Background: an optimization exercise with open tools, aiming at small area. Do not read the settings as production practice.
In this exercise RTL edits were held to simulation tests only and were not proved equivalent to the original.
Not every run is shown, and edits may drop behaviour that the tests do not exercise.

`flow/run.sh`:
```
#!/bin/bash
# synth_recipe.tcl (not shown) runs the flow's synth.tcl, then flattens the netlist and writes it again
# the make line also repeats each setting of config.mk as NAME=value (left out here)
make -C /OpenROAD-flow-scripts/flow DESIGN_CONFIG=/design/flow/config.mk WORK_HOME=/design/flow/orfs CLKGATE_MAP_FILE= SYNTH_SCRIPT=/design/flow/synth_recipe.tcl finish
```
`flow/config.mk`:
```
export PLATFORM = sky130hd
export DESIGN_NAME = top
export DESIGN_NICKNAME = top
export VERILOG_FILES = /design/flow/design.v
export SDC_FILE = /design/flow/constraint.sdc
export NUM_CORES = 4
export LEC_CHECK = 0
export CAP_MARGIN = 20
export CORE_MARGIN = 2
export CORE_UTILIZATION = 40
export SLEW_MARGIN = 20
```
`flow/constraint.sdc`:
```
create_clock -name core_clock -period 8.0 [get_ports {clk}]
set_input_delay 1.6000 -clock core_clock [delete_from_list [all_inputs] [get_ports {clk}]]
set_output_delay 1.6000 -clock core_clock [all_outputs]
set_load 0.01 [all_outputs]
```
`flow/design.v`:
```
module PC_Reg #(
    parameter DATA_LENGTH = 32
) (
    input logic clk,
    input logic rst,
    input logic [DATA_LENGTH-1:0] next_PC,
    output logic [DATA_LENGTH-1:0] PC
);
always_ff @(posedge clk)begin
    if (rst) PC <= 0;
    else PC <= next_PC;
end
endmodule
module adder #(
    parameter DATA_LENGTH = 32
) (
   input logic [DATA_LENGTH-1:0] in,
   input logic [DATA_LENGTH-1:0] N,
   output logic [DATA_LENGTH-1:0] out 
);
assign out = in + N;
endmodule
module mux_2 #(
    parameter WIDTH = 32
) (
    input logic [WIDTH-1:0] d_0,
    input logic [WIDTH-1:0] d_1,
    input logic s,
    output logic [WIDTH-1:0] dout
);
assign dout = s ? d_1 : d_0;
endmodule
module  top_fetch #(
    parameter WIDTH = 32
) (
    input logic clk,
    input logic rst,
    input logic PCsrc_E,
    input logic [WIDTH-1:0] PCTarget_E,
    input logic [WIDTH-1:0] imem_rdata,  
    output logic [WIDTH-1:0] instr_F,
    output logic [WIDTH-1:0] PC_F,
    output logic [WIDTH-1:0] PCPlus4_F
);
logic [WIDTH-1:0] next_PC;
adder add_inc(
    .in(PC_F),
    .N(32'd4),
    .out(PCPlus4_F)
);
mux_2 mux(
    .d_0(PCPlus4_F),
    .d_1(PCTarget_E),
    .s(PCsrc_E),
    .dout(next_PC)
);
PC_Reg PC_Reg(
    .clk(clk),
    .rst(rst),
    .next_PC(next_PC),
    .PC(PC_F)
);
assign instr_F = imem_rdata;
endmodule
module ALU_decoder #(
) (
    input logic [1:0] ALUOp,
    input logic [2:0] funct3,
    input logic funct7_bit,
    output logic [3:0] ALUControlD
);
always_comb begin
    case(ALUOp)
        2'b00: ALUControlD = 4'b0;
        2'b01: ALUControlD = {1'b0, funct3};
        default: begin
            case(funct3)
                3'b000: ALUControlD = {ALUOp == 2'b10 ? funct7_bit : 1'b0, 3'b000};  
                3'b001: ALUControlD = {funct7_bit, 3'b001};  
                3'b010: ALUControlD = {funct7_bit, 3'b101};  
                3'b011: ALUControlD = {funct7_bit, 3'b111};  
                3'b100: ALUControlD = {funct7_bit, 3'b100};  
                3'b101: ALUControlD = {funct7_bit, 3'b110};  
                3'b110: ALUControlD = {funct7_bit, 3'b011};  
                3'b111: ALUControlD = {funct7_bit, 3'b010};  
                default: ALUControlD = 4'b0;  
            endcase
        end
    endcase
end    
endmodule
module main_decoder #(
) (
    input logic [14:12] funct3,
    input logic [6:0] opcode,
    output logic RegWriteD,
    output logic [1:0] ResultSrcD,
    output logic ALUsrcD,
    output logic [2:0] ImmSrcD,
    output logic BranchD,
    output logic JumpD,
    output logic [1:0] ALUOp,
    output logic [2:0] R_size,
    output logic [2:0] DMem_size,
    output logic jalr_o, lui_o,
    output logic load_extend_s
);
typedef enum {UNDEFINED, R_type, addi, slli, L_type, lui, S_type, B_type, jal, jalr} Instr;
Instr instr;
always_comb begin
    case (opcode)
        7'b0110011: instr = R_type;
        7'b0010011: if (funct3 == 3'b000) instr = addi;
                    else instr = slli;  
        7'b0000011: instr = L_type;
        7'b0110111: instr = lui;
        7'b0100011: instr = S_type;
        7'b1100011: instr = B_type;
        7'b1101111: instr = jal;
        7'b1100111: instr = jalr;
        default: instr = UNDEFINED;
    endcase
end
always_comb begin
    RegWriteD = instr == R_type || instr == addi || instr == slli || instr == L_type || instr == lui || instr == jal || instr == jalr;
    case(instr)
        L_type: ResultSrcD = 2'b01;
        jal: ResultSrcD = 2'b10;
        jalr: ResultSrcD = 2'b10;
        default: ResultSrcD = 2'b00;
    endcase
    ALUsrcD = instr == addi || instr == slli || instr == L_type || instr == lui || instr == S_type;
    case(instr)
        lui: ImmSrcD = 3'b001;
        S_type: ImmSrcD = 3'b010;
        B_type: ImmSrcD = 3'b011;
        jal: ImmSrcD = 3'b100;
        default: ImmSrcD = 3'b000;  
    endcase
    BranchD = instr == B_type;
    JumpD = instr == jal || instr == jalr;
    case(instr)
        L_type: ALUOp = 2'b00;
        S_type: ALUOp = 2'b00;
        B_type: ALUOp = 2'b01;
        R_type: ALUOp = 2'b10;
        default: ALUOp = 2'b11;  
    endcase
    if(instr == L_type) begin
        case(funct3)
            3'b010: DMem_size = 3'b100;
            3'b001: DMem_size = 3'b010;
            3'b101: DMem_size = 3'b010;
            3'b000: DMem_size = 3'b001;
            3'b100: DMem_size = 3'b001;
            default: DMem_size = 3'b000;
        endcase
        R_size = 3'b000;
    end else if(instr == S_type) begin
        case(funct3)
            3'b010: R_size = 3'b100;
            3'b001: R_size = 3'b010;
            3'b000: R_size = 3'b001;
            default: R_size = 3'b000;
        endcase
        DMem_size = 3'b000;
    end else begin
        R_size = 3'b000;
        DMem_size = 3'b000;
    end
    jalr_o = instr == jalr;
    lui_o = instr == lui;
    load_extend_s = 1'b0;
    if(instr == L_type)
    case(funct3)
        3'b001: load_extend_s = 1'b1;
        3'b000: load_extend_s = 1'b1;
        default: load_extend_s = 1'b0;
    endcase
end
endmodule
module control_unit #(
) (
    input logic [6:0] opcode,
    input logic [2:0] funct3,
    input logic [6:0] funct7,
    output logic RegWriteD,
    output logic [1:0] ResultSrcD,
    output logic ALUsrcD,
    output logic [2:0] ImmSrcD,
    output logic BranchD,
    output logic JumpD,
    output logic [2:0] R_size,
    output logic [2:0] DMem_size,
    output logic [3:0] ALUControlD,
    output logic jalr, lui,
    output logic load_extend_s
);
logic [1:0] instr_type;        
main_decoder main_control (
    .funct3(funct3),
    .opcode(opcode),
    .RegWriteD(RegWriteD),
    .ResultSrcD(ResultSrcD),
    .ALUsrcD(ALUsrcD),
    .ImmSrcD(ImmSrcD),
    .BranchD(BranchD),
    .JumpD(JumpD),
    .R_size(R_size),
    .DMem_size(DMem_size),
    .ALUOp(instr_type),
    .jalr_o(jalr),
    .lui_o(lui),
    .load_extend_s(load_extend_s)
);
ALU_decoder alu_control (
    .ALUOp(instr_type),
    .funct3(funct3),
    .funct7_bit(funct7[5]),
    .ALUControlD(ALUControlD)
);
endmodule
module register #(
    parameter ADDRESS_WIDTH = 5,
    parameter DATA_WIDTH = 32
) (
    input logic clk, rst,
    input logic [4:0] rs1, rs2, rd,
    input logic WE3,
    input logic [DATA_WIDTH-1:0] WD3,
    output logic [DATA_WIDTH-1:0] RD1,
    output logic [DATA_WIDTH-1:0] RD2,
    output logic [DATA_WIDTH-1:0] a0
);
logic [DATA_WIDTH-1:0] reg_array [2**ADDRESS_WIDTH-1:0];
logic wr_en;
assign wr_en = WE3 && rd != 0;
always_comb begin
    RD1 = rs1 == 0 ? 0 : (wr_en && rd == rs1) ? WD3 : reg_array[rs1];
    RD2 = rs2 == 0 ? 0 : (wr_en && rd == rs2) ? WD3 : reg_array[rs2];
    a0 = reg_array[10];  
end
integer i;
always_ff @(posedge clk) begin
    for (i = 1; i < 2**ADDRESS_WIDTH; i = i + 1) begin
        if (rst)
            reg_array[i] <= 0;
        else if (wr_en && rd == i)  
            reg_array[i] <= WD3;
    end
end
endmodule
module sign_extend #(
    parameter data_width = 32,
              imm_width1 = 12,
              imm_width2 = 20,
              imm_width3 = 20
) (
    input logic [data_width-1:0] InstrD,
    input logic [2:0] ImmSrcD,
    output logic [data_width-1:0] ImmExtD
);
logic [imm_width1-1:0] imm_type_1;
logic [imm_width2-1:0] imm_type_lui;
logic [imm_width3-1:0] imm_type_jal;
always_comb begin
    imm_type_1 = {imm_width1{1'b0}};
    imm_type_lui = {imm_width2{1'b0}};
    imm_type_jal = {imm_width3{1'b0}};
    case(ImmSrcD)
        3'b000: imm_type_1 = InstrD[31:20];
        3'b001: imm_type_lui = InstrD[31:12];
        3'b010: imm_type_1 = {InstrD[31:25], InstrD[11:7]};
        3'b011: imm_type_1 = {InstrD[31], InstrD[7], InstrD[30:25], InstrD[11:8]};
        3'b100: imm_type_jal = {InstrD[31], InstrD[19:12], InstrD[20], InstrD[30:21]};
        default: ;
    endcase
    case(ImmSrcD)
        3'b000: ImmExtD = {{data_width - imm_width1{imm_type_1[11]}}, imm_type_1};
        3'b010: ImmExtD = {{data_width - imm_width1{imm_type_1[11]}}, imm_type_1};
        3'b011: ImmExtD = {{data_width - imm_width1{imm_type_1[11]}}, imm_type_1};
        3'b100: ImmExtD = {{data_width - imm_width3{imm_type_jal[19]}}, imm_type_jal};
        3'b001: ImmExtD = {imm_type_lui, {data_width - imm_width2{1'b0}}};
        default: ImmExtD = {data_width{1'b0}};
    endcase
end
endmodule
module top_decode #(
    parameter WIDTH = 32
) (
    input logic clk,
    input logic rst,
    input logic [WIDTH-1:0] instr_D,
    input logic regWrite_W,
    input logic [4:0] Rd_W,
    input logic [WIDTH-1:0] result_W,
    output logic regWrite_D,
    output logic [1:0] resultSrc_D,
    output logic jump_D,
    output logic branch_D,  
    output logic [3:0] ALUctrl_D,
    output logic ALUsrc_D,
    output logic [4:0] Rd_D,
    output logic [WIDTH-1:0] RD1_D, RD2_D, ImmExt_D, a0,
    output logic [2:0] R_size_D, DMem_size_D,
    output logic jalr, lui, load_extend_s
);
assign Rd_D = instr_D[11:7];
logic [2:0] ImmSrc_D;
register register (
    .clk(clk),
    .rst(rst),
    .rs1(instr_D[19:15]),
    .rs2(instr_D[24:20]),
    .rd(Rd_W),
    .WE3(regWrite_W),
    .WD3(result_W),
    .RD1(RD1_D),
    .RD2(RD2_D),
    .a0(a0)
);
control_unit control_unit(
    .opcode(instr_D[6:0]),
    .funct3(instr_D[14:12]),
    .funct7(instr_D[31:25]),
    .RegWriteD(regWrite_D),
    .ResultSrcD(resultSrc_D),
    .ALUsrcD(ALUsrc_D),
    .ImmSrcD(ImmSrc_D),
    .BranchD(branch_D),
    .JumpD(jump_D),
    .R_size(R_size_D),
    .DMem_size(DMem_size_D),
    .ALUControlD(ALUctrl_D),
    .jalr(jalr),
    .lui(lui),
    .load_extend_s(load_extend_s)
);
sign_extend SignExtend (
    .InstrD(instr_D),
    .ImmSrcD(ImmSrc_D),
    .ImmExtD(ImmExt_D)
);
endmodule
module alu #(
    parameter DATA_WIDTH = 32
) (
    input logic [DATA_WIDTH-1:0] ALUop1,
    input logic [DATA_WIDTH-1:0] ALUop2,
    input logic [3:0] ALUctrl,
    output logic [DATA_WIDTH-1:0] SUM,
    output logic EQ
);
logic [4:0] shamt;
assign shamt = ALUop2[4:0];
always_comb begin
        EQ = 1'b0;
        case (ALUctrl[2:0])
            3'b000: begin
                    SUM = ALUctrl[3] ? ALUop1 - ALUop2 : ALUop1 + ALUop2;  
                    EQ = (ALUop1 == ALUop2);  
            end
            3'b001: begin
                    SUM = ALUop1 << shamt;  
                    EQ = (ALUop1 != ALUop2);  
            end
            3'b010: SUM = ALUop1 & ALUop2;  
            3'b011: SUM = ALUop1 | ALUop2;  
            3'b101: begin
                SUM = {31'b0, signed'(ALUop1) < signed'(ALUop2)};  
                EQ = (signed'(ALUop1) >= signed'(ALUop2));  
            end
            3'b100: begin
                SUM = ALUop1 ^ ALUop2;
                EQ = (signed'(ALUop1) < signed'(ALUop2));  
            end
            3'b110: begin
                SUM = ALUctrl[3] ? DATA_WIDTH'(signed'(ALUop1) >>> shamt) : ALUop1 >> shamt;  
                EQ =  ALUop1 < ALUop2;  
            end
            3'b111: begin 
                SUM = {31'b0, ALUop1 < ALUop2};  
                EQ =  ALUop1 >=  ALUop2;  
            end
            default: begin
                SUM = ALUop1;
                EQ = (ALUop1 == ALUop2);
            end
        endcase
end
endmodule
module pc_src #(
) (
    input logic JumpE,
    input logic BranchE,
    input logic ZeroE,
    output logic PCSrcE
);
logic and_result;
always_comb begin
    and_result = BranchE & ZeroE;
    PCSrcE = and_result | JumpE;
end
endmodule
module top_execute #(
    parameter DATA_WIDTH = 32
) (
    input logic ALUsrc,
    input logic [3:0] ALUctrl,
    input logic [DATA_WIDTH-1:0] RD1, RD2,
    input logic [DATA_WIDTH-1:0] ImmOp,
    input logic [DATA_WIDTH-1:0] PC_E,
    input logic jump_E,
    input logic branch_E,
    input logic jalr,
    input logic lui,
    output logic [DATA_WIDTH-1:0] ALUout2,
    output logic PCsrc_E,
    output logic [DATA_WIDTH-1:0] PCTarget_E, writeData_E
);
logic EQ;
logic [DATA_WIDTH-1:0] ALUop2, ALUout1;
assign ALUop2 = ALUsrc ? ImmOp : RD2;
assign PCTarget_E = jalr ? ALUout1 : (PC_E + (ImmOp << 1));
assign writeData_E = RD2;
assign ALUout2 = lui ? ImmOp : ALUout1;
alu ALU(
.ALUop1(RD1),
.ALUop2(ALUop2),
.ALUctrl(ALUctrl),
.SUM(ALUout1),
.EQ(EQ)
);
pc_src pc_src(
    .JumpE(jump_E),
    .BranchE(branch_E),
    .ZeroE(EQ),
    .PCSrcE(PCsrc_E)
);
endmodule
module byte_extend #(
    parameter WORD_LENGTH = 32,
    parameter BYTE_LEN = 8
) (
    input logic [BYTE_LEN-1:0] din,
    input logic s,
    output logic [WORD_LENGTH-1:0] dout
);
logic sign;
always_comb begin
    sign = din[7];
    if(s) begin
        case (sign)
            1: dout = {{24{1'b1}},din};
            0: dout = {{24{1'b0}},din};
            default: dout = {{24{1'b0}},din};
        endcase
    end
    else begin
        dout = {{24{1'b0}},din};
    end    
end
endmodule
module half_extend #(
    parameter WORD_LENGTH = 32,
    parameter HALF_LEN = 16
) (
    input logic [HALF_LEN-1:0] din,
    input logic s,
    output logic [WORD_LENGTH-1:0] dout
);
logic sign;
always_comb begin
    sign = din[HALF_LEN-1];
    if(s) begin
        case (sign)
            1: dout = {{16{1'b1}},din};
            0: dout = {{16{1'b0}},din};
            default: dout = {{16{1'b0}},din};
        endcase
    end
    else begin
        dout = {{16{1'b0}},din};
    end    
end
endmodule
module half_byte_word #(
    parameter CPU_WORD = 32,
    parameter HALF_LEN = 16,
    parameter BYTE_LEN = 8
) (
    input logic lw,  
    input logic lb,  
    input logic lh,  
    input logic s,
    input [CPU_WORD-1:0] data,
    output logic [CPU_WORD-1:0] dout
);
    logic [CPU_WORD-1:0] he;
    logic [CPU_WORD-1:0] be;
    logic [HALF_LEN-1:0] h;
    logic [BYTE_LEN-1:0] b;
    assign h = data[HALF_LEN-1:0];
    assign b = data[BYTE_LEN-1:0];
    half_extend h_e(h,s,he);
    byte_extend s_e(b,s,be);
    always_comb begin
        if(lh)  begin
            dout = he;
        end
        else if(lb) begin
            dout = be;
        end
        else if(lw) begin
            dout = data;
        end
        else begin
            dout = {CPU_WORD{1'b0}};
        end
    end
endmodule
/*verilator lint_off MODDUP*/
module top_memory #(
    parameter WIDTH = 32
) (
    input logic clk,
    input logic sw,
    input logic sh,
    input logic sb,
    input logic lw,
    input logic lh,
    input logic lb,
    input logic s,
    input logic [WIDTH-1:0] ALUResult_M,
    input logic [WIDTH-1:0] writeData_M,
    output logic [WIDTH-1:0] readData_M,
    output logic [WIDTH-1:0] dmem_addr,
    output logic [WIDTH-1:0] dmem_wdata,
    output logic [3:0] dmem_we,
    output logic dmem_re,
    input logic [WIDTH-1:0] dmem_rdata
);
logic [WIDTH-1:0] dout;
assign dmem_addr = ALUResult_M;
assign dmem_wdata = writeData_M;
assign dmem_we = sb ? 4'b0001 : sh ? 4'b0011 : sw ? 4'b1111 : 4'b0000;
assign dmem_re = lw | lh | lb;
assign dout = dmem_rdata;
half_byte_word hbw(
    .lw(lw),
    .lh(lh),
    .lb(lb),
    .s(s),
    .data(dout),
    .dout(readData_M)
);
endmodule
module fetch_decode_reg #(
    parameter WIDTH = 32
) (
    input logic clk, rst,
    input logic [WIDTH-1:0] instr_F, PC_F, PCPlus4_F,
    output logic [WIDTH-1:0] instr_D, PC_D, PCPlus4_D
);
always_ff @(posedge clk) begin
    if (rst) begin
        instr_D <= 0;
        PC_D <= 0;
        PCPlus4_D <= 0;
    end else begin
        instr_D <= instr_F;
        PC_D <= PC_F;
        PCPlus4_D <= PCPlus4_F;
    end
end
endmodule
module decode_execute_reg #(
    parameter WIDTH = 32
) (
    input logic clk, rst,
    input logic regWrite_D, jump_D, ALUsrc_D, branch_D, jalr_D, lui_D, load_extend_s_D,
    input logic [1:0] resultSrc_D,
    input logic [2:0] R_size_D, DMem_size_D,
    input logic [3:0] ALUctrl_D,
    input logic [4:0] Rd_D,
    input logic [WIDTH-1:0] RD1_D, RD2_D, PC_D, ImmExt_D, PCPlus4_D,
    output logic regWrite_E, jump_E, ALUsrc_E, branch_E, jalr_E, lui_E, load_extend_s_E,
    output logic [1:0] resultSrc_E,
    output logic [2:0] R_size_E, DMem_size_E,
    output logic [3:0] ALUctrl_E,
    output logic [4:0] Rd_E,
    output logic [WIDTH-1:0] RD1_E, RD2_E, PC_E, ImmExt_E, PCPlus4_E
);
always_ff @(posedge clk) begin
    if (rst) begin
        regWrite_E <= 0;
        resultSrc_E <= 0;
        jump_E <= 0;
        branch_E <= 0;
        ALUctrl_E <= 0;
        ALUsrc_E <= 0;
        RD1_E <= 0;
        RD2_E <= 0;
        PC_E <= 0;
        Rd_E <= 0;
        ImmExt_E <= 0;
        PCPlus4_E <= 0;
        R_size_E <= 0;
        DMem_size_E <= 0;
        jalr_E <= 0;
        lui_E <= 0;
        load_extend_s_E <= 0;
    end else begin
        regWrite_E <= regWrite_D;
        resultSrc_E <= resultSrc_D;
        jump_E <= jump_D;
        branch_E <= branch_D;
        ALUctrl_E <= ALUctrl_D;
        ALUsrc_E <= ALUsrc_D;
        RD1_E <= RD1_D;
        RD2_E <= RD2_D;
        PC_E <= PC_D;
        Rd_E <= Rd_D;
        ImmExt_E <= ImmExt_D;
        PCPlus4_E <= PCPlus4_D;
        R_size_E <= R_size_D;
        DMem_size_E <= DMem_size_D;
        jalr_E <= jalr_D;
        lui_E <= lui_D;
        load_extend_s_E <= load_extend_s_D;
    end
end
endmodule
module execute_memory_reg #(
    parameter WIDTH = 32
) (
    input logic clk, rst,
    input logic regWrite_E, load_extend_s_E,
    input logic [1:0] resultSrc_E,
    input logic [2:0] R_size_E, DMem_size_E,
    input logic [4:0] Rd_E,
    input logic [WIDTH-1:0] ALUResult_E, writeData_E, PCPlus4_E,
    output logic regWrite_M, load_extend_s_M,
    output logic [1:0] resultSrc_M,
    output logic [2:0] R_size_M, DMem_size_M,
    output logic [4:0] Rd_M,
    output logic [WIDTH-1:0] ALUResult_M, writeData_M, PCPlus4_M
);
always_ff @(posedge clk) begin
    if (rst) begin
        regWrite_M <= 0;
        resultSrc_M <= 0;
        ALUResult_M <= 0;
        writeData_M <= 0;
        Rd_M <= 0;
        PCPlus4_M <= 0;
        R_size_M <= 0;
        DMem_size_M <= 0;
        load_extend_s_M <= 0;
    end else begin
        regWrite_M <= regWrite_E;
        resultSrc_M <= resultSrc_E;
        ALUResult_M <= ALUResult_E;
        writeData_M <= writeData_E;
        Rd_M <= Rd_E;
        PCPlus4_M <= PCPlus4_E;
        R_size_M <= R_size_E;
        DMem_size_M <= DMem_size_E;
        load_extend_s_M <= load_extend_s_E;
    end
end
endmodule
module memory_writeback_reg #(
    parameter WIDTH = 32
) (
    input logic clk, rst,
    input logic regWrite_M,
    input logic [1:0] resultSrc_M,
    input logic [4:0] Rd_M,
    input logic [WIDTH-1:0] ALUResult_M, readData_M, PCPlus4_M,
    output logic regWrite_W,
    output logic [1:0] resultSrc_W,
    output logic [4:0] Rd_W,
    output logic [WIDTH-1:0] ALUResult_W, readData_W, PCPlus4_W
);
always_ff @(posedge clk) begin
    if (rst) begin
        regWrite_W <= 0;
        resultSrc_W <= 0;
        Rd_W <= 0;
        ALUResult_W <= 0;
        readData_W <= 0;
        PCPlus4_W <= 0;
    end else begin
        regWrite_W <= regWrite_M;
        resultSrc_W <= resultSrc_M;
        Rd_W <= Rd_M;
        ALUResult_W <= ALUResult_M;
        readData_W <= readData_M;
        PCPlus4_W <= PCPlus4_M;
    end
end
endmodule
module top_writeback #(
    parameter WIDTH = 32
) (
    input logic [WIDTH-1:0] ALUResult_W, readData_W, PCPlus4_W,
    input logic [1:0] resultSrc_W,
    output logic [WIDTH-1:0] result_W
);
always_comb begin
    case (resultSrc_W)
        2'b00: result_W = ALUResult_W;
        2'b01: result_W = readData_W;
        2'b10: result_W = PCPlus4_W;
        default: result_W = 0;
    endcase
end
endmodule
module top #(
    parameter WIDTH = 32
) (
    input logic clk, rst,
    output logic [31:0] imem_addr,
    input logic [31:0] imem_rdata,
    output logic [31:0] dmem_addr,
    output logic [31:0] dmem_wdata,
    output logic [3:0] dmem_we,
    output logic dmem_re,
    input logic [31:0] dmem_rdata,
    output logic [31:0] a0
);
logic [WIDTH-1:0] instr_F, PC_F, PCPlus4_F;
logic [WIDTH-1:0] instr_D, PC_D, PCPlus4_D;
logic [WIDTH-1:0] RD1_D, RD2_D, ImmExt_D;
logic regWrite_D, jump_D, ALUsrc_D, branch_D, jalr_D, lui_D, load_extend_s_D;
logic [1:0] resultSrc_D;
logic [2:0] R_size_D, DMem_size_D;
logic [3:0] ALUctrl_D;
logic [4:0] Rd_D;
logic [WIDTH-1:0] RD1_E, RD2_E, ImmExt_E, PCPlus4_E, PC_E;
logic regWrite_E, jump_E, ALUsrc_E, PCsrc_E, branch_E, jalr_E, lui_E, load_extend_s_E;
logic [1:0] resultSrc_E;
logic [2:0] R_size_E, DMem_size_E;
logic [3:0] ALUctrl_E;
logic [4:0] Rd_E;
logic [WIDTH-1:0] ALUResult_E, writeData_E, PCTarget_E;
logic [WIDTH-1:0] ALUResult_M, writeData_M, PCPlus4_M;
logic regWrite_M, load_extend_s_M;
logic [1:0] resultSrc_M;
logic [2:0] R_size_M, DMem_size_M;
logic [4:0] Rd_M;
logic [WIDTH-1:0] readData_M;
logic [WIDTH-1:0] ALUResult_W, readData_W, PCPlus4_W;
logic regWrite_W;
logic [1:0] resultSrc_W;
logic [4:0] Rd_W;
logic [WIDTH-1:0] result_W;
top_fetch top_fetch(
    .clk(clk),
    .rst(rst),
    .PCsrc_E(PCsrc_E),  
    .PCTarget_E(PCTarget_E),  
    .imem_rdata(imem_rdata),
    .instr_F(instr_F),
    .PC_F(PC_F),
    .PCPlus4_F(PCPlus4_F)
);
assign imem_addr = PC_F;
fetch_decode_reg fetch_decode_reg(
    .clk(clk),
    .rst(rst),
    .instr_F(instr_F),
    .PC_F(PC_F),
    .PCPlus4_F(PCPlus4_F),
    .instr_D(instr_D),
    .PC_D(PC_D),
    .PCPlus4_D(PCPlus4_D)
);
top_decode top_decode(
    .clk(clk),
    .rst(rst),
    .instr_D(instr_D),
    .regWrite_W(regWrite_W),  
    .Rd_W(Rd_W),  
    .result_W(result_W),  
    .regWrite_D(regWrite_D),
    .resultSrc_D(resultSrc_D),
    .jump_D(jump_D),
    .branch_D(branch_D),
    .ALUctrl_D(ALUctrl_D),
    .ALUsrc_D(ALUsrc_D),
    .RD1_D(RD1_D),
    .RD2_D(RD2_D),
    .Rd_D(Rd_D),
    .ImmExt_D(ImmExt_D),
    .a0(a0),
    .R_size_D(R_size_D),
    .DMem_size_D(DMem_size_D),
    .jalr(jalr_D),
    .lui(lui_D),
    .load_extend_s(load_extend_s_D)
);
decode_execute_reg decode_execute_reg(
    .clk(clk),
    .rst(rst),
    .regWrite_D(regWrite_D),
    .jump_D(jump_D),
    .branch_D(branch_D),
    .jalr_D(jalr_D),
    .lui_D(lui_D),
    .load_extend_s_D(load_extend_s_D),
    .ALUsrc_D(ALUsrc_D),
    .resultSrc_D(resultSrc_D),
    .ALUctrl_D(ALUctrl_D),
    .Rd_D(Rd_D),
    .RD1_D(RD1_D),
    .RD2_D(RD2_D),
    .PC_D(PC_D),
    .ImmExt_D(ImmExt_D),
    .PCPlus4_D(PCPlus4_D),
    .R_size_D(R_size_D),
    .DMem_size_D(DMem_size_D),
    .regWrite_E(regWrite_E),
    .jump_E(jump_E),
    .branch_E(branch_E),
    .jalr_E(jalr_E),
    .lui_E(lui_E),
    .load_extend_s_E(load_extend_s_E),
    .ALUsrc_E(ALUsrc_E),
    .resultSrc_E(resultSrc_E),
    .ALUctrl_E(ALUctrl_E),
    .Rd_E(Rd_E),
    .RD1_E(RD1_E),
    .RD2_E(RD2_E),
    .PC_E(PC_E),
    .ImmExt_E(ImmExt_E),
    .PCPlus4_E(PCPlus4_E),
    .R_size_E(R_size_E),
    .DMem_size_E(DMem_size_E)
);
top_execute top_execute(
    .ALUctrl(ALUctrl_E),
    .ALUsrc(ALUsrc_E),
    .RD1(RD1_E),
    .RD2(RD2_E),
    .ImmOp(ImmExt_E),
    .PC_E(PC_E),
    .jump_E(jump_E),
    .branch_E(branch_E),
    .ALUout2(ALUResult_E),
    .PCsrc_E(PCsrc_E),
    .PCTarget_E(PCTarget_E),
    .writeData_E(writeData_E),
    .jalr(jalr_E),  
    .lui(lui_E)
);
execute_memory_reg execute_memory_reg(
    .clk(clk),
    .rst(rst),
    .regWrite_E(regWrite_E),
    .load_extend_s_E(load_extend_s_E),
    .resultSrc_E(resultSrc_E),
    .R_size_E(R_size_E),
    .DMem_size_E(DMem_size_E),
    .Rd_E(Rd_E),
    .ALUResult_E(ALUResult_E),
    .writeData_E(writeData_E),
    .PCPlus4_E(PCPlus4_E),
    .regWrite_M(regWrite_M),
    .load_extend_s_M(load_extend_s_M),
    .resultSrc_M(resultSrc_M),
    .R_size_M(R_size_M),
    .DMem_size_M(DMem_size_M),
    .Rd_M(Rd_M),
    .ALUResult_M(ALUResult_M),
    .writeData_M(writeData_M),
    .PCPlus4_M(PCPlus4_M)
);
top_memory top_memory(
    .clk(clk),
    .sw(R_size_M[2]),
    .sh(R_size_M[1]),
    .sb(R_size_M[0]),
    .lw(DMem_size_M[2]),
    .lh(DMem_size_M[1]),
    .lb(DMem_size_M[0]),
    .s(load_extend_s_M),
    .ALUResult_M(ALUResult_M),
    .writeData_M(writeData_M),
    .readData_M(readData_M),
    .dmem_addr(dmem_addr),
    .dmem_wdata(dmem_wdata),
    .dmem_we(dmem_we),
    .dmem_re(dmem_re),
    .dmem_rdata(dmem_rdata)
);
memory_writeback_reg memory_writeback_reg(
    .clk(clk),
    .rst(rst),
    .regWrite_M(regWrite_M),
    .resultSrc_M(resultSrc_M),
    .Rd_M(Rd_M),
    .ALUResult_M(ALUResult_M),
    .readData_M(readData_M),
    .PCPlus4_M(PCPlus4_M),
    .regWrite_W(regWrite_W),
    .resultSrc_W(resultSrc_W),
    .Rd_W(Rd_W),
    .ALUResult_W(ALUResult_W),
    .readData_W(readData_W),
    .PCPlus4_W(PCPlus4_W)
);
top_writeback top_writeback(
    .ALUResult_W(ALUResult_W),
    .readData_W(readData_W),
    .PCPlus4_W(PCPlus4_W),
    .resultSrc_W(resultSrc_W),
    .result_W(result_W)
);
endmodule
```
==> flow_summary.yaml, run 1 <==
outcome:
  status: "complete, no violations"
yosys:
  synth_ff_type: "dfxtp_1"
  synth_compound_area_share_pct: 28.7
  synth_top_family_by_area: "compound AO/OA/AOI/OAI gates"
  synthAdderAreaFrac_pct: 2.37
  synth_simple_gate_area_share_pct: 15.6
  syn_area_per_cell_um2: 8.72
  synth_top_cell_by_area: "dfxtp_1"
  synth_edf_count: 0
  ys_seq_area_share_pct: 42.1
  synth.area.top_cells: "dfxtp_1 42%, a211oi_1 11%, nor2_1 7.3%, a221oi_1 5.0%, a22o_1 4.2%"
  yosys.area.top_type_share_pct: 42.1
  synthCells: 8274
  yosysWarnings: 48
  synth_commonest_cells: "1515 x dfxtp_1, 1400 x nor2_1, 1035 x a211oi_1"
  muxShareOfSynthArea_pct: 4.70
  synth_cell_types: 101
placed_design:
  place_inst: 10200
  port_buffers: 198
  place_congestion: 1.01
  place_area_mm2: 0.0767
critical_path:
  r2r_start: "decode_execute_reg.ALUsrc_E"
  crit_fanout: 23
  worstSetupStartpointType: "flip-flop"
  cp.buffers_inverters: 2
  critPathMaxStageDelay_ns: 0.72
  cp_cell_sequence: "buf_4, mux2i_1, ha_1, nor4_4, nand2_1, a211oi_2, o31ai_2, a21boi_2, o21ai_1, and2_1, a311oi_4, buf_4, and4b_1, or3_1"
  critical_path_class: "flip-flop to flip-flop"
  reg2reg_depth: 14
  crit_cells: 14
  timing.rr.end: "top_fetch.PC_Reg.PC[30]"
  cp_data_required_time_ns: 8.68
  path_delay_family: "compound AO/OA/AOI/OAI gates"
  r2r_setup_slack_ns: 2.49
  critPathLaunch: "decode_execute_reg.ALUsrc_E"
  arrival_ns: 6.19
  crit_path_frequent_cell: "buf_4"
  worst_path_max_delay_cell: "a311oi_4"
  end_kind: "flip-flop"
job:
  cap_violations: 0
global_routing:
  busiest_layer: "met2"
  grt_max_degree: 203
  grt-ovfl-total: 0
  grt_pass1_wl_um: 511000
  grt_use_met3_pct: 13.4
  grt_use_met1_pct: 47.1
  grt_pass1_vias: 66200
  antenna_found_initial: 28
  grt.total_usage_pct: 38.4
  use_met2_pct: 56.4
cells_and_area:
  multi_input_cells: 5787
  nFillCells: 17300
  dominant_cells: "multi-input gates"
  regMostFlops: "top_decode.register.reg_array"
  antennaDiodeCount: 20
  multi_input_area_mm2: 0.0391
  multi_input_area_share_pct: 47.5
  mostFrequentLayoutCells: "1512 x dfxtp_1, 1324 x nor2_1, 1035 x a211oi_1"
  postLayoutCoreUtil_pct: 46.0
  clkCellAreaFrac_pct: 6.62
  bufAreaShareNonClock_pct: 4.73
  num-clock-buffers: 233
  layout_commonest_cell: "dfxtp_1"
  seq_cell_count: 1515
  stdcell_count: 10600
  largest_register_ffs: 992
  final_nets: 8255
  n_all_buffers: 434
  layout-area-overhead-vs-synth_pct: 14.1
  design_area_mm2: 0.0823
  sh_seq_area_pct: 36.8
timing:
  max_slew_margin_pct: 9.45
  setup_slack_ns: 2.49
  finalHoldViolCount: 0
  fmax_ghz: 0.181
  finalCriticalPeriod_ns: 5.51
  rsz0062_at_grt: "no"
  drv_slew: 0
  worst_pin_slew_ns: 1.36
  fin_crit_sh_pct: 68.9
  finClkSkew_ns: 0.0375
  setup_viol: 0
  tns_ns: 0
route:
  ant_nets: 0
  viasPerCell: 6.90
  route.detailed.drc: 0
  wl_per_cell_um: 35.2
  route.vias.total: 72800
  dr.pass1.iters: 11
  routed.top_layer: "met5"
  wl_met1_um: 137000
  drt-initial-drc-count: 14500
  dr_wl_met3_um: 49000
  routed-wl-met2_um: 154000
floorplan:
  core_area_mm2: 0.179
  start_util_pct: 40.3
  die_area_mm2: 0.184
power_and_ir_drop:
  pg_comb_uw: 1870
  switching_share_pct: 27.4
  p_comb_share_pct: 10.7
  power_frac_seq_pct: 44.4
  clock_power_share_pct: 44.8
  p_seq_uw: 7760
  power_leader: "clock"
  p_sw_uw: 4780
  finalPower_uw: 17500
  leakage_uw: 0.0276
  p_int_uw: 12700
  cellPowerDensity_mw_per_mm2: 212
worst_hold_path:
  whs_endpoint: "decode_execute_reg.PC_E[23]"
  hold_depth: 1
  hp-class: "flip-flop to flip-flop"
  hp-start: "fetch_decode_reg.PC_D[23]"
cts:
  cts_hold_buf: 0
  cts_setup_buffers: 0
  cts_root_buf: "clkbuf_16"
  cts.sinks: 1515
  cts_tree: "built"
  clk-insertion-delay-late_ns: 0.84
  cts_htree_levels: 4
  clk_pin_slew_worst_paths_ns: 0.06
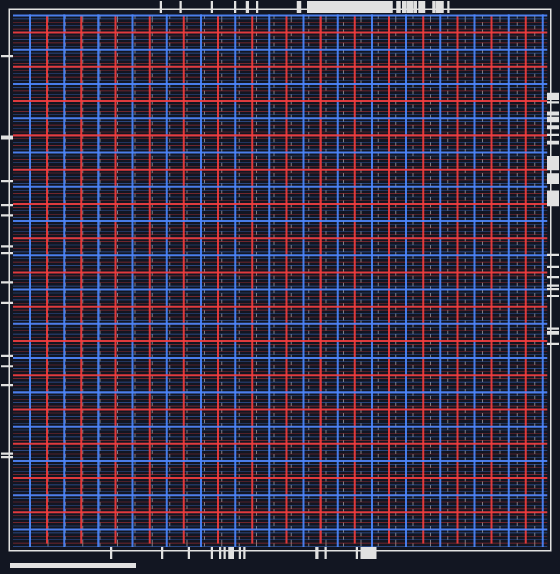
**Above:** run 1 (PDN straps and rails).
Bar = 100 µm. Pins as bars on the die edge. Tap cells in gray.
VSS -> blue
VDD -> red
met5 straps = 31
met4 straps = 31

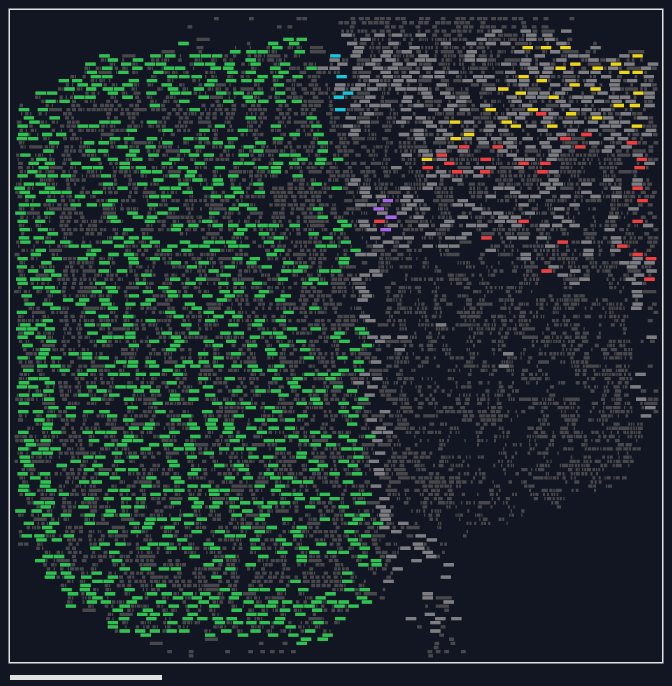
**Above:** run 1 (register map, names as in the netlist).
Bar = 100 µm. Other sequential cells in the stronger gray, the rest of the logic in the fainter gray.
`memory_writeback_reg.Rd_W` -> cyan  # sequential cells 5, where top center
`decode_execute_reg.ALUctrl_E` -> purple  # sequential cells 4
`execute_memory_reg.PCPlus4_M` -> yellow  # sequential cells 32, where upper right
`top_decode.register.reg_array` -> green  # sequential cells 992
`fetch_decode_reg.PC_D` -> red  # sequential cells 30, where upper right
not colored = 452

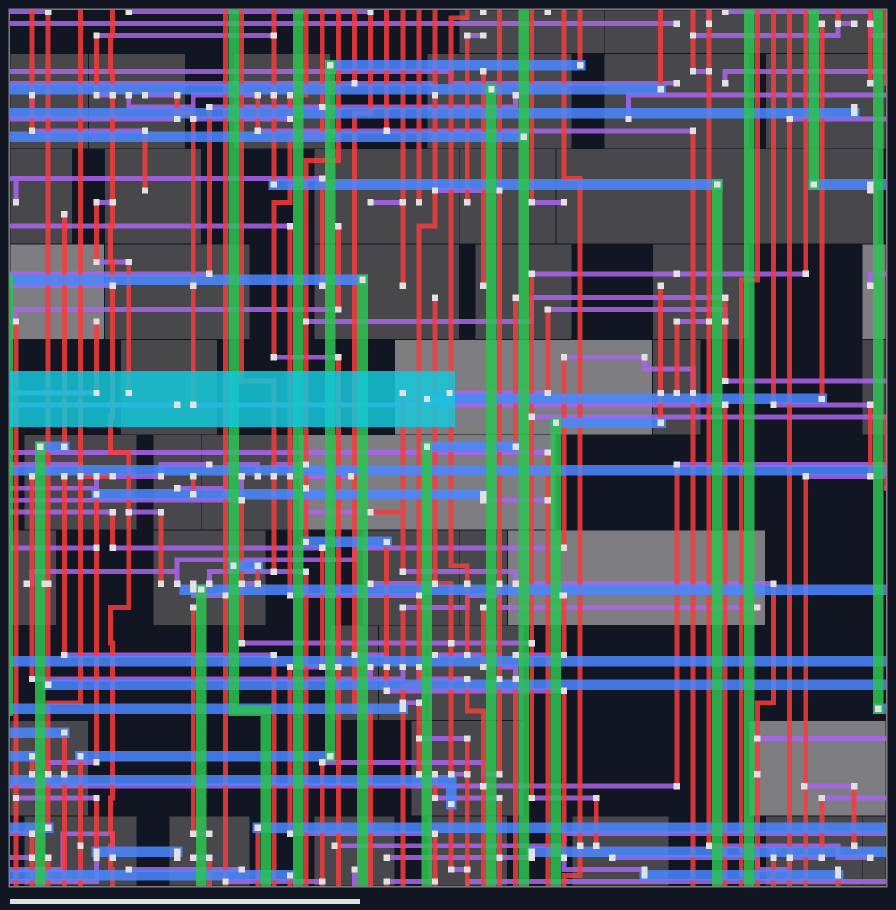
**Above:** run 1 (a small window of the routed layout).
Bar = 10 µm. Window x 202 to 227, y 202 to 227 µm. Cells in gray, sequential cells in the stronger gray; small squares are vias.
metal 4 -> green
metal 3 -> blue
metal 2 -> red
metal 1 -> purple
metal 5 -> cyan
netlist names of flops here include = `top_decode.register.reg_array` (4)
most frequent = a211oi_1 (5), nor2_4 (5), buf_4 (5)
sequential cells in the window = 4
cells with their middle in the window = 37

**Run 1: routing congestion map**

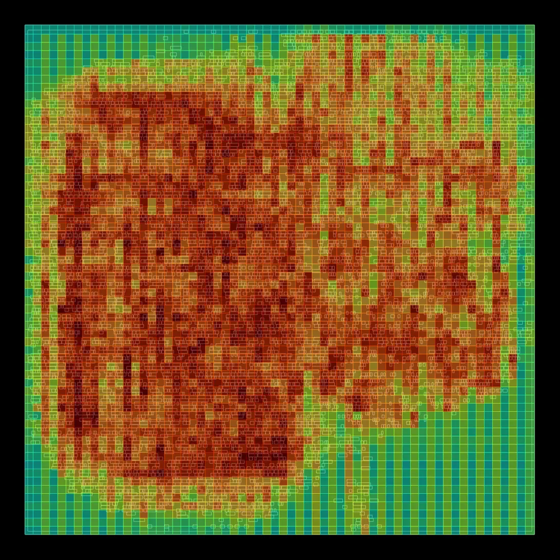

==> run 2: a larger rewrite; changed files in full <==
removed: flow/run.sh
==> flow/design.v <==
module g_ha (input logic a, b, output logic s, co);
assign {co, s} = {1'b0, a} + {1'b0, b};
endmodule
module pc_inc (input logic [31:0] a, output logic [31:0] y);
logic [32:3] c;
assign y[1:0] = a[1:0];
g_inv u_2 (.a(a[2]), .y(y[2]));
assign c[3] = a[2];
for (genvar i = 3; i < 32; i++) begin : g_b
    g_ha u (.a(a[i]), .b(c[i]), .s(y[i]), .co(c[i+1]));
end
endmodule
module pc_tadd (input logic [31:0] a, input logic [12:1] b, input logic sign,
                output logic [31:0] y);
assign y[0] = a[0];
logic [13:2] c;
g_xor2 u_s1 (.a(a[1]), .b(b[1]), .y(y[1]));
g_and2 u_c1 (.a(a[1]), .b(b[1]), .y(c[2]));
for (genvar i = 2; i <= 12; i++) begin : g_lo
    logic p, g;
    if (i % 2 == 0) begin : g_even
        g_xor2  u_p (.a(a[i]), .b(b[i]), .y(p));
        g_and2  u_g (.a(a[i]), .b(b[i]), .y(g));
        g_a21oi u_c (.a1(p), .a2(c[i]), .b1(g), .y(c[i+1]));
    end else begin : g_odd
        g_xnor2 u_p (.a(a[i]), .b(b[i]), .y(p));
        g_nand2 u_g (.a(a[i]), .b(b[i]), .y(g));
        g_o21ai u_c (.a1(p), .a2(c[i]), .b1(g), .y(c[i+1]));
    end
    g_xor2 u_s (.a(p), .b(c[i]), .y(y[i]));
end
logic [32:13] d;
g_xor2 u_d13 (.a(c[13]), .b(sign), .y(d[13]));
for (genvar i = 13; i < 32; i++) begin : g_hi
    logic x;
    if (i % 2 == 1) begin : g_odd
        g_xnor2 u_x (.a(a[i]), .b(sign), .y(x));           
        g_nor2  u_d (.a(x), .b(d[i]), .y(d[i+1]));
        g_xnor2 u_y (.a(a[i]), .b(d[i]), .y(y[i]));
    end else begin : g_even
        g_xor2  u_x (.a(a[i]), .b(sign), .y(x));
        g_nand2 u_d (.a(x), .b(d[i]), .y(d[i+1]));
        g_xor2  u_y (.a(a[i]), .b(d[i]), .y(y[i]));
    end
end
endmodule
module g_ao222n (input logic a, b, c, d, e, f, output logic y);
assign y = ~((a & b) | (c & d) | (e & f));
endmodule
module g_ao22n (input logic a, b, c, d, output logic y);
assign y = ~((a & b) | (c & d));
endmodule
module g_nand2 (input logic a, b, output logic y);
assign y = ~(a & b);
endmodule
module g_nand3 (input logic a, b, c, output logic y);
assign y = ~(a & b & c);
endmodule
module g_nand4 (input logic a, b, c, d, output logic y);
assign y = ~(a & b & c & d);
endmodule
module g_or3 (input logic a, b, c, output logic y);
assign y = a | b | c;
endmodule
module rf_hold (input logic wd, en, q, hold, output logic d);
assign d = (wd & en) | (q & hold);
endmodule
module rf_read32 (input logic [31:0] s, x, output logic y);
logic [10:0] p;
for (genvar k = 0; k < 10; k++) begin : g_p
    g_ao222n u (.a(s[3*k]), .b(x[3*k]), .c(s[3*k+1]), .d(x[3*k+1]),
                .e(s[3*k+2]), .f(x[3*k+2]), .y(p[k]));
end
g_ao22n u_last (.a(s[30]), .b(x[30]), .c(s[31]), .d(x[31]), .y(p[10]));
logic [2:0] o;
g_nand4 u_o0 (.a(p[0]), .b(p[1]), .c(p[2]), .d(p[3]), .y(o[0]));
g_nand4 u_o1 (.a(p[4]), .b(p[5]), .c(p[6]), .d(p[7]), .y(o[1]));
g_nand3 u_o2 (.a(p[8]), .b(p[9]), .c(p[10]), .y(o[2]));
g_or3 u_y (.a(o[0]), .b(o[1]), .c(o[2]), .y(y));
endmodule
module rf_read31 (input logic [30:0] s, x, output logic y);
logic [10:0] p;
for (genvar k = 0; k < 10; k++) begin : g_p
    g_ao222n u (.a(s[3*k]), .b(x[3*k]), .c(s[3*k+1]), .d(x[3*k+1]),
                .e(s[3*k+2]), .f(x[3*k+2]), .y(p[k]));
end
g_nand2 u_last (.a(s[30]), .b(x[30]), .y(p[10]));
logic [2:0] o;
g_nand4 u_o0 (.a(p[0]), .b(p[1]), .c(p[2]), .d(p[3]), .y(o[0]));
g_nand4 u_o1 (.a(p[4]), .b(p[5]), .c(p[6]), .d(p[7]), .y(o[1]));
g_nand3 u_o2 (.a(p[8]), .b(p[9]), .c(p[10]), .y(o[2]));
g_or3 u_y (.a(o[0]), .b(o[1]), .c(o[2]), .y(y));
endmodule
module g_xor2 (input logic a, b, output logic y);
assign y = a ^ b;
endmodule
module g_xnor2 (input logic a, b, output logic y);
assign y = ~(a ^ b);
endmodule
module g_and2 (input logic a, b, output logic y);
assign y = a & b;
endmodule
module g_nor2 (input logic a, b, output logic y);
assign y = ~(a | b);
endmodule
module g_inv (input logic a, output logic y);
assign y = ~a;
endmodule
module g_a21oi (input logic a1, a2, b1, output logic y);
assign y = ~((a1 & a2) | b1);
endmodule
module g_o21ai (input logic a1, a2, b1, output logic y);
assign y = ~((a1 | a2) & b1);
endmodule
module g_a22oi (input logic a, b, c, d, output logic y);
assign y = ~((a & b) | (c & d));
endmodule
module g_o22ai (input logic a, b, c, d, output logic y);
assign y = ~((a | b) & (c | d));
endmodule
module g_ornot (input logic t, u, output logic y);
assign y = t | ~u;
endmodule
module g_mux2i (input logic s, d0, d1, output logic y);
assign y = ~(s ? d1 : d0);
endmodule
module g_mux2 (input logic s, d0, d1, output logic y);
assign y = s ? d1 : d0;
endmodule
module g_nor4 (input logic a, b, c, d, output logic y);
assign y = ~(a | b | c | d);
endmodule
module g_and4 (input logic a, b, c, d, output logic y);
assign y = a & b & c & d;
endmodule
module alu_core (
    input  logic [31:0] a, b,
    input  logic        sub,
    input  logic        ss, sxo, sao, ssr, ssl,
    input  logic        sh_left, fill,
    output logic [31:0] r,
    output logic        cout,
    output logic        eq
);
logic [31:0] bx;       
logic [31:0] pp;       
logic [31:0] gg;       
logic [31:0] s;
for (genvar i = 0; i < 32; i++) begin : g_pg
    g_xor2 u_bx (.a(b[i]), .b(sub), .y(bx[i]));
    if (i % 2 == 0) begin : g_even
        g_xor2  u_p (.a(a[i]), .b(bx[i]), .y(pp[i]));
        g_and2  u_g (.a(a[i]), .b(bx[i]), .y(gg[i]));
    end else begin : g_odd
        g_xnor2 u_p (.a(a[i]), .b(bx[i]), .y(pp[i]));
        g_nand2 u_g (.a(a[i]), .b(bx[i]), .y(gg[i]));
    end
end
logic [4:0] cb;        
assign cb[0] = sub;
logic [8:0] c0;
assign c0[0] = sub;
for (genvar i = 0; i < 8; i++) begin : g_b0
    if (i % 2 == 0) begin : g_even
        g_a21oi u_c (.a1(pp[i]), .a2(c0[i]), .b1(gg[i]), .y(c0[i+1]));
    end else begin : g_odd
        g_o21ai u_c (.a1(pp[i]), .a2(c0[i]), .b1(gg[i]), .y(c0[i+1]));
    end
    g_xor2 u_s (.a(pp[i]), .b(c0[i]), .y(s[i]));
end
assign cb[1] = c0[8];
for (genvar k = 1; k < 4; k++) begin : g_blk
    logic [8:1] z, o;      
    g_nand2 u_z1 (.a(a[8*k]), .b(bx[8*k]), .y(z[1]));
    g_nor2  u_o1 (.a(pp[8*k]), .b(gg[8*k]), .y(o[1]));
    g_xor2  u_s0 (.a(pp[8*k]), .b(cb[k]), .y(s[8*k]));
    for (genvar j = 1; j < 8; j++) begin : g_bit
        localparam int I = 8 * k + j;
        if (j < 7) begin : g_c
            if (j % 2 == 0) begin : g_even
                g_a21oi u_cz (.a1(pp[I]), .a2(z[j]), .b1(gg[I]), .y(z[j+1]));
                g_a21oi u_co (.a1(pp[I]), .a2(o[j]), .b1(gg[I]), .y(o[j+1]));
            end else begin : g_odd
                g_o21ai u_cz (.a1(pp[I]), .a2(z[j]), .b1(gg[I]), .y(z[j+1]));
                g_o21ai u_co (.a1(pp[I]), .a2(o[j]), .b1(gg[I]), .y(o[j+1]));
            end
        end else begin : g_last
            g_o21ai u_cz (.a1(pp[I]), .a2(z[j]), .b1(gg[I]), .y(z[j+1]));
            g_o21ai u_co (.a1(pp[I]), .a2(o[j]), .b1(gg[I]), .y(o[j+1]));
        end
        logic cn;    
        g_mux2i u_m (.s(cb[k]), .d0(z[j]), .d1(o[j]), .y(cn));
        g_xnor2 u_s (.a(pp[I]), .b(cn), .y(s[I]));
    end
    g_mux2 u_cb (.s(cb[k]), .d0(z[8]), .d1(o[8]), .y(cb[k+1]));
end
assign cout = cb[4];
logic [7:0] eqp;
for (genvar k = 0; k < 8; k++) begin : g_eq
    logic x0, x1;
    g_nor2 u_n0 (.a(pp[4*k+1]), .b(pp[4*k+3]), .y(x0));
    g_and2 u_n1 (.a(pp[4*k]), .b(pp[4*k+2]), .y(x1));
    g_and2 u_n2 (.a(x0), .b(x1), .y(eqp[k]));
end
logic eq0, eq1;
g_and4 u_eq0 (.a(eqp[0]), .b(eqp[1]), .c(eqp[2]), .d(eqp[3]), .y(eq0));
g_and4 u_eq1 (.a(eqp[4]), .b(eqp[5]), .c(eqp[6]), .d(eqp[7]), .y(eq1));
g_and2 u_eq (.a(eq0), .b(eq1), .y(eq));
logic [31:0] lv [0:5];
logic fill_n;
g_inv u_fn (.a(fill), .y(fill_n));
for (genvar k = 0; k < 32; k++) begin : g_rev
    g_mux2i u (.s(sh_left), .d0(a[k]), .d1(a[31-k]), .y(lv[0][k]));    
end
for (genvar l = 0; l < 5; l++) begin : g_lvl
    for (genvar k = 0; k < 32; k++) begin : g_bit
        if (k + (1 << l) < 32) begin : g_in
            g_mux2i u (.s(b[l]), .d0(lv[l][k]), .d1(lv[l][k + (1 << l)]), .y(lv[l+1][k]));
        end else begin : g_fill
            g_mux2i u (.s(b[l]), .d0(lv[l][k]), .d1(l % 2 == 0 ? fill_n : fill), .y(lv[l+1][k]));
        end
    end
end
logic sxo_n, sao_n;
g_inv u_i0 (.a(sxo), .y(sxo_n));
g_inv u_i1 (.a(sao), .y(sao_n));
for (genvar k = 0; k < 32; k++) begin : g_res
    if (k % 2 == 0) begin : g_even
        logic y1, y2;
        g_ao222n u1 (.a(s[k]), .b(ss), .c(pp[k]), .d(sxo), .e(gg[k]), .f(sao), .y(y1));
        g_a22oi  u2 (.a(lv[5][k]), .b(ssr), .c(lv[5][31-k]), .d(ssl), .y(y2));
        g_nand2  u3 (.a(y1), .b(y2), .y(r[k]));
    end else begin : g_odd
        logic t, u;
        g_o22ai  u1 (.a(pp[k]), .b(sxo_n), .c(gg[k]), .d(sao_n), .y(t));
        g_ao222n u2 (.a(s[k]), .b(ss), .c(lv[5][k]), .d(ssr), .e(lv[5][31-k]), .f(ssl), .y(u));
        g_ornot  u3 (.t(t), .u(u), .y(r[k]));
    end
end
endmodule
module top #(
    parameter WIDTH = 32
) (
    input logic clk, rst,
    output logic [31:0] imem_addr,
    input logic [31:0] imem_rdata,
    output logic [31:0] dmem_addr,
    output logic [31:0] dmem_wdata,
    output logic [3:0] dmem_we,
    output logic dmem_re,
    input logic [31:0] dmem_rdata,
    output logic [31:0] a0
);
logic [31:0] pc_F;
logic [31:0] instr_D, pc_D;
logic [31:0] instr_E, pc_E;
logic [31:0] res_M, sd_M;
logic [4:0]  rd_M;
logic        ld_M, st_M;
logic [2:0]  f3_M;
logic [31:0] wb_W;
logic [4:0]  rd_W;
logic [31:0] rf [1:31];
logic        taken_E;
logic [31:0] target_E;
assign imem_addr = pc_F;
logic [31:0] pc_inc4;
pc_inc u_inc (.a(pc_F), .y(pc_inc4));
always_ff @(posedge clk) begin
    if (rst) pc_F <= 32'd0;
    else     pc_F <= taken_E ? target_E : pc_inc4;
end
always_ff @(posedge clk) begin
    instr_D <= {imem_rdata[31:1], imem_rdata[0] & ~rst};
    pc_D    <= pc_F;
    instr_E <= {instr_D[31:1], instr_D[0] & ~rst};
    pc_E    <= pc_D;
    h1_E    <= h1_D;
    l1_E    <= l1_D;
    h2_E    <= h2_D;
    l2_E    <= l2_D;
end
logic [3:0] h1_D, h2_D, h1_E, h2_E;
logic [7:0] l1_D, l2_D, l1_E, l2_E;
logic       en1_D;
assign en1_D = !(instr_D[6:0] == 7'b0110111 || instr_D[6:0] == 7'b1101111);
always_comb begin
    for (int k = 0; k < 4; k++) begin
        h1_D[k] = instr_D[19:18] == k && en1_D;
        h2_D[k] = instr_D[24:23] == k;
    end
    for (int k = 0; k < 8; k++) begin
        l1_D[k] = instr_D[17:15] == k;
        l2_D[k] = instr_D[22:20] == k;
    end
end
logic [4:0] op, rs1, rs2, rd;
logic [2:0] f3;
logic       b30;
assign rs1 = {instr_E[19:18], |l1_E[7:4], l1_E[2] | l1_E[3] | l1_E[6] | l1_E[7],
              l1_E[1] | l1_E[3] | l1_E[5] | l1_E[7]};
assign rs2 = {h2_E[2] | h2_E[3], h2_E[1] | h2_E[3], |l2_E[7:4], l2_E[2] | l2_E[3] | l2_E[6] | l2_E[7],
              l2_E[1] | l2_E[3] | l2_E[5] | l2_E[7]};
logic [31:0] ins;
assign ins = {instr_E[31:25], rs2, rs1, instr_E[14:0]};
assign op  = instr_E[6:2];
assign rd  = instr_E[11:7];
assign f3  = instr_E[14:12];
assign b30 = instr_E[30];
logic v, is_r, is_i, is_ld, is_lui, is_st, is_br, is_jal, is_jalr;
assign v       = instr_E[1:0] == 2'b11;
assign is_r    = v && op == 5'b01100;
assign is_i    = v && op == 5'b00100;
assign is_ld   = v && op == 5'b00000;
assign is_lui  = v && op == 5'b01101;
assign is_st   = v && op == 5'b01000;
assign is_br   = v && op == 5'b11000;
assign is_jal  = v && op == 5'b11011;
assign is_jalr = v && op == 5'b11001;
logic [31:0] sel1, sel2;
always_comb begin
    sel1[0] = is_jal;
    sel2[0] = 1'b0;
    for (int i = 1; i < 32; i++) begin
        sel1[i] = h1_E[i / 8] && l1_E[i % 8];
        sel2[i] = h2_E[i / 8] && l2_E[i % 8];
    end
end
logic [31:0] rd1, rd2;
for (genvar b = 0; b < 32; b++) begin : g_rd
    logic [31:0] col;
    assign col[0] = pc_E[b];
    for (genvar i = 1; i < 32; i++) begin : g_col
        assign col[i] = rf[i][b];
    end
    rf_read32 u_rd1 (.s(sel1), .x(col), .y(rd1[b]));
    rf_read31 u_rd2 (.s(sel2[31:1]), .x(col[31:1]), .y(rd2[b]));
end
logic [31:0] imm_i, imm_s, imm_u, imm_j, imm_b;
assign imm_i = {{20{ins[31]}}, ins[31:20]};
assign imm_s = {{20{ins[31]}}, ins[31:25], ins[11:7]};
assign imm_u = {ins[31:12], 12'd0};
assign imm_j = {{12{ins[31]}}, ins[19:12], ins[20], ins[30:21], 1'b0};
assign imm_b = {{20{ins[31]}}, ins[7], ins[30:25], ins[11:8], 1'b0};
logic [31:0] opa, opb;
assign opa = rd1;
always_comb begin
    if (is_i || is_ld) opb = imm_i;
    else if (is_st)    opb = imm_s;
    else if (is_lui)   opb = imm_u;
    else if (is_jal)   opb = imm_j;
    else               opb = rd2;
end
logic       fmode;
logic [2:0] af3;
logic       sub;
assign fmode = is_r || is_i || is_jalr;
assign af3   = fmode ? f3 : 3'b000;
assign sub   = is_br || (fmode && f3[2:1] == 2'b01) || (is_r && f3 == 3'b000 && b30);
logic [31:0] alu, alu_r;
logic       cout, ltu, lts, eq;
logic       sel_sum, sel_xo, sel_ao, sel_sr, sel_sl;
assign sel_sum = af3 == 3'b000;
assign sel_xo  = af3 == 3'b100 || af3 == 3'b110;
assign sel_ao  = af3 == 3'b111 || af3 == 3'b110;
assign sel_sr  = af3 == 3'b101;
assign sel_sl  = af3 == 3'b001;
alu_core u_alu (
    .a(opa), .b(opb), .sub(sub),
    .ss(sel_sum), .sxo(sel_xo), .sao(sel_ao), .ssr(sel_sr), .ssl(sel_sl),
    .sh_left(sel_sl), .fill(sel_sr && b30 && opa[31]),
    .r(alu_r), .cout(cout), .eq(eq)
);
assign ltu = ~cout;
assign lts = (opa[31] ^ opb[31]) ? opa[31] : ltu;
assign alu = {alu_r[31:1], alu_r[0] | (af3 == 3'b010 && lts) | (af3 == 3'b011 && ltu)};
function automatic logic cond_f(input logic [2:0] f, input logic e, input logic c,
                                input logic a31, input logic b31);
    logic u, sl;
    u  = ~c;                           
    sl = (a31 ^ b31) ? a31 : u;        
    case (f)
        3'b000: cond_f = e;
        3'b001: cond_f = ~e;
        3'b100: cond_f = sl;
        3'b101: cond_f = ~sl;
        3'b110: cond_f = u;
        3'b111: cond_f = ~u;
        default: cond_f = 1'b0;
    endcase
endfunction
logic jump, tk0, tk1;
assign jump = is_jal || is_jalr;
assign tk0  = jump || (is_br && cond_f(f3, eq, 1'b0, opa[31], opb[31]));
assign tk1  = jump || (is_br && cond_f(f3, eq, 1'b1, opa[31], opb[31]));
g_mux2 u_taken (.s(cout), .d0(tk0), .d1(tk1), .y(taken_E));
logic [31:0] tadd;
pc_tadd u_tadd (.a(pc_E), .b(is_br ? imm_b[12:1] : 12'd2), .sign(is_br && instr_E[31]), .y(tadd));
assign target_E = jump ? alu : tadd;
always_ff @(posedge clk) begin
    res_M <= jump ? tadd : alu;
    sd_M  <= rd2;
    f3_M  <= f3;
    if (rst) begin
        rd_M <= 5'd0;
        ld_M <= 1'b0;
        st_M <= 1'b0;
    end else begin
        rd_M <= (is_r || is_i || is_ld || is_lui || jump) ? rd : 5'd0;
        ld_M <= is_ld;
        st_M <= is_st && f3[2] == 1'b0 && f3[1:0] != 2'b11;
    end
end
logic lw_M, lh_M, lb_M, sx_M;
assign dmem_re  = ld_M && !(f3_M[1] && f3_M[0]) && !(f3_M[2] && f3_M[1]);
assign lw_M     = dmem_re && f3_M[1];
assign lh_M     = dmem_re && f3_M[0];
assign lb_M     = dmem_re && !f3_M[1] && !f3_M[0];
assign sx_M     = !f3_M[2];
assign dmem_addr  = res_M;
assign dmem_wdata = sd_M;
assign dmem_we    = {st_M && f3_M[1], st_M && f3_M[1], st_M && (f3_M[1] || f3_M[0]), st_M};
logic [31:0] ld_val;
always_comb begin
    ld_val = 32'd0;
    if (lw_M) ld_val = dmem_rdata;
    else if (lh_M) ld_val = {{16{sx_M & dmem_rdata[15]}}, dmem_rdata[15:0]};
    else if (lb_M) ld_val = {{24{sx_M & dmem_rdata[7]}}, dmem_rdata[7:0]};
end
always_ff @(posedge clk) begin
    wb_W <= ld_M ? ld_val : res_M;
    if (rst) rd_W <= 5'd0;
    else     rd_W <= rd_M;
end
logic [31:1] wen, hold;
always_comb begin
    for (int i = 1; i < 32; i++) begin
        wen[i]  = !rst && rd_W == i;
        hold[i] = !rst && rd_W != i;
    end
end
for (genvar i = 1; i < 32; i++) begin : g_rf
    logic [31:0] d;
    for (genvar b = 0; b < 32; b++) begin : g_bit
        rf_hold u_h (.wd(wb_W[b]), .en(wen[i]), .q(rf[i][b]), .hold(hold[i]), .d(d[b]));
    end
    always_ff @(posedge clk) rf[i] <= d;
end
assign a0 = rf[10];
endmodule
==> flow/flow/run.sh <==
#!/bin/bash
# The standard layout (standard.sh, all steps), except that the
# input and output ports are buffered with sky130_fd_sc_hd__buf_1 cells
# instead of the default clkdlybuf4s50_1. The make output goes to
# standard.log here; ORFS's per-step logs are under orfs/logs.
set -euo pipefail
export BUFFER_PORTS_ARGS="-buffer_cell sky130_fd_sc_hd__buf_1"
bash standard.sh > standard.log 2>&1
==> flow/standard.sh <==
#!/bin/bash
# synth_recipe.tcl (not shown) runs the flow's synth.tcl, then flattens the netlist and writes it again
# the make line also repeats each setting of config.mk as NAME=value (left out here)
make -C /OpenROAD-flow-scripts/flow DESIGN_CONFIG=/design/flow/config.mk WORK_HOME=/design/flow/orfs CLKGATE_MAP_FILE= SYNTH_SCRIPT=/design/flow/synth_recipe.tcl "${@:-finish}"
==> flow/config.mk <==
export PLATFORM = sky130hd
export DESIGN_NAME = top
export DESIGN_NICKNAME = top
export VERILOG_FILES = /design/flow/design.v
export SDC_FILE = /design/flow/constraint.sdc
export NUM_CORES = 4
export LEC_CHECK = 0
export CAP_MARGIN = 10
export CORE_MARGIN = 2
export CORE_UTILIZATION = 60
export CTS_CLUSTER_DIAMETER = 60
export CTS_CLUSTER_SIZE = 22
export SLEW_MARGIN = 10
export SYNTH_HIERARCHICAL = 1
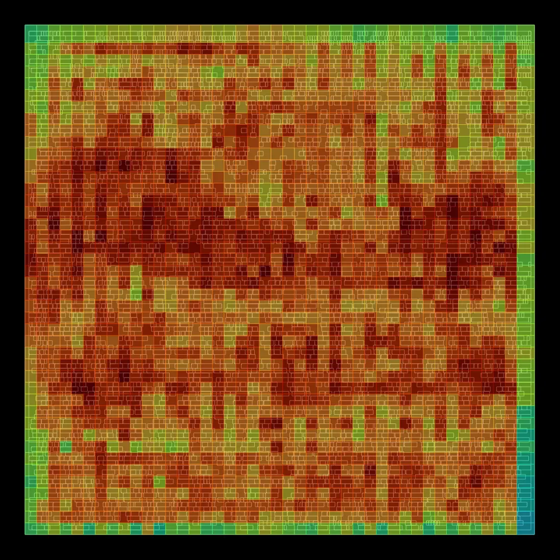
**Above:** run 2 (routing congestion map).
grt met2 use: 67.6%
met3 Use GR: 13.9%

==> flow_summary.yaml, run 2 <==
timing:
  tns_ns: 0
  max_slew_margin_pct: 11.6
  finClkSkew_ns: 0.0402
  rsz0062_at_grt: "no"
  setup_slack_ns: 0.786
  fmax_ghz: 0.139
  worst_pin_slew_ns: 1.32
  drv_slew: 0
  setup_viol: 0
  finalCriticalPeriod_ns: 7.21
  holdWs_ns: 0.327
  fin_crit_sh_pct: 90.2
  finalHoldViolCount: 0
route:
  ant_nets: 0
  drt-initial-drc-count: 14800
  route.vias.total: 50900
  viasPerCell: 8.22
  wl_per_cell_um: 37.6
  dr.pass1.iters: 22
  routed-wl-met2_um: 91700
  routed.top_layer: "met5"
  dr_wl_met3_um: 37200
  route.detailed.drc: 0
  totalWireLength_um: 233000
  wl_met1_um: 83300
cells_and_area:
  num-clock-buffers: 97
  multi_input_area_mm2: 0.0269
  final_nets: 5060
  seq_area_mm2: 0.0256
  largest_register_ffs: 992
  drive_gt1_share_pct: 10.2
  mostFrequentLayoutCells: "1278 x dfxtp_1, 992 x a22o_1, 672 x a222oi_1"
  postLayoutCoreUtil_pct: 68.3
  n_all_buffers: 379
  bufAreaShareNonClock_pct: 3.55
  antennaDiodeCount: 13
  sh_seq_area_pct: 43.1
  nFillCells: 6620
  layout_commonest_cell: "dfxtp_1"
  layout-area-overhead-vs-synth_pct: 12.8
  multi_input_area_share_pct: 45.3
  seq_cell_count: 1279
  dominant_cells: "multi-input gates"
  inv_count: 24
  stdcell_count: 6199
  design_area_mm2: 0.0594
  clkCellAreaFrac_pct: 5.34
  regMostFlops: "rf"
  multi_input_cells: 3191
global_routing:
  grt_pass1_wl_um: 329000
  grt-ovfl-total: 0
  grt_pass1_vias: 45500
  grt_max_degree: 42
  grt_use_met1_pct: 66.6
  antenna_found_initial: 28
  busiest_layer: "met2"
  grt.total_usage_pct: 49.2
cts:
  cts_buffers: 89
  cts_tree: "built"
  cts_hold_buf: 0
  clk_pin_slew_worst_paths_ns: 0.08
  cts_htree_levels: 3
  cts_max_path_buffers: 3
  post_cts_resized: 0
  clk-insertion-delay-late_ns: 0.73
  cts.sinks: 1279
  cts_setup_buffers: 0
  cts_root_buf: "clkbuf_16"
power_and_ir_drop:
  power_frac_seq_pct: 54.2
  p_seq_uw: 6440
  cellPowerDensity_mw_per_mm2: 200
  leakage_uw: 0.0214
  power_leader: "sequential cells"
  p_comb_share_pct: 3.2
  switching_share_pct: 25.0
  p_int_uw: 8900
  clock_power_share_pct: 42.6
  p_sw_uw: 2960
  pg_comb_uw: 375
  irDropWorstVdd_v: 0.000297
  finalPower_uw: 11900
  clock_power_uw: 5060
yosys:
  synth_edf_count: 0
  synth-xor-area-share_pct: 2.63
  synth_ff_type: "dfxtp_1"
  synth.most_common_cell: "dfxtp_1"
  synth_compound_area_share_pct: 33.4
  synth_commonest_cells: "1279 x dfxtp_1, 992 x a22o_1, 672 x a222oi_1"
  ys_seq_area_share_pct: 48.6
  syn_area_per_cell_um2: 11.5
  synth_nets: 4681
  yosysWarnings: 11
  synth.area.top_cells: "dfxtp_1 49%, a22o_1 17%, a222oi_1 13%, mux2i_1 4.8%, xor2_1 1.6%"
  synthCells: 4585
  synth_simple_gate_area_share_pct: 7.79
  yosys.area.top_type_share_pct: 48.6
  synth_cell_types: 66
  synthArstFlopShare_pct: 0
  muxShareOfSynthArea_pct: 5.63
  syn-cell-area_mm2: 0.0526
  synth_top_family_by_area: "compound AO/OA/AOI/OAI gates"
  ys_seq_elements: 1279
  synth_top_cell_by_area: "dfxtp_1"
  synthAdderAreaFrac_pct: 0.713
critical_path:
  cp_cell_sequence: "nand4b_4, or3_1, inv_2, a222oi_1, nand4_1, or3_1, xor2_1, a21oi_2, o21ai_1, a21oi_2, o21ai_1, a21oi_2, o21ai_1, a21oi_2, o21ai_2, buf_4, mux2_4, mux2_4, mux2_4, mux2_4, buf_4, nor2_1, a211oi_1"
  crit_cells: 23
  critPathMaxStageDelay_ns: 0.56
  cp_data_required_time_ns: 8.63
  critPathLaunch: "instr_E[4]"
  r2r_setup_slack_ns: 0.79
  crit_fanout: 35
  endpoint: "pc_F[20]"
  arrival_ns: 7.84
  critical_path_class: "flip-flop to flip-flop"
  path_delay_family: "compound AO/OA/AOI/OAI gates"
  cp.buffers_inverters: 3
  timing.rr.end: "pc_F[20]"
  worstSetupStartpointType: "flip-flop"
  worst_path_max_delay_cell: "or3_1"
  reg2reg_depth: 23
  r2r_start: "instr_E[4]"
  end_kind: "flip-flop"
placed_design:
  place_ws_ns: 0.981
  place_congestion: 1.04
  hpwl_um: 154000
  place_inst: 6028
  port_buffers: 198
  place_area_mm2: 0.0562
worst_hold_path:
  hp-class: "flip-flop to flip-flop"
  whs_endpoint: "pc_E[22]"
  hp-start: "pc_D[22]"
  hold_depth: 0
floorplan:
  die_area_mm2: 0.0901
  die_y_um: 300
  core_area_mm2: 0.0869
  die_w_um: 300
  start_util_pct: 60.6
  boundaryPins: 199
  rows: 108
  taps: 1155
outcome:
  status: "complete, no violations"
job:
  cap_violations: 0
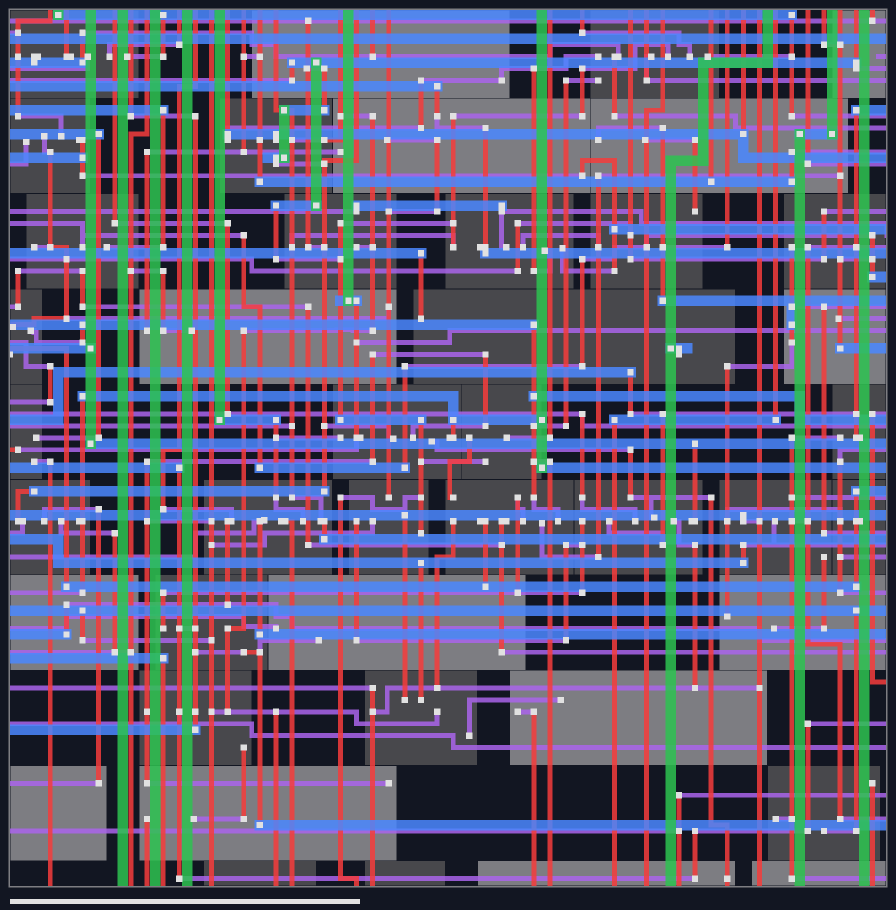
**Above:** run 2 (a small window of the routed layout).
Bar = 10 µm. Window x 138 to 163, y 138 to 163 µm. Cells in gray, sequential cells in the stronger gray; small squares are vias.
metal 3 -> blue
metal 2 -> red
metal 4 -> green
metal 1 -> purple
sequential cells in the window = 9
cells with their middle in the window = 31
most frequent = a22o_1 (10), a222oi_1 (9), dfxtp_1 (9)
netlist names of flops here include = `rf` (9)

**Run 2: register map, names as in the netlist**

Bar = 100 µm. Other sequential cells in the stronger gray, the rest of the logic in the fainter gray.
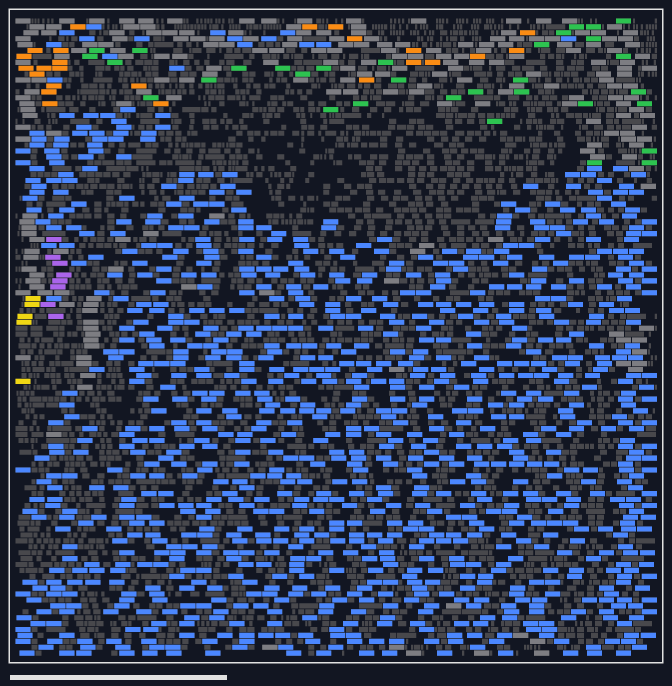

## Run 3: what changed since run 2
==> flow/run.sh (new file) <==
#!/bin/bash
# synth_recipe.tcl (not shown) runs the flow's synth.tcl, then flattens the netlist and writes it again
# the make line also repeats each setting of config.mk as NAME=value (left out here)
make -C /OpenROAD-flow-scripts/flow DESIGN_CONFIG=/design/flow/config.mk WORK_HOME=/design/flow/orfs CLKGATE_MAP_FILE= SYNTH_SCRIPT=/design/flow/synth_recipe.tcl finish
removed: flow/flow/run.sh
removed: flow/standard.sh
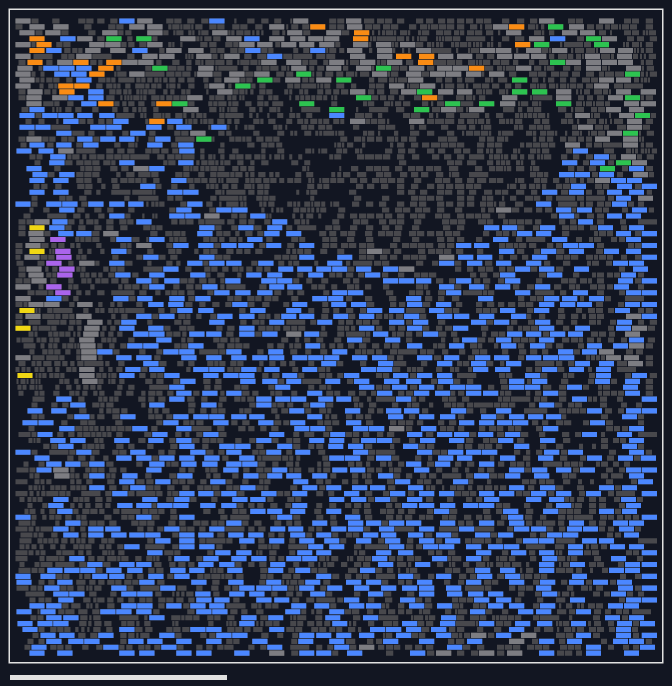
**Above:** run 3 (register map, names as in the netlist).
Bar = 100 µm. Other sequential cells in the stronger gray, the rest of the logic in the fainter gray.
`l1_E` -> purple  # sequential cells 8, where middle left
`rd_W` -> yellow  # sequential cells 5, where middle left
`pc_E` -> green  # sequential cells 32, where a band across the top
`rf` -> blue  # sequential cells 992, where widely spread
`instr_E` -> orange  # sequential cells 24

==> flow_summary.yaml, run 3 <==
cells_and_area:
  nFillCells: 6566
  layout-area-overhead-vs-synth_pct: 14.6
  multi_input_area_mm2: 0.0269
  n_all_buffers: 373
  seq_cell_count: 1279
  final_nets: 5053
  antennaDiodeCount: 8
  mostFrequentLayoutCells: "1279 x dfxtp_1, 992 x a22o_1, 672 x a222oi_1"
  multi_input_cells: 3191
  num-clock-buffers: 97
  design_area_mm2: 0.0603
  clkCellAreaFrac_pct: 4.95
  sh_seq_area_pct: 42.4
  stdcell_count: 6183
  layout_commonest_cell: "dfxtp_1"
  dominant_cells: "multi-input gates"
  largest_register_ffs: 992
  seq_area_mm2: 0.0256
  bufAreaShareNonClock_pct: 5.46
  inv_count: 24
  regMostFlops: "rf"
  postLayoutCoreUtil_pct: 69.4
  drive_gt1_share_pct: 9.96
  multi_input_area_share_pct: 44.6
route:
  wl_per_cell_um: 37.6
  drt-initial-drc-count: 13800
  dr_wl_met3_um: 36000
  viasPerCell: 8.22
  routed-wl-met2_um: 92100
  wl_met1_um: 81600
  totalWireLength_um: 232000
  dr.pass1.iters: 20
  route.detailed.drc: 0
  ant_nets: 0
  route.vias.total: 50800
  routed.top_layer: "met5"
yosys:
  synth_cell_types: 66
  yosys.area.top_type_share_pct: 48.6
  synthArstFlopShare_pct: 0
  yosysWarnings: 11
  synth-xor-area-share_pct: 2.63
  ys_seq_elements: 1279
  muxShareOfSynthArea_pct: 5.63
  synth_edf_count: 0
  synthCells: 4585
  synth.most_common_cell: "dfxtp_1"
  synth_compound_area_share_pct: 33.4
  syn-cell-area_mm2: 0.0526
  synth.area.top_cells: "dfxtp_1 49%, a22o_1 17%, a222oi_1 13%, mux2i_1 4.8%, xor2_1 1.6%"
  synth_ff_type: "dfxtp_1"
  synth_top_family_by_area: "compound AO/OA/AOI/OAI gates"
  ys_seq_area_share_pct: 48.6
  synth_simple_gate_area_share_pct: 7.79
  syn_area_per_cell_um2: 11.5
  synth_top_cell_by_area: "dfxtp_1"
  synthAdderAreaFrac_pct: 0.713
  synth_commonest_cells: "1279 x dfxtp_1, 992 x a22o_1, 672 x a222oi_1"
  synth_nets: 4681
critical_path:
  crit_fanout: 65
  path_delay_family: "compound AO/OA/AOI/OAI gates"
  timing.rr.end: "pc_F[0]"
  reg2reg_depth: 24
  crit_cells: 24
  cp_cell_sequence: "and2_1, a222oi_1, nand3_1, or3_1, or3b_1, a21oi_4, xor2_1, xor2_1, a21oi_2, o21ai_1, a21oi_2, o21ai_1, a21oi_2, o21ai_1, a21oi_2, o21ai_2, buf_4, mux2_4, mux2_4, mux2_4, mux2_4, inv_1, a2111oi_0, nor3_1"
  critical_path_class: "flip-flop to flip-flop"
  arrival_ns: 7.86
  worstSetupStartpointType: "flip-flop"
  cp.buffers_inverters: 2
  critPathMaxStageDelay_ns: 0.71
  end_kind: "flip-flop"
  endpoint: "pc_F[0]"
  r2r_start: "h2_E[3]"
  cp_data_required_time_ns: 8.56
  r2r_setup_slack_ns: 0.70
  critPathLaunch: "h2_E[3]"
  worst_path_max_delay_cell: "and2_1"
placed_design:
  place_inst: 6022
  place_ws_ns: 0.990
  port_buffers: 198
  place_area_mm2: 0.0573
  place_congestion: 1.06
  hpwl_um: 153000
global_routing:
  antenna_found_initial: 16
  grt_pass1_vias: 46400
  grt_use_met3_pct: 14.8
  grt_pass1_wl_um: 331000
  grt_use_met1_pct: 65.3
  busiest_layer: "met2"
  grt_max_degree: 66
  grt-ovfl-total: 0
  grt.total_usage_pct: 49.6
  use_met2_pct: 69.2
cts:
  cts_setup_buffers: 0
  cts_buffers: 88
  cts_tree: "built"
  cts.sinks: 1279
  clk-insertion-delay-late_ns: 0.71
  cts_htree_levels: 3
  cts_root_buf: "clkbuf_16"
  post_cts_resized: 0
  cts_max_path_buffers: 3
  clk_pin_slew_worst_paths_ns: 0.09
  cts_hold_buf: 0
worst_hold_path:
  whs_endpoint: "instr_E[29]"
  hp-start: "instr_D[29]"
  hp-class: "flip-flop to flip-flop"
  hold_depth: 0
power_and_ir_drop:
  power_frac_seq_pct: 55.2
  p_sw_uw: 2890
  clock_power_share_pct: 41.5
  cellPowerDensity_mw_per_mm2: 193
  pg_comb_uw: 392
  irDropWorstVdd_v: 0.000244
  p_seq_uw: 6440
  p_comb_share_pct: 3.4
  power_leader: "sequential cells"
  switching_share_pct: 24.8
  leakage_uw: 0.0217
  finalPower_uw: 11700
  p_int_uw: 8780
  clock_power_uw: 4840
timing:
  max_slew_margin_pct: 15.9
  tns_ns: 0
  setup_viol: 0
  worst_pin_slew_ns: 1.26
  setup_slack_ns: 0.698
  fin_crit_sh_pct: 91.3
  fmax_ghz: 0.137
  finalHoldViolCount: 0
  holdWs_ns: 0.315
  finClkSkew_ns: 0.0287
  finalCriticalPeriod_ns: 7.30
  drv_slew: 0
  rsz0062_at_grt: "no"
outcome:
  status: "complete, no violations"
floorplan:
  die_w_um: 300
  boundaryPins: 199
  start_util_pct: 60.6
  die_area_mm2: 0.0901
  rows: 108
  taps: 1155
  core_area_mm2: 0.0869
  die_y_um: 300
job:
  cap_violations: 0
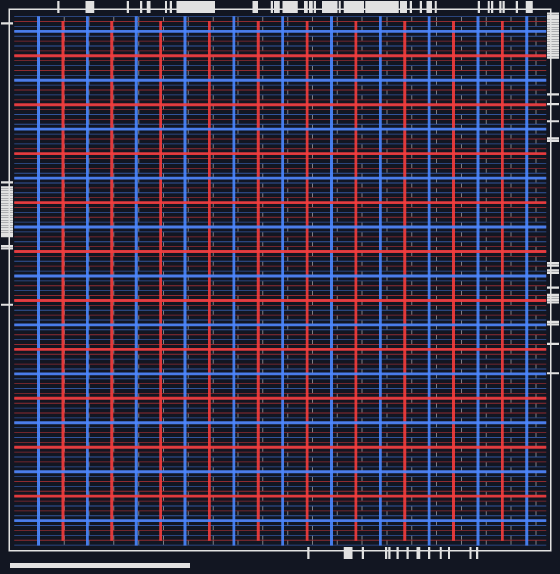
**Above:** run 3 (PDN straps and rails).
Bar = 100 µm. Pins as bars on the die edge. Tap cells in gray.
VDD -> red
VSS -> blue
met4 straps = 21
met5 straps = 21
tap cells = 1155
signal pins = 199
met1 rails = 109

**Run 3: a small window of the routed layout**

Bar = 10 µm. Window x 138 to 163, y 138 to 163 µm. Cells in gray, sequential cells in the stronger gray; small squares are vias.
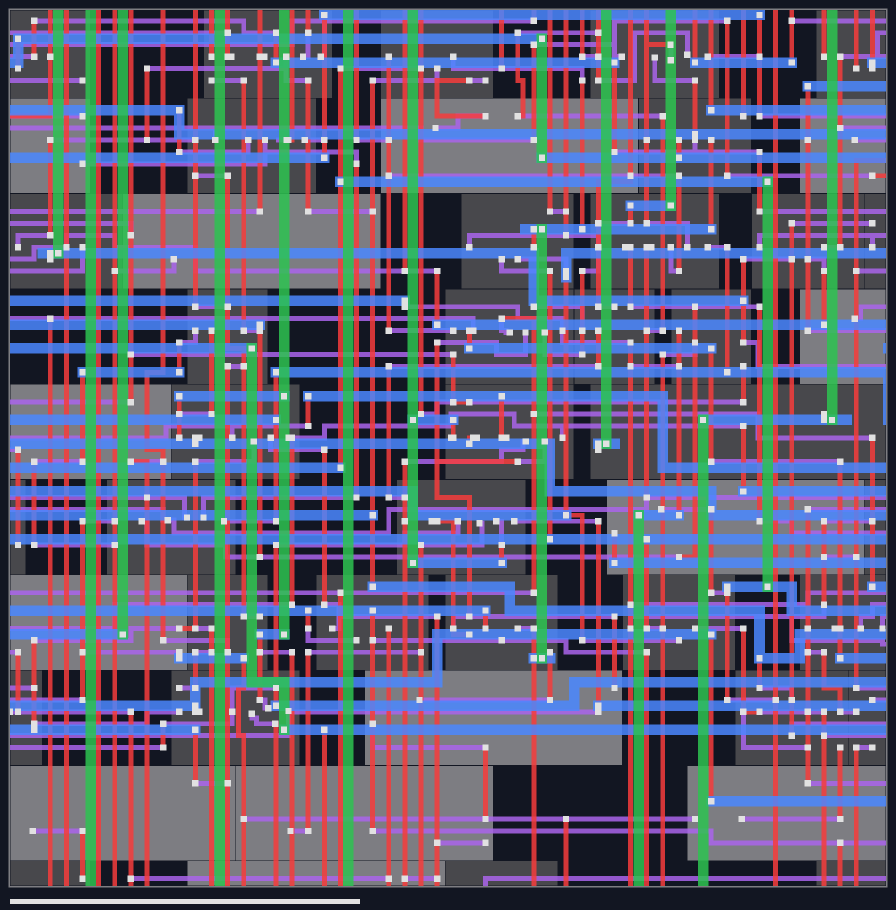

## Run 4: what changed since run 3
--- a/flow/design.v
+++ b/flow/design.v
@@ -1,9 +1,8 @@
 module g_ha (input logic a, b, output logic s, co);
 assign {co, s} = {1'b0, a} + {1'b0, b};
 endmodule
-module pc_inc (input logic [31:0] a, output logic [31:0] y);
+module pc_inc (input logic [31:0] a, output logic [31:2] y);
 logic [32:3] c;
-assign y[1:0] = a[1:0];
 g_inv u_2 (.a(a[2]), .y(y[2]));
 assign c[3] = a[2];
 for (genvar i = 3; i < 32; i++) begin : g_b
@@ -11,8 +10,7 @@
 end
 endmodule
 module pc_tadd (input logic [31:0] a, input logic [12:1] b, input logic sign,
-                output logic [31:0] y);
-assign y[0] = a[0];
+                output logic [31:1] y);
 logic [13:2] c;
 g_xor2 u_s1 (.a(a[1]), .b(b[1]), .y(y[1]));
 g_and2 u_c1 (.a(a[1]), .b(b[1]), .y(c[2]));
@@ -21,7 +19,7 @@
     if (i % 2 == 0) begin : g_even
         g_xor2  u_p (.a(a[i]), .b(b[i]), .y(p));
         g_and2  u_g (.a(a[i]), .b(b[i]), .y(g));
-        g_a21oi u_c (.a1(p), .a2(c[i]), .b1(g), .y(c[i+1]));
+        g_o22ai u_c (.a(a[i]), .b(b[i]), .c(c[i]), .d(g), .y(c[i+1]));
     end else begin : g_odd
         g_xnor2 u_p (.a(a[i]), .b(b[i]), .y(p));
         g_nand2 u_g (.a(a[i]), .b(b[i]), .y(g));
@@ -71,7 +69,7 @@
     g_ao222n u (.a(s[3*k]), .b(x[3*k]), .c(s[3*k+1]), .d(x[3*k+1]),
                 .e(s[3*k+2]), .f(x[3*k+2]), .y(p[k]));
 end
-g_ao22n u_last (.a(s[30]), .b(x[30]), .c(s[31]), .d(x[31]), .y(p[10]));
+g_ao222n u_last (.a(s[30]), .b(x[30]), .c(s[31]), .d(x[31]), .e(s[31]), .f(x[31]), .y(p[10]));
 logic [2:0] o;
 g_nand4 u_o0 (.a(p[0]), .b(p[1]), .c(p[2]), .d(p[3]), .y(o[0]));
 g_nand4 u_o1 (.a(p[4]), .b(p[5]), .c(p[6]), .d(p[7]), .y(o[1]));
@@ -162,7 +160,7 @@
 assign c0[0] = sub;
 for (genvar i = 0; i < 8; i++) begin : g_b0
     if (i % 2 == 0) begin : g_even
-        g_a21oi u_c (.a1(pp[i]), .a2(c0[i]), .b1(gg[i]), .y(c0[i+1]));
+        g_o22ai u_c (.a(a[i]), .b(bx[i]), .c(c0[i]), .d(gg[i]), .y(c0[i+1]));
     end else begin : g_odd
         g_o21ai u_c (.a1(pp[i]), .a2(c0[i]), .b1(gg[i]), .y(c0[i+1]));
     end
@@ -178,8 +176,8 @@
         localparam int I = 8 * k + j;
         if (j < 7) begin : g_c
             if (j % 2 == 0) begin : g_even
-                g_a21oi u_cz (.a1(pp[I]), .a2(z[j]), .b1(gg[I]), .y(z[j+1]));
-                g_a21oi u_co (.a1(pp[I]), .a2(o[j]), .b1(gg[I]), .y(o[j+1]));
+                g_o22ai u_cz (.a(a[I]), .b(bx[I]), .c(z[j]), .d(gg[I]), .y(z[j+1]));
+                g_o22ai u_co (.a(a[I]), .b(bx[I]), .c(o[j]), .d(gg[I]), .y(o[j+1]));
             end else begin : g_odd
                 g_o21ai u_cz (.a1(pp[I]), .a2(z[j]), .b1(gg[I]), .y(z[j+1]));
                 g_o21ai u_co (.a1(pp[I]), .a2(o[j]), .b1(gg[I]), .y(o[j+1]));
@@ -228,7 +226,7 @@
     if (k % 2 == 0) begin : g_even
         logic y1, y2;
         g_ao222n u1 (.a(s[k]), .b(ss), .c(pp[k]), .d(sxo), .e(gg[k]), .f(sao), .y(y1));
-        g_a22oi  u2 (.a(lv[5][k]), .b(ssr), .c(lv[5][31-k]), .d(ssl), .y(y2));
+        g_ao222n u2 (.a(lv[5][k]), .b(ssr), .c(lv[5][31-k]), .d(ssl), .e(lv[5][31-k]), .f(ssl), .y(y2));
         g_nand2  u3 (.a(y1), .b(y2), .y(r[k]));
     end else begin : g_odd
         logic t, u;
@@ -265,13 +263,14 @@
 logic [31:0] target_E;
 assign imem_addr = pc_F;
 logic [31:0] pc_inc4;
-pc_inc u_inc (.a(pc_F), .y(pc_inc4));
+assign pc_inc4[1:0] = pc_F[1:0];
+pc_inc u_inc (.a(pc_F), .y(pc_inc4[31:2]));
 always_ff @(posedge clk) begin
     if (rst) pc_F <= 32'd0;
     else     pc_F <= taken_E ? target_E : pc_inc4;
 end
 always_ff @(posedge clk) begin
-    instr_D <= {imem_rdata[31:1], imem_rdata[0] & ~rst};
+    instr_D <= {imem_rdata[31:1], imem_rdata[1] & imem_rdata[0] & ~rst};
     pc_D    <= pc_F;
     instr_E <= {instr_D[31:1], instr_D[0] & ~rst};
     pc_E    <= pc_D;
@@ -283,7 +282,7 @@
 logic [3:0] h1_D, h2_D, h1_E, h2_E;
 logic [7:0] l1_D, l2_D, l1_E, l2_E;
 logic       en1_D;
-assign en1_D = !(instr_D[6:0] == 7'b0110111 || instr_D[6:0] == 7'b1101111);
+assign en1_D = !(instr_D[0] && (instr_D[6:2] == 5'b01101 || instr_D[6:2] == 5'b11011));
 always_comb begin
     for (int k = 0; k < 4; k++) begin
         h1_D[k] = instr_D[19:18] == k && en1_D;
@@ -308,7 +307,7 @@
 assign f3  = instr_E[14:12];
 assign b30 = instr_E[30];
 logic v, is_r, is_i, is_ld, is_lui, is_st, is_br, is_jal, is_jalr;
-assign v       = instr_E[1:0] == 2'b11;
+assign v       = instr_E[0];
 assign is_r    = v && op == 5'b01100;
 assign is_i    = v && op == 5'b00100;
 assign is_ld   = v && op == 5'b00000;
@@ -395,7 +394,8 @@
 assign tk1  = jump || (is_br && cond_f(f3, eq, 1'b1, opa[31], opb[31]));
 g_mux2 u_taken (.s(cout), .d0(tk0), .d1(tk1), .y(taken_E));
 logic [31:0] tadd;
-pc_tadd u_tadd (.a(pc_E), .b(is_br ? imm_b[12:1] : 12'd2), .sign(is_br && instr_E[31]), .y(tadd));
+assign tadd[0] = pc_E[0];
+pc_tadd u_tadd (.a(pc_E), .b(is_br ? imm_b[12:1] : 12'd2), .sign(is_br && instr_E[31]), .y(tadd[31:1]));
 assign target_E = jump ? alu : tadd;
 always_ff @(posedge clk) begin
     res_M <= jump ? tadd : alu;
==> flow/flow/run.sh (new file) <==
#!/bin/bash
# The standard layout (standard.sh, all steps), except that the
# input and output ports are buffered with sky130_fd_sc_hd__buf_1 cells
# instead of the default clkdlybuf4s50_1. The make output goes to
# standard.log here; ORFS's per-step logs are under orfs/logs.
set -euo pipefail
export BUFFER_PORTS_ARGS="-buffer_cell sky130_fd_sc_hd__buf_1"
bash standard.sh > standard.log 2>&1
==> flow/standard.sh (new file) <==
#!/bin/bash
# synth_recipe.tcl (not shown) runs the flow's synth.tcl, then flattens the netlist and writes it again
# the make line also repeats each setting of config.mk as NAME=value (left out here)
make -C /OpenROAD-flow-scripts/flow DESIGN_CONFIG=/design/flow/config.mk WORK_HOME=/design/flow/orfs CLKGATE_MAP_FILE= SYNTH_SCRIPT=/design/flow/synth_recipe.tcl "${@:-finish}"
--- a/flow/config.mk
+++ b/flow/config.mk
@@ -8,7 +8,7 @@
 export CAP_MARGIN = 10
 export CORE_MARGIN = 2
 export CORE_UTILIZATION = 60
-export CTS_CLUSTER_DIAMETER = 60
-export CTS_CLUSTER_SIZE = 22
+export CTS_CLUSTER_DIAMETER = 70
+export CTS_CLUSTER_SIZE = 28
 export SLEW_MARGIN = 10
 export SYNTH_HIERARCHICAL = 1
removed: flow/run.sh
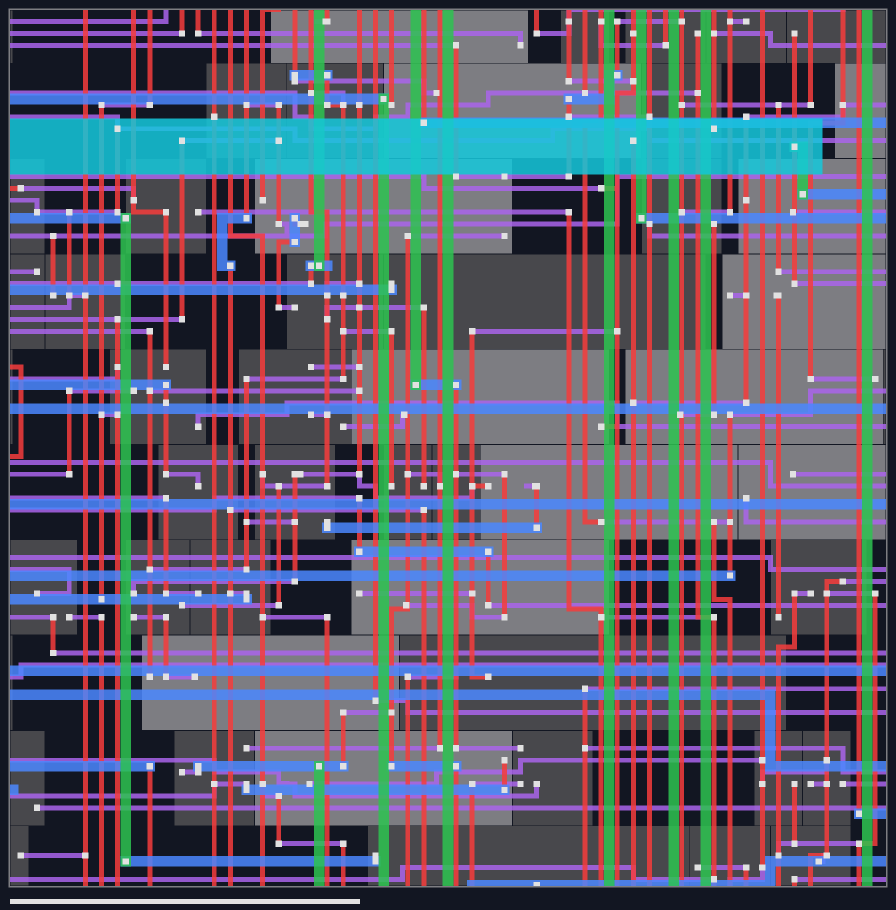
**Above:** run 4 (a small window of the routed layout).
Bar = 10 µm. Window x 137 to 162, y 137 to 162 µm. Cells in gray, sequential cells in the stronger gray; small squares are vias.
metal 1 -> purple
metal 3 -> blue
metal 5 -> cyan
metal 2 -> red
metal 4 -> green
netlist names of flops here include = `l1_E` (6), `rd_W` (3), `h1_E` (2)
most frequent = dfxtp_1 (12), and2_1 (7), nor2_1 (4)
cells with their middle in the window = 42
sequential cells in the window = 12

==> flow_summary.yaml, run 4 <==
cells_and_area:
  seq_cell_count: 1277
  drive_gt1_share_pct: 7.88
  design_area_mm2: 0.0579
  seq_area_mm2: 0.0256
  largest_register_ffs: 992
  nFillCells: 6874
  dominant_cells: "multi-input gates"
  num-clock-buffers: 67
  multi_input_area_mm2: 0.0267
  bufAreaShareNonClock_pct: 3.70
  inv_count: 7
  multi_input_area_share_pct: 46.1
  layout-area-overhead-vs-synth_pct: 10.6
  final_nets: 5065
  sh_seq_area_pct: 44.2
  mostFrequentLayoutCells: "1276 x dfxtp_1, 1001 x a22o_1, 720 x a222oi_1"
  stdcell_count: 6180
  regMostFlops: "rf"
  antennaDiodeCount: 26
  postLayoutCoreUtil_pct: 66.8
  layout_commonest_cell: "dfxtp_1"
  clkCellAreaFrac_pct: 3.40
yosys:
  yosysWarnings: 11
  synthCells: 4621
  synth_top_family_by_area: "compound AO/OA/AOI/OAI gates"
  syn-cell-area_mm2: 0.0523
  ys_seq_area_share_pct: 48.8
  muxShareOfSynthArea_pct: 5.03
  synth_top_cell_by_area: "dfxtp_1"
  yosys.area.top_type_share_pct: 48.8
  synth_commonest_cells: "1277 x dfxtp_1, 1001 x a22o_1, 720 x a222oi_1"
  synth_simple_gate_area_share_pct: 8.37
  synth_ff_type: "dfxtp_1"
  synth_edf_count: 0
  syn_area_per_cell_um2: 11.3
  synth_compound_area_share_pct: 33.3
  synth_nets: 4717
  synth-xor-area-share_pct: 2.63
  synthArstFlopShare_pct: 0
  ys_seq_elements: 1277
  synth.most_common_cell: "dfxtp_1"
  synth.area.top_cells: "dfxtp_1 49%, a22o_1 17%, a222oi_1 14%, mux2i_1 4.2%, xor2_1 1.6%"
  synthAdderAreaFrac_pct: 0.717
  synth_cell_types: 61
global_routing:
  grt_pass1_wl_um: 361000
  grt_use_met3_pct: 28.2
  grt.total_usage_pct: 55.6
  grt-ovfl-total: 0
  grt_max_degree: 81
  grt_pass1_vias: 46700
  antenna_found_initial: 36
  use_met2_pct: 74.0
critical_path:
  crit_fanout: 65
  reg2reg_depth: 21
  worstSetupStartpointType: "flip-flop"
  cp_data_required_time_ns: 8.65
  r2r_setup_slack_ns: 0.34
  timing.rr.end: "pc_F[9]"
  worst_path_max_delay_cell: "a222oi_1"
  cp.buffers_inverters: 0
  r2r_start: "h2_E[1]"
  endpoint: "pc_F[9]"
  cp_cell_sequence: "and2_1, a222oi_1, nand4_1, or3_1, mux2i_1, nor2_1, xor2_1, xnor2_1, o21ai_1, o22ai_1, o21ai_1, o22ai_1, o21ai_1, o22ai_1, o21ai_1, mux2_4, mux2_4, mux2_4, mux2_4, nor2_1, a311oi_1"
  critPathLaunch: "h2_E[1]"
  arrival_ns: 8.30
  critPathMaxStageDelay_ns: 1.36
  path_delay_family: "compound AO/OA/AOI/OAI gates"
  end_kind: "flip-flop"
  critical_path_class: "flip-flop to flip-flop"
  crit_cells: 21
route:
  wl_per_cell_um: 42.4
  drt-initial-drc-count: 15500
  dr.pass1.iters: 19
  ant_nets: 0
  route.vias.total: 53300
  routed-wl-met2_um: 98500
  routed.top_layer: "met5"
  totalWireLength_um: 262000
  viasPerCell: 8.63
  wl_met1_um: 88700
  dr_wl_met3_um: 48000
placed_design:
  hpwl_um: 178000
  place_congestion: 1.09
  port_buffers: 198
  place_inst: 6059
  place_ws_ns: 0.952
  place_area_mm2: 0.0558
floorplan:
  die_w_um: 299
  boundaryPins: 199
  taps: 1155
  start_util_pct: 60.4
  die_area_mm2: 0.0896
  die_y_um: 299
  rows: 108
power_and_ir_drop:
  p_sw_uw: 2600
  cellPowerDensity_mw_per_mm2: 183
  p_int_uw: 8000
  leakage_uw: 0.0207
  irDropWorstVdd_v: 0.000223
  p_comb_share_pct: 3.2
  switching_share_pct: 24.5
  power_leader: "sequential cells"
  power_frac_seq_pct: 60.7
  p_seq_uw: 6440
  clock_power_share_pct: 36.1
  finalPower_uw: 10600
  pg_comb_uw: 340
  clock_power_uw: 3830
timing:
  fmax_ghz: 0.131
  setup_viol: 0
  fin_crit_sh_pct: 95.7
  rsz0062_at_grt: "no"
  max_slew_margin_pct: -1.95
  finClkSkew_ns: 0.0583
  setup_slack_ns: 0.343
  worst_pin_slew_ns: 1.53
  drv_slew: 1
  finalHoldViolCount: 0
  tns_ns: 0
  finalCriticalPeriod_ns: 7.66
cts:
  post_cts_resized: 0
  cts_buffers: 60
  cts_tree: "built"
  cts.sinks: 1277
  cts_htree_levels: 2
  cts_max_path_buffers: 3
  clk-insertion-delay-late_ns: 0.75
  clk_pin_slew_worst_paths_ns: 0.11
  cts_hold_buf: 0
outcome:
  status: "complete, but fails checks"
  violations: "slew limit"
job:
  cap_violations: 0
worst_hold_path:
  hp-start: "pc_D[31]"
  whs_endpoint: "pc_E[31]"
  hp-class: "flip-flop to flip-flop"
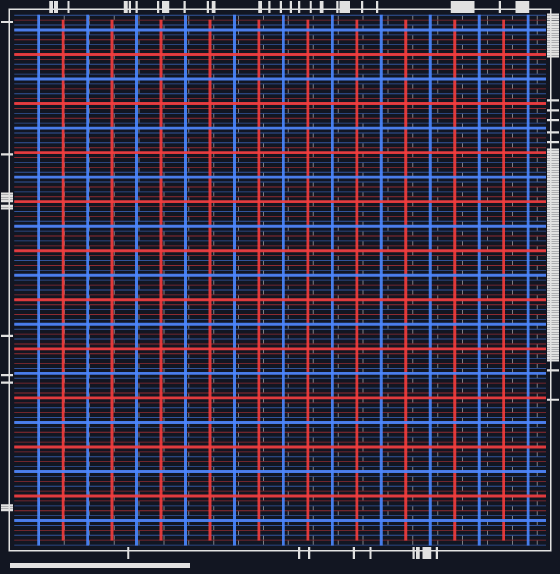
**Above:** run 4 (PDN straps and rails).
Bar = 100 µm. Pins as bars on the die edge. Tap cells in gray.
VDD -> red
VSS -> blue
met5 straps = 21
met4 straps = 21
met1 rails = 109
tap cells = 1155


==> screenshots <==
Metal 4.
Supply wires on this layer in gray.
picture 1
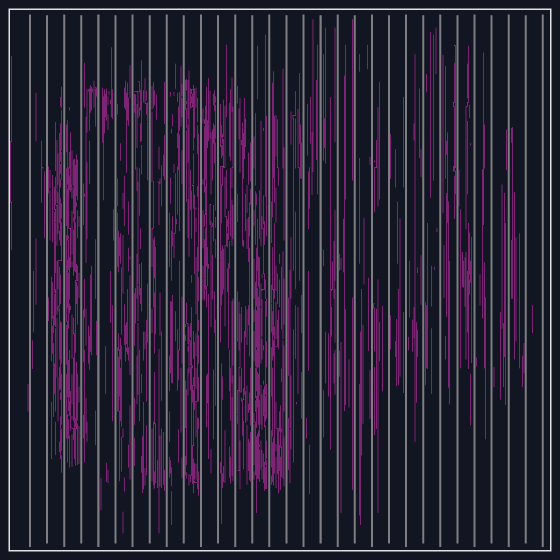
picture 2
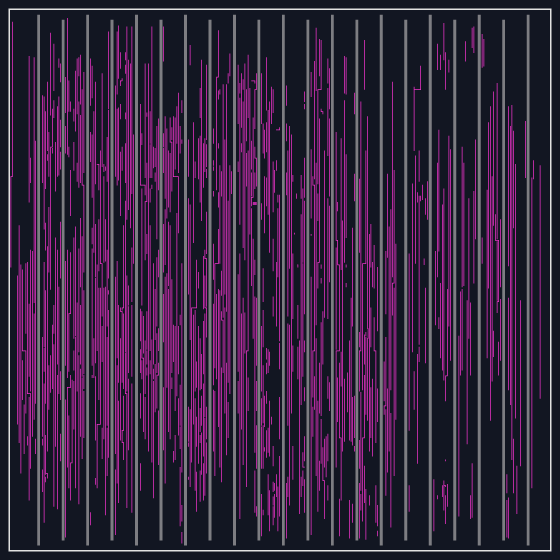
picture 3
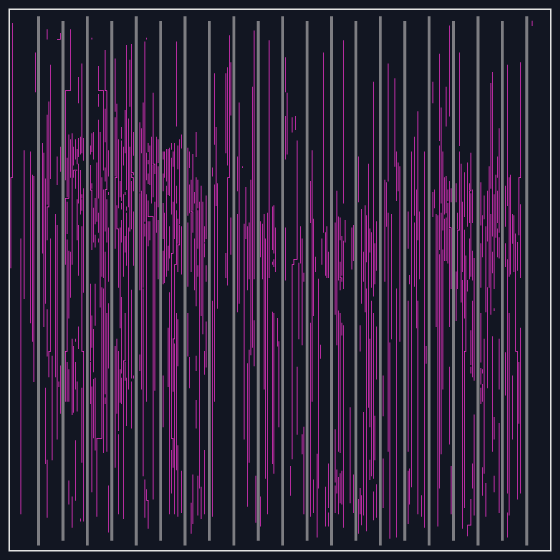
| picture | from |
|---|---|
| picture 1 | run 1 |
| picture 2 | run 4 |
| picture 3 | run 2 |

==> port drivers added, routing unchanged <==
How much do the figures lean on ideal ports? The routed layouts below were timed once more, with nothing changed but the port constraints.
Step 1, drivers: a clkbuf_16 drives clk and a buf_2 each remaining input, both assumed.
Step 2 moves the port delays by t, midway between the first and last clock arrival at a register: inputs arrive t later, outputs are due t later. That takes back most of the time a late clock gives input paths.
Slacks: ideal / step 1 / step 2; pairs: ideal / step 1.
run	t (ns)	setup WS [ns]	clock arrival spread, ns
run 1	0.899	2.489 / 2.489 / 2.489	0.057 / 0.056
run 2	0.791	0.786 / 0.786 / 0.786	0.041 / 0.040
run 3	0.778	0.698 / 0.698 / 0.698	0.038 / 0.038
run 4	0.801	0.343 / 0.343 / 0.343	0.059 / 0.058
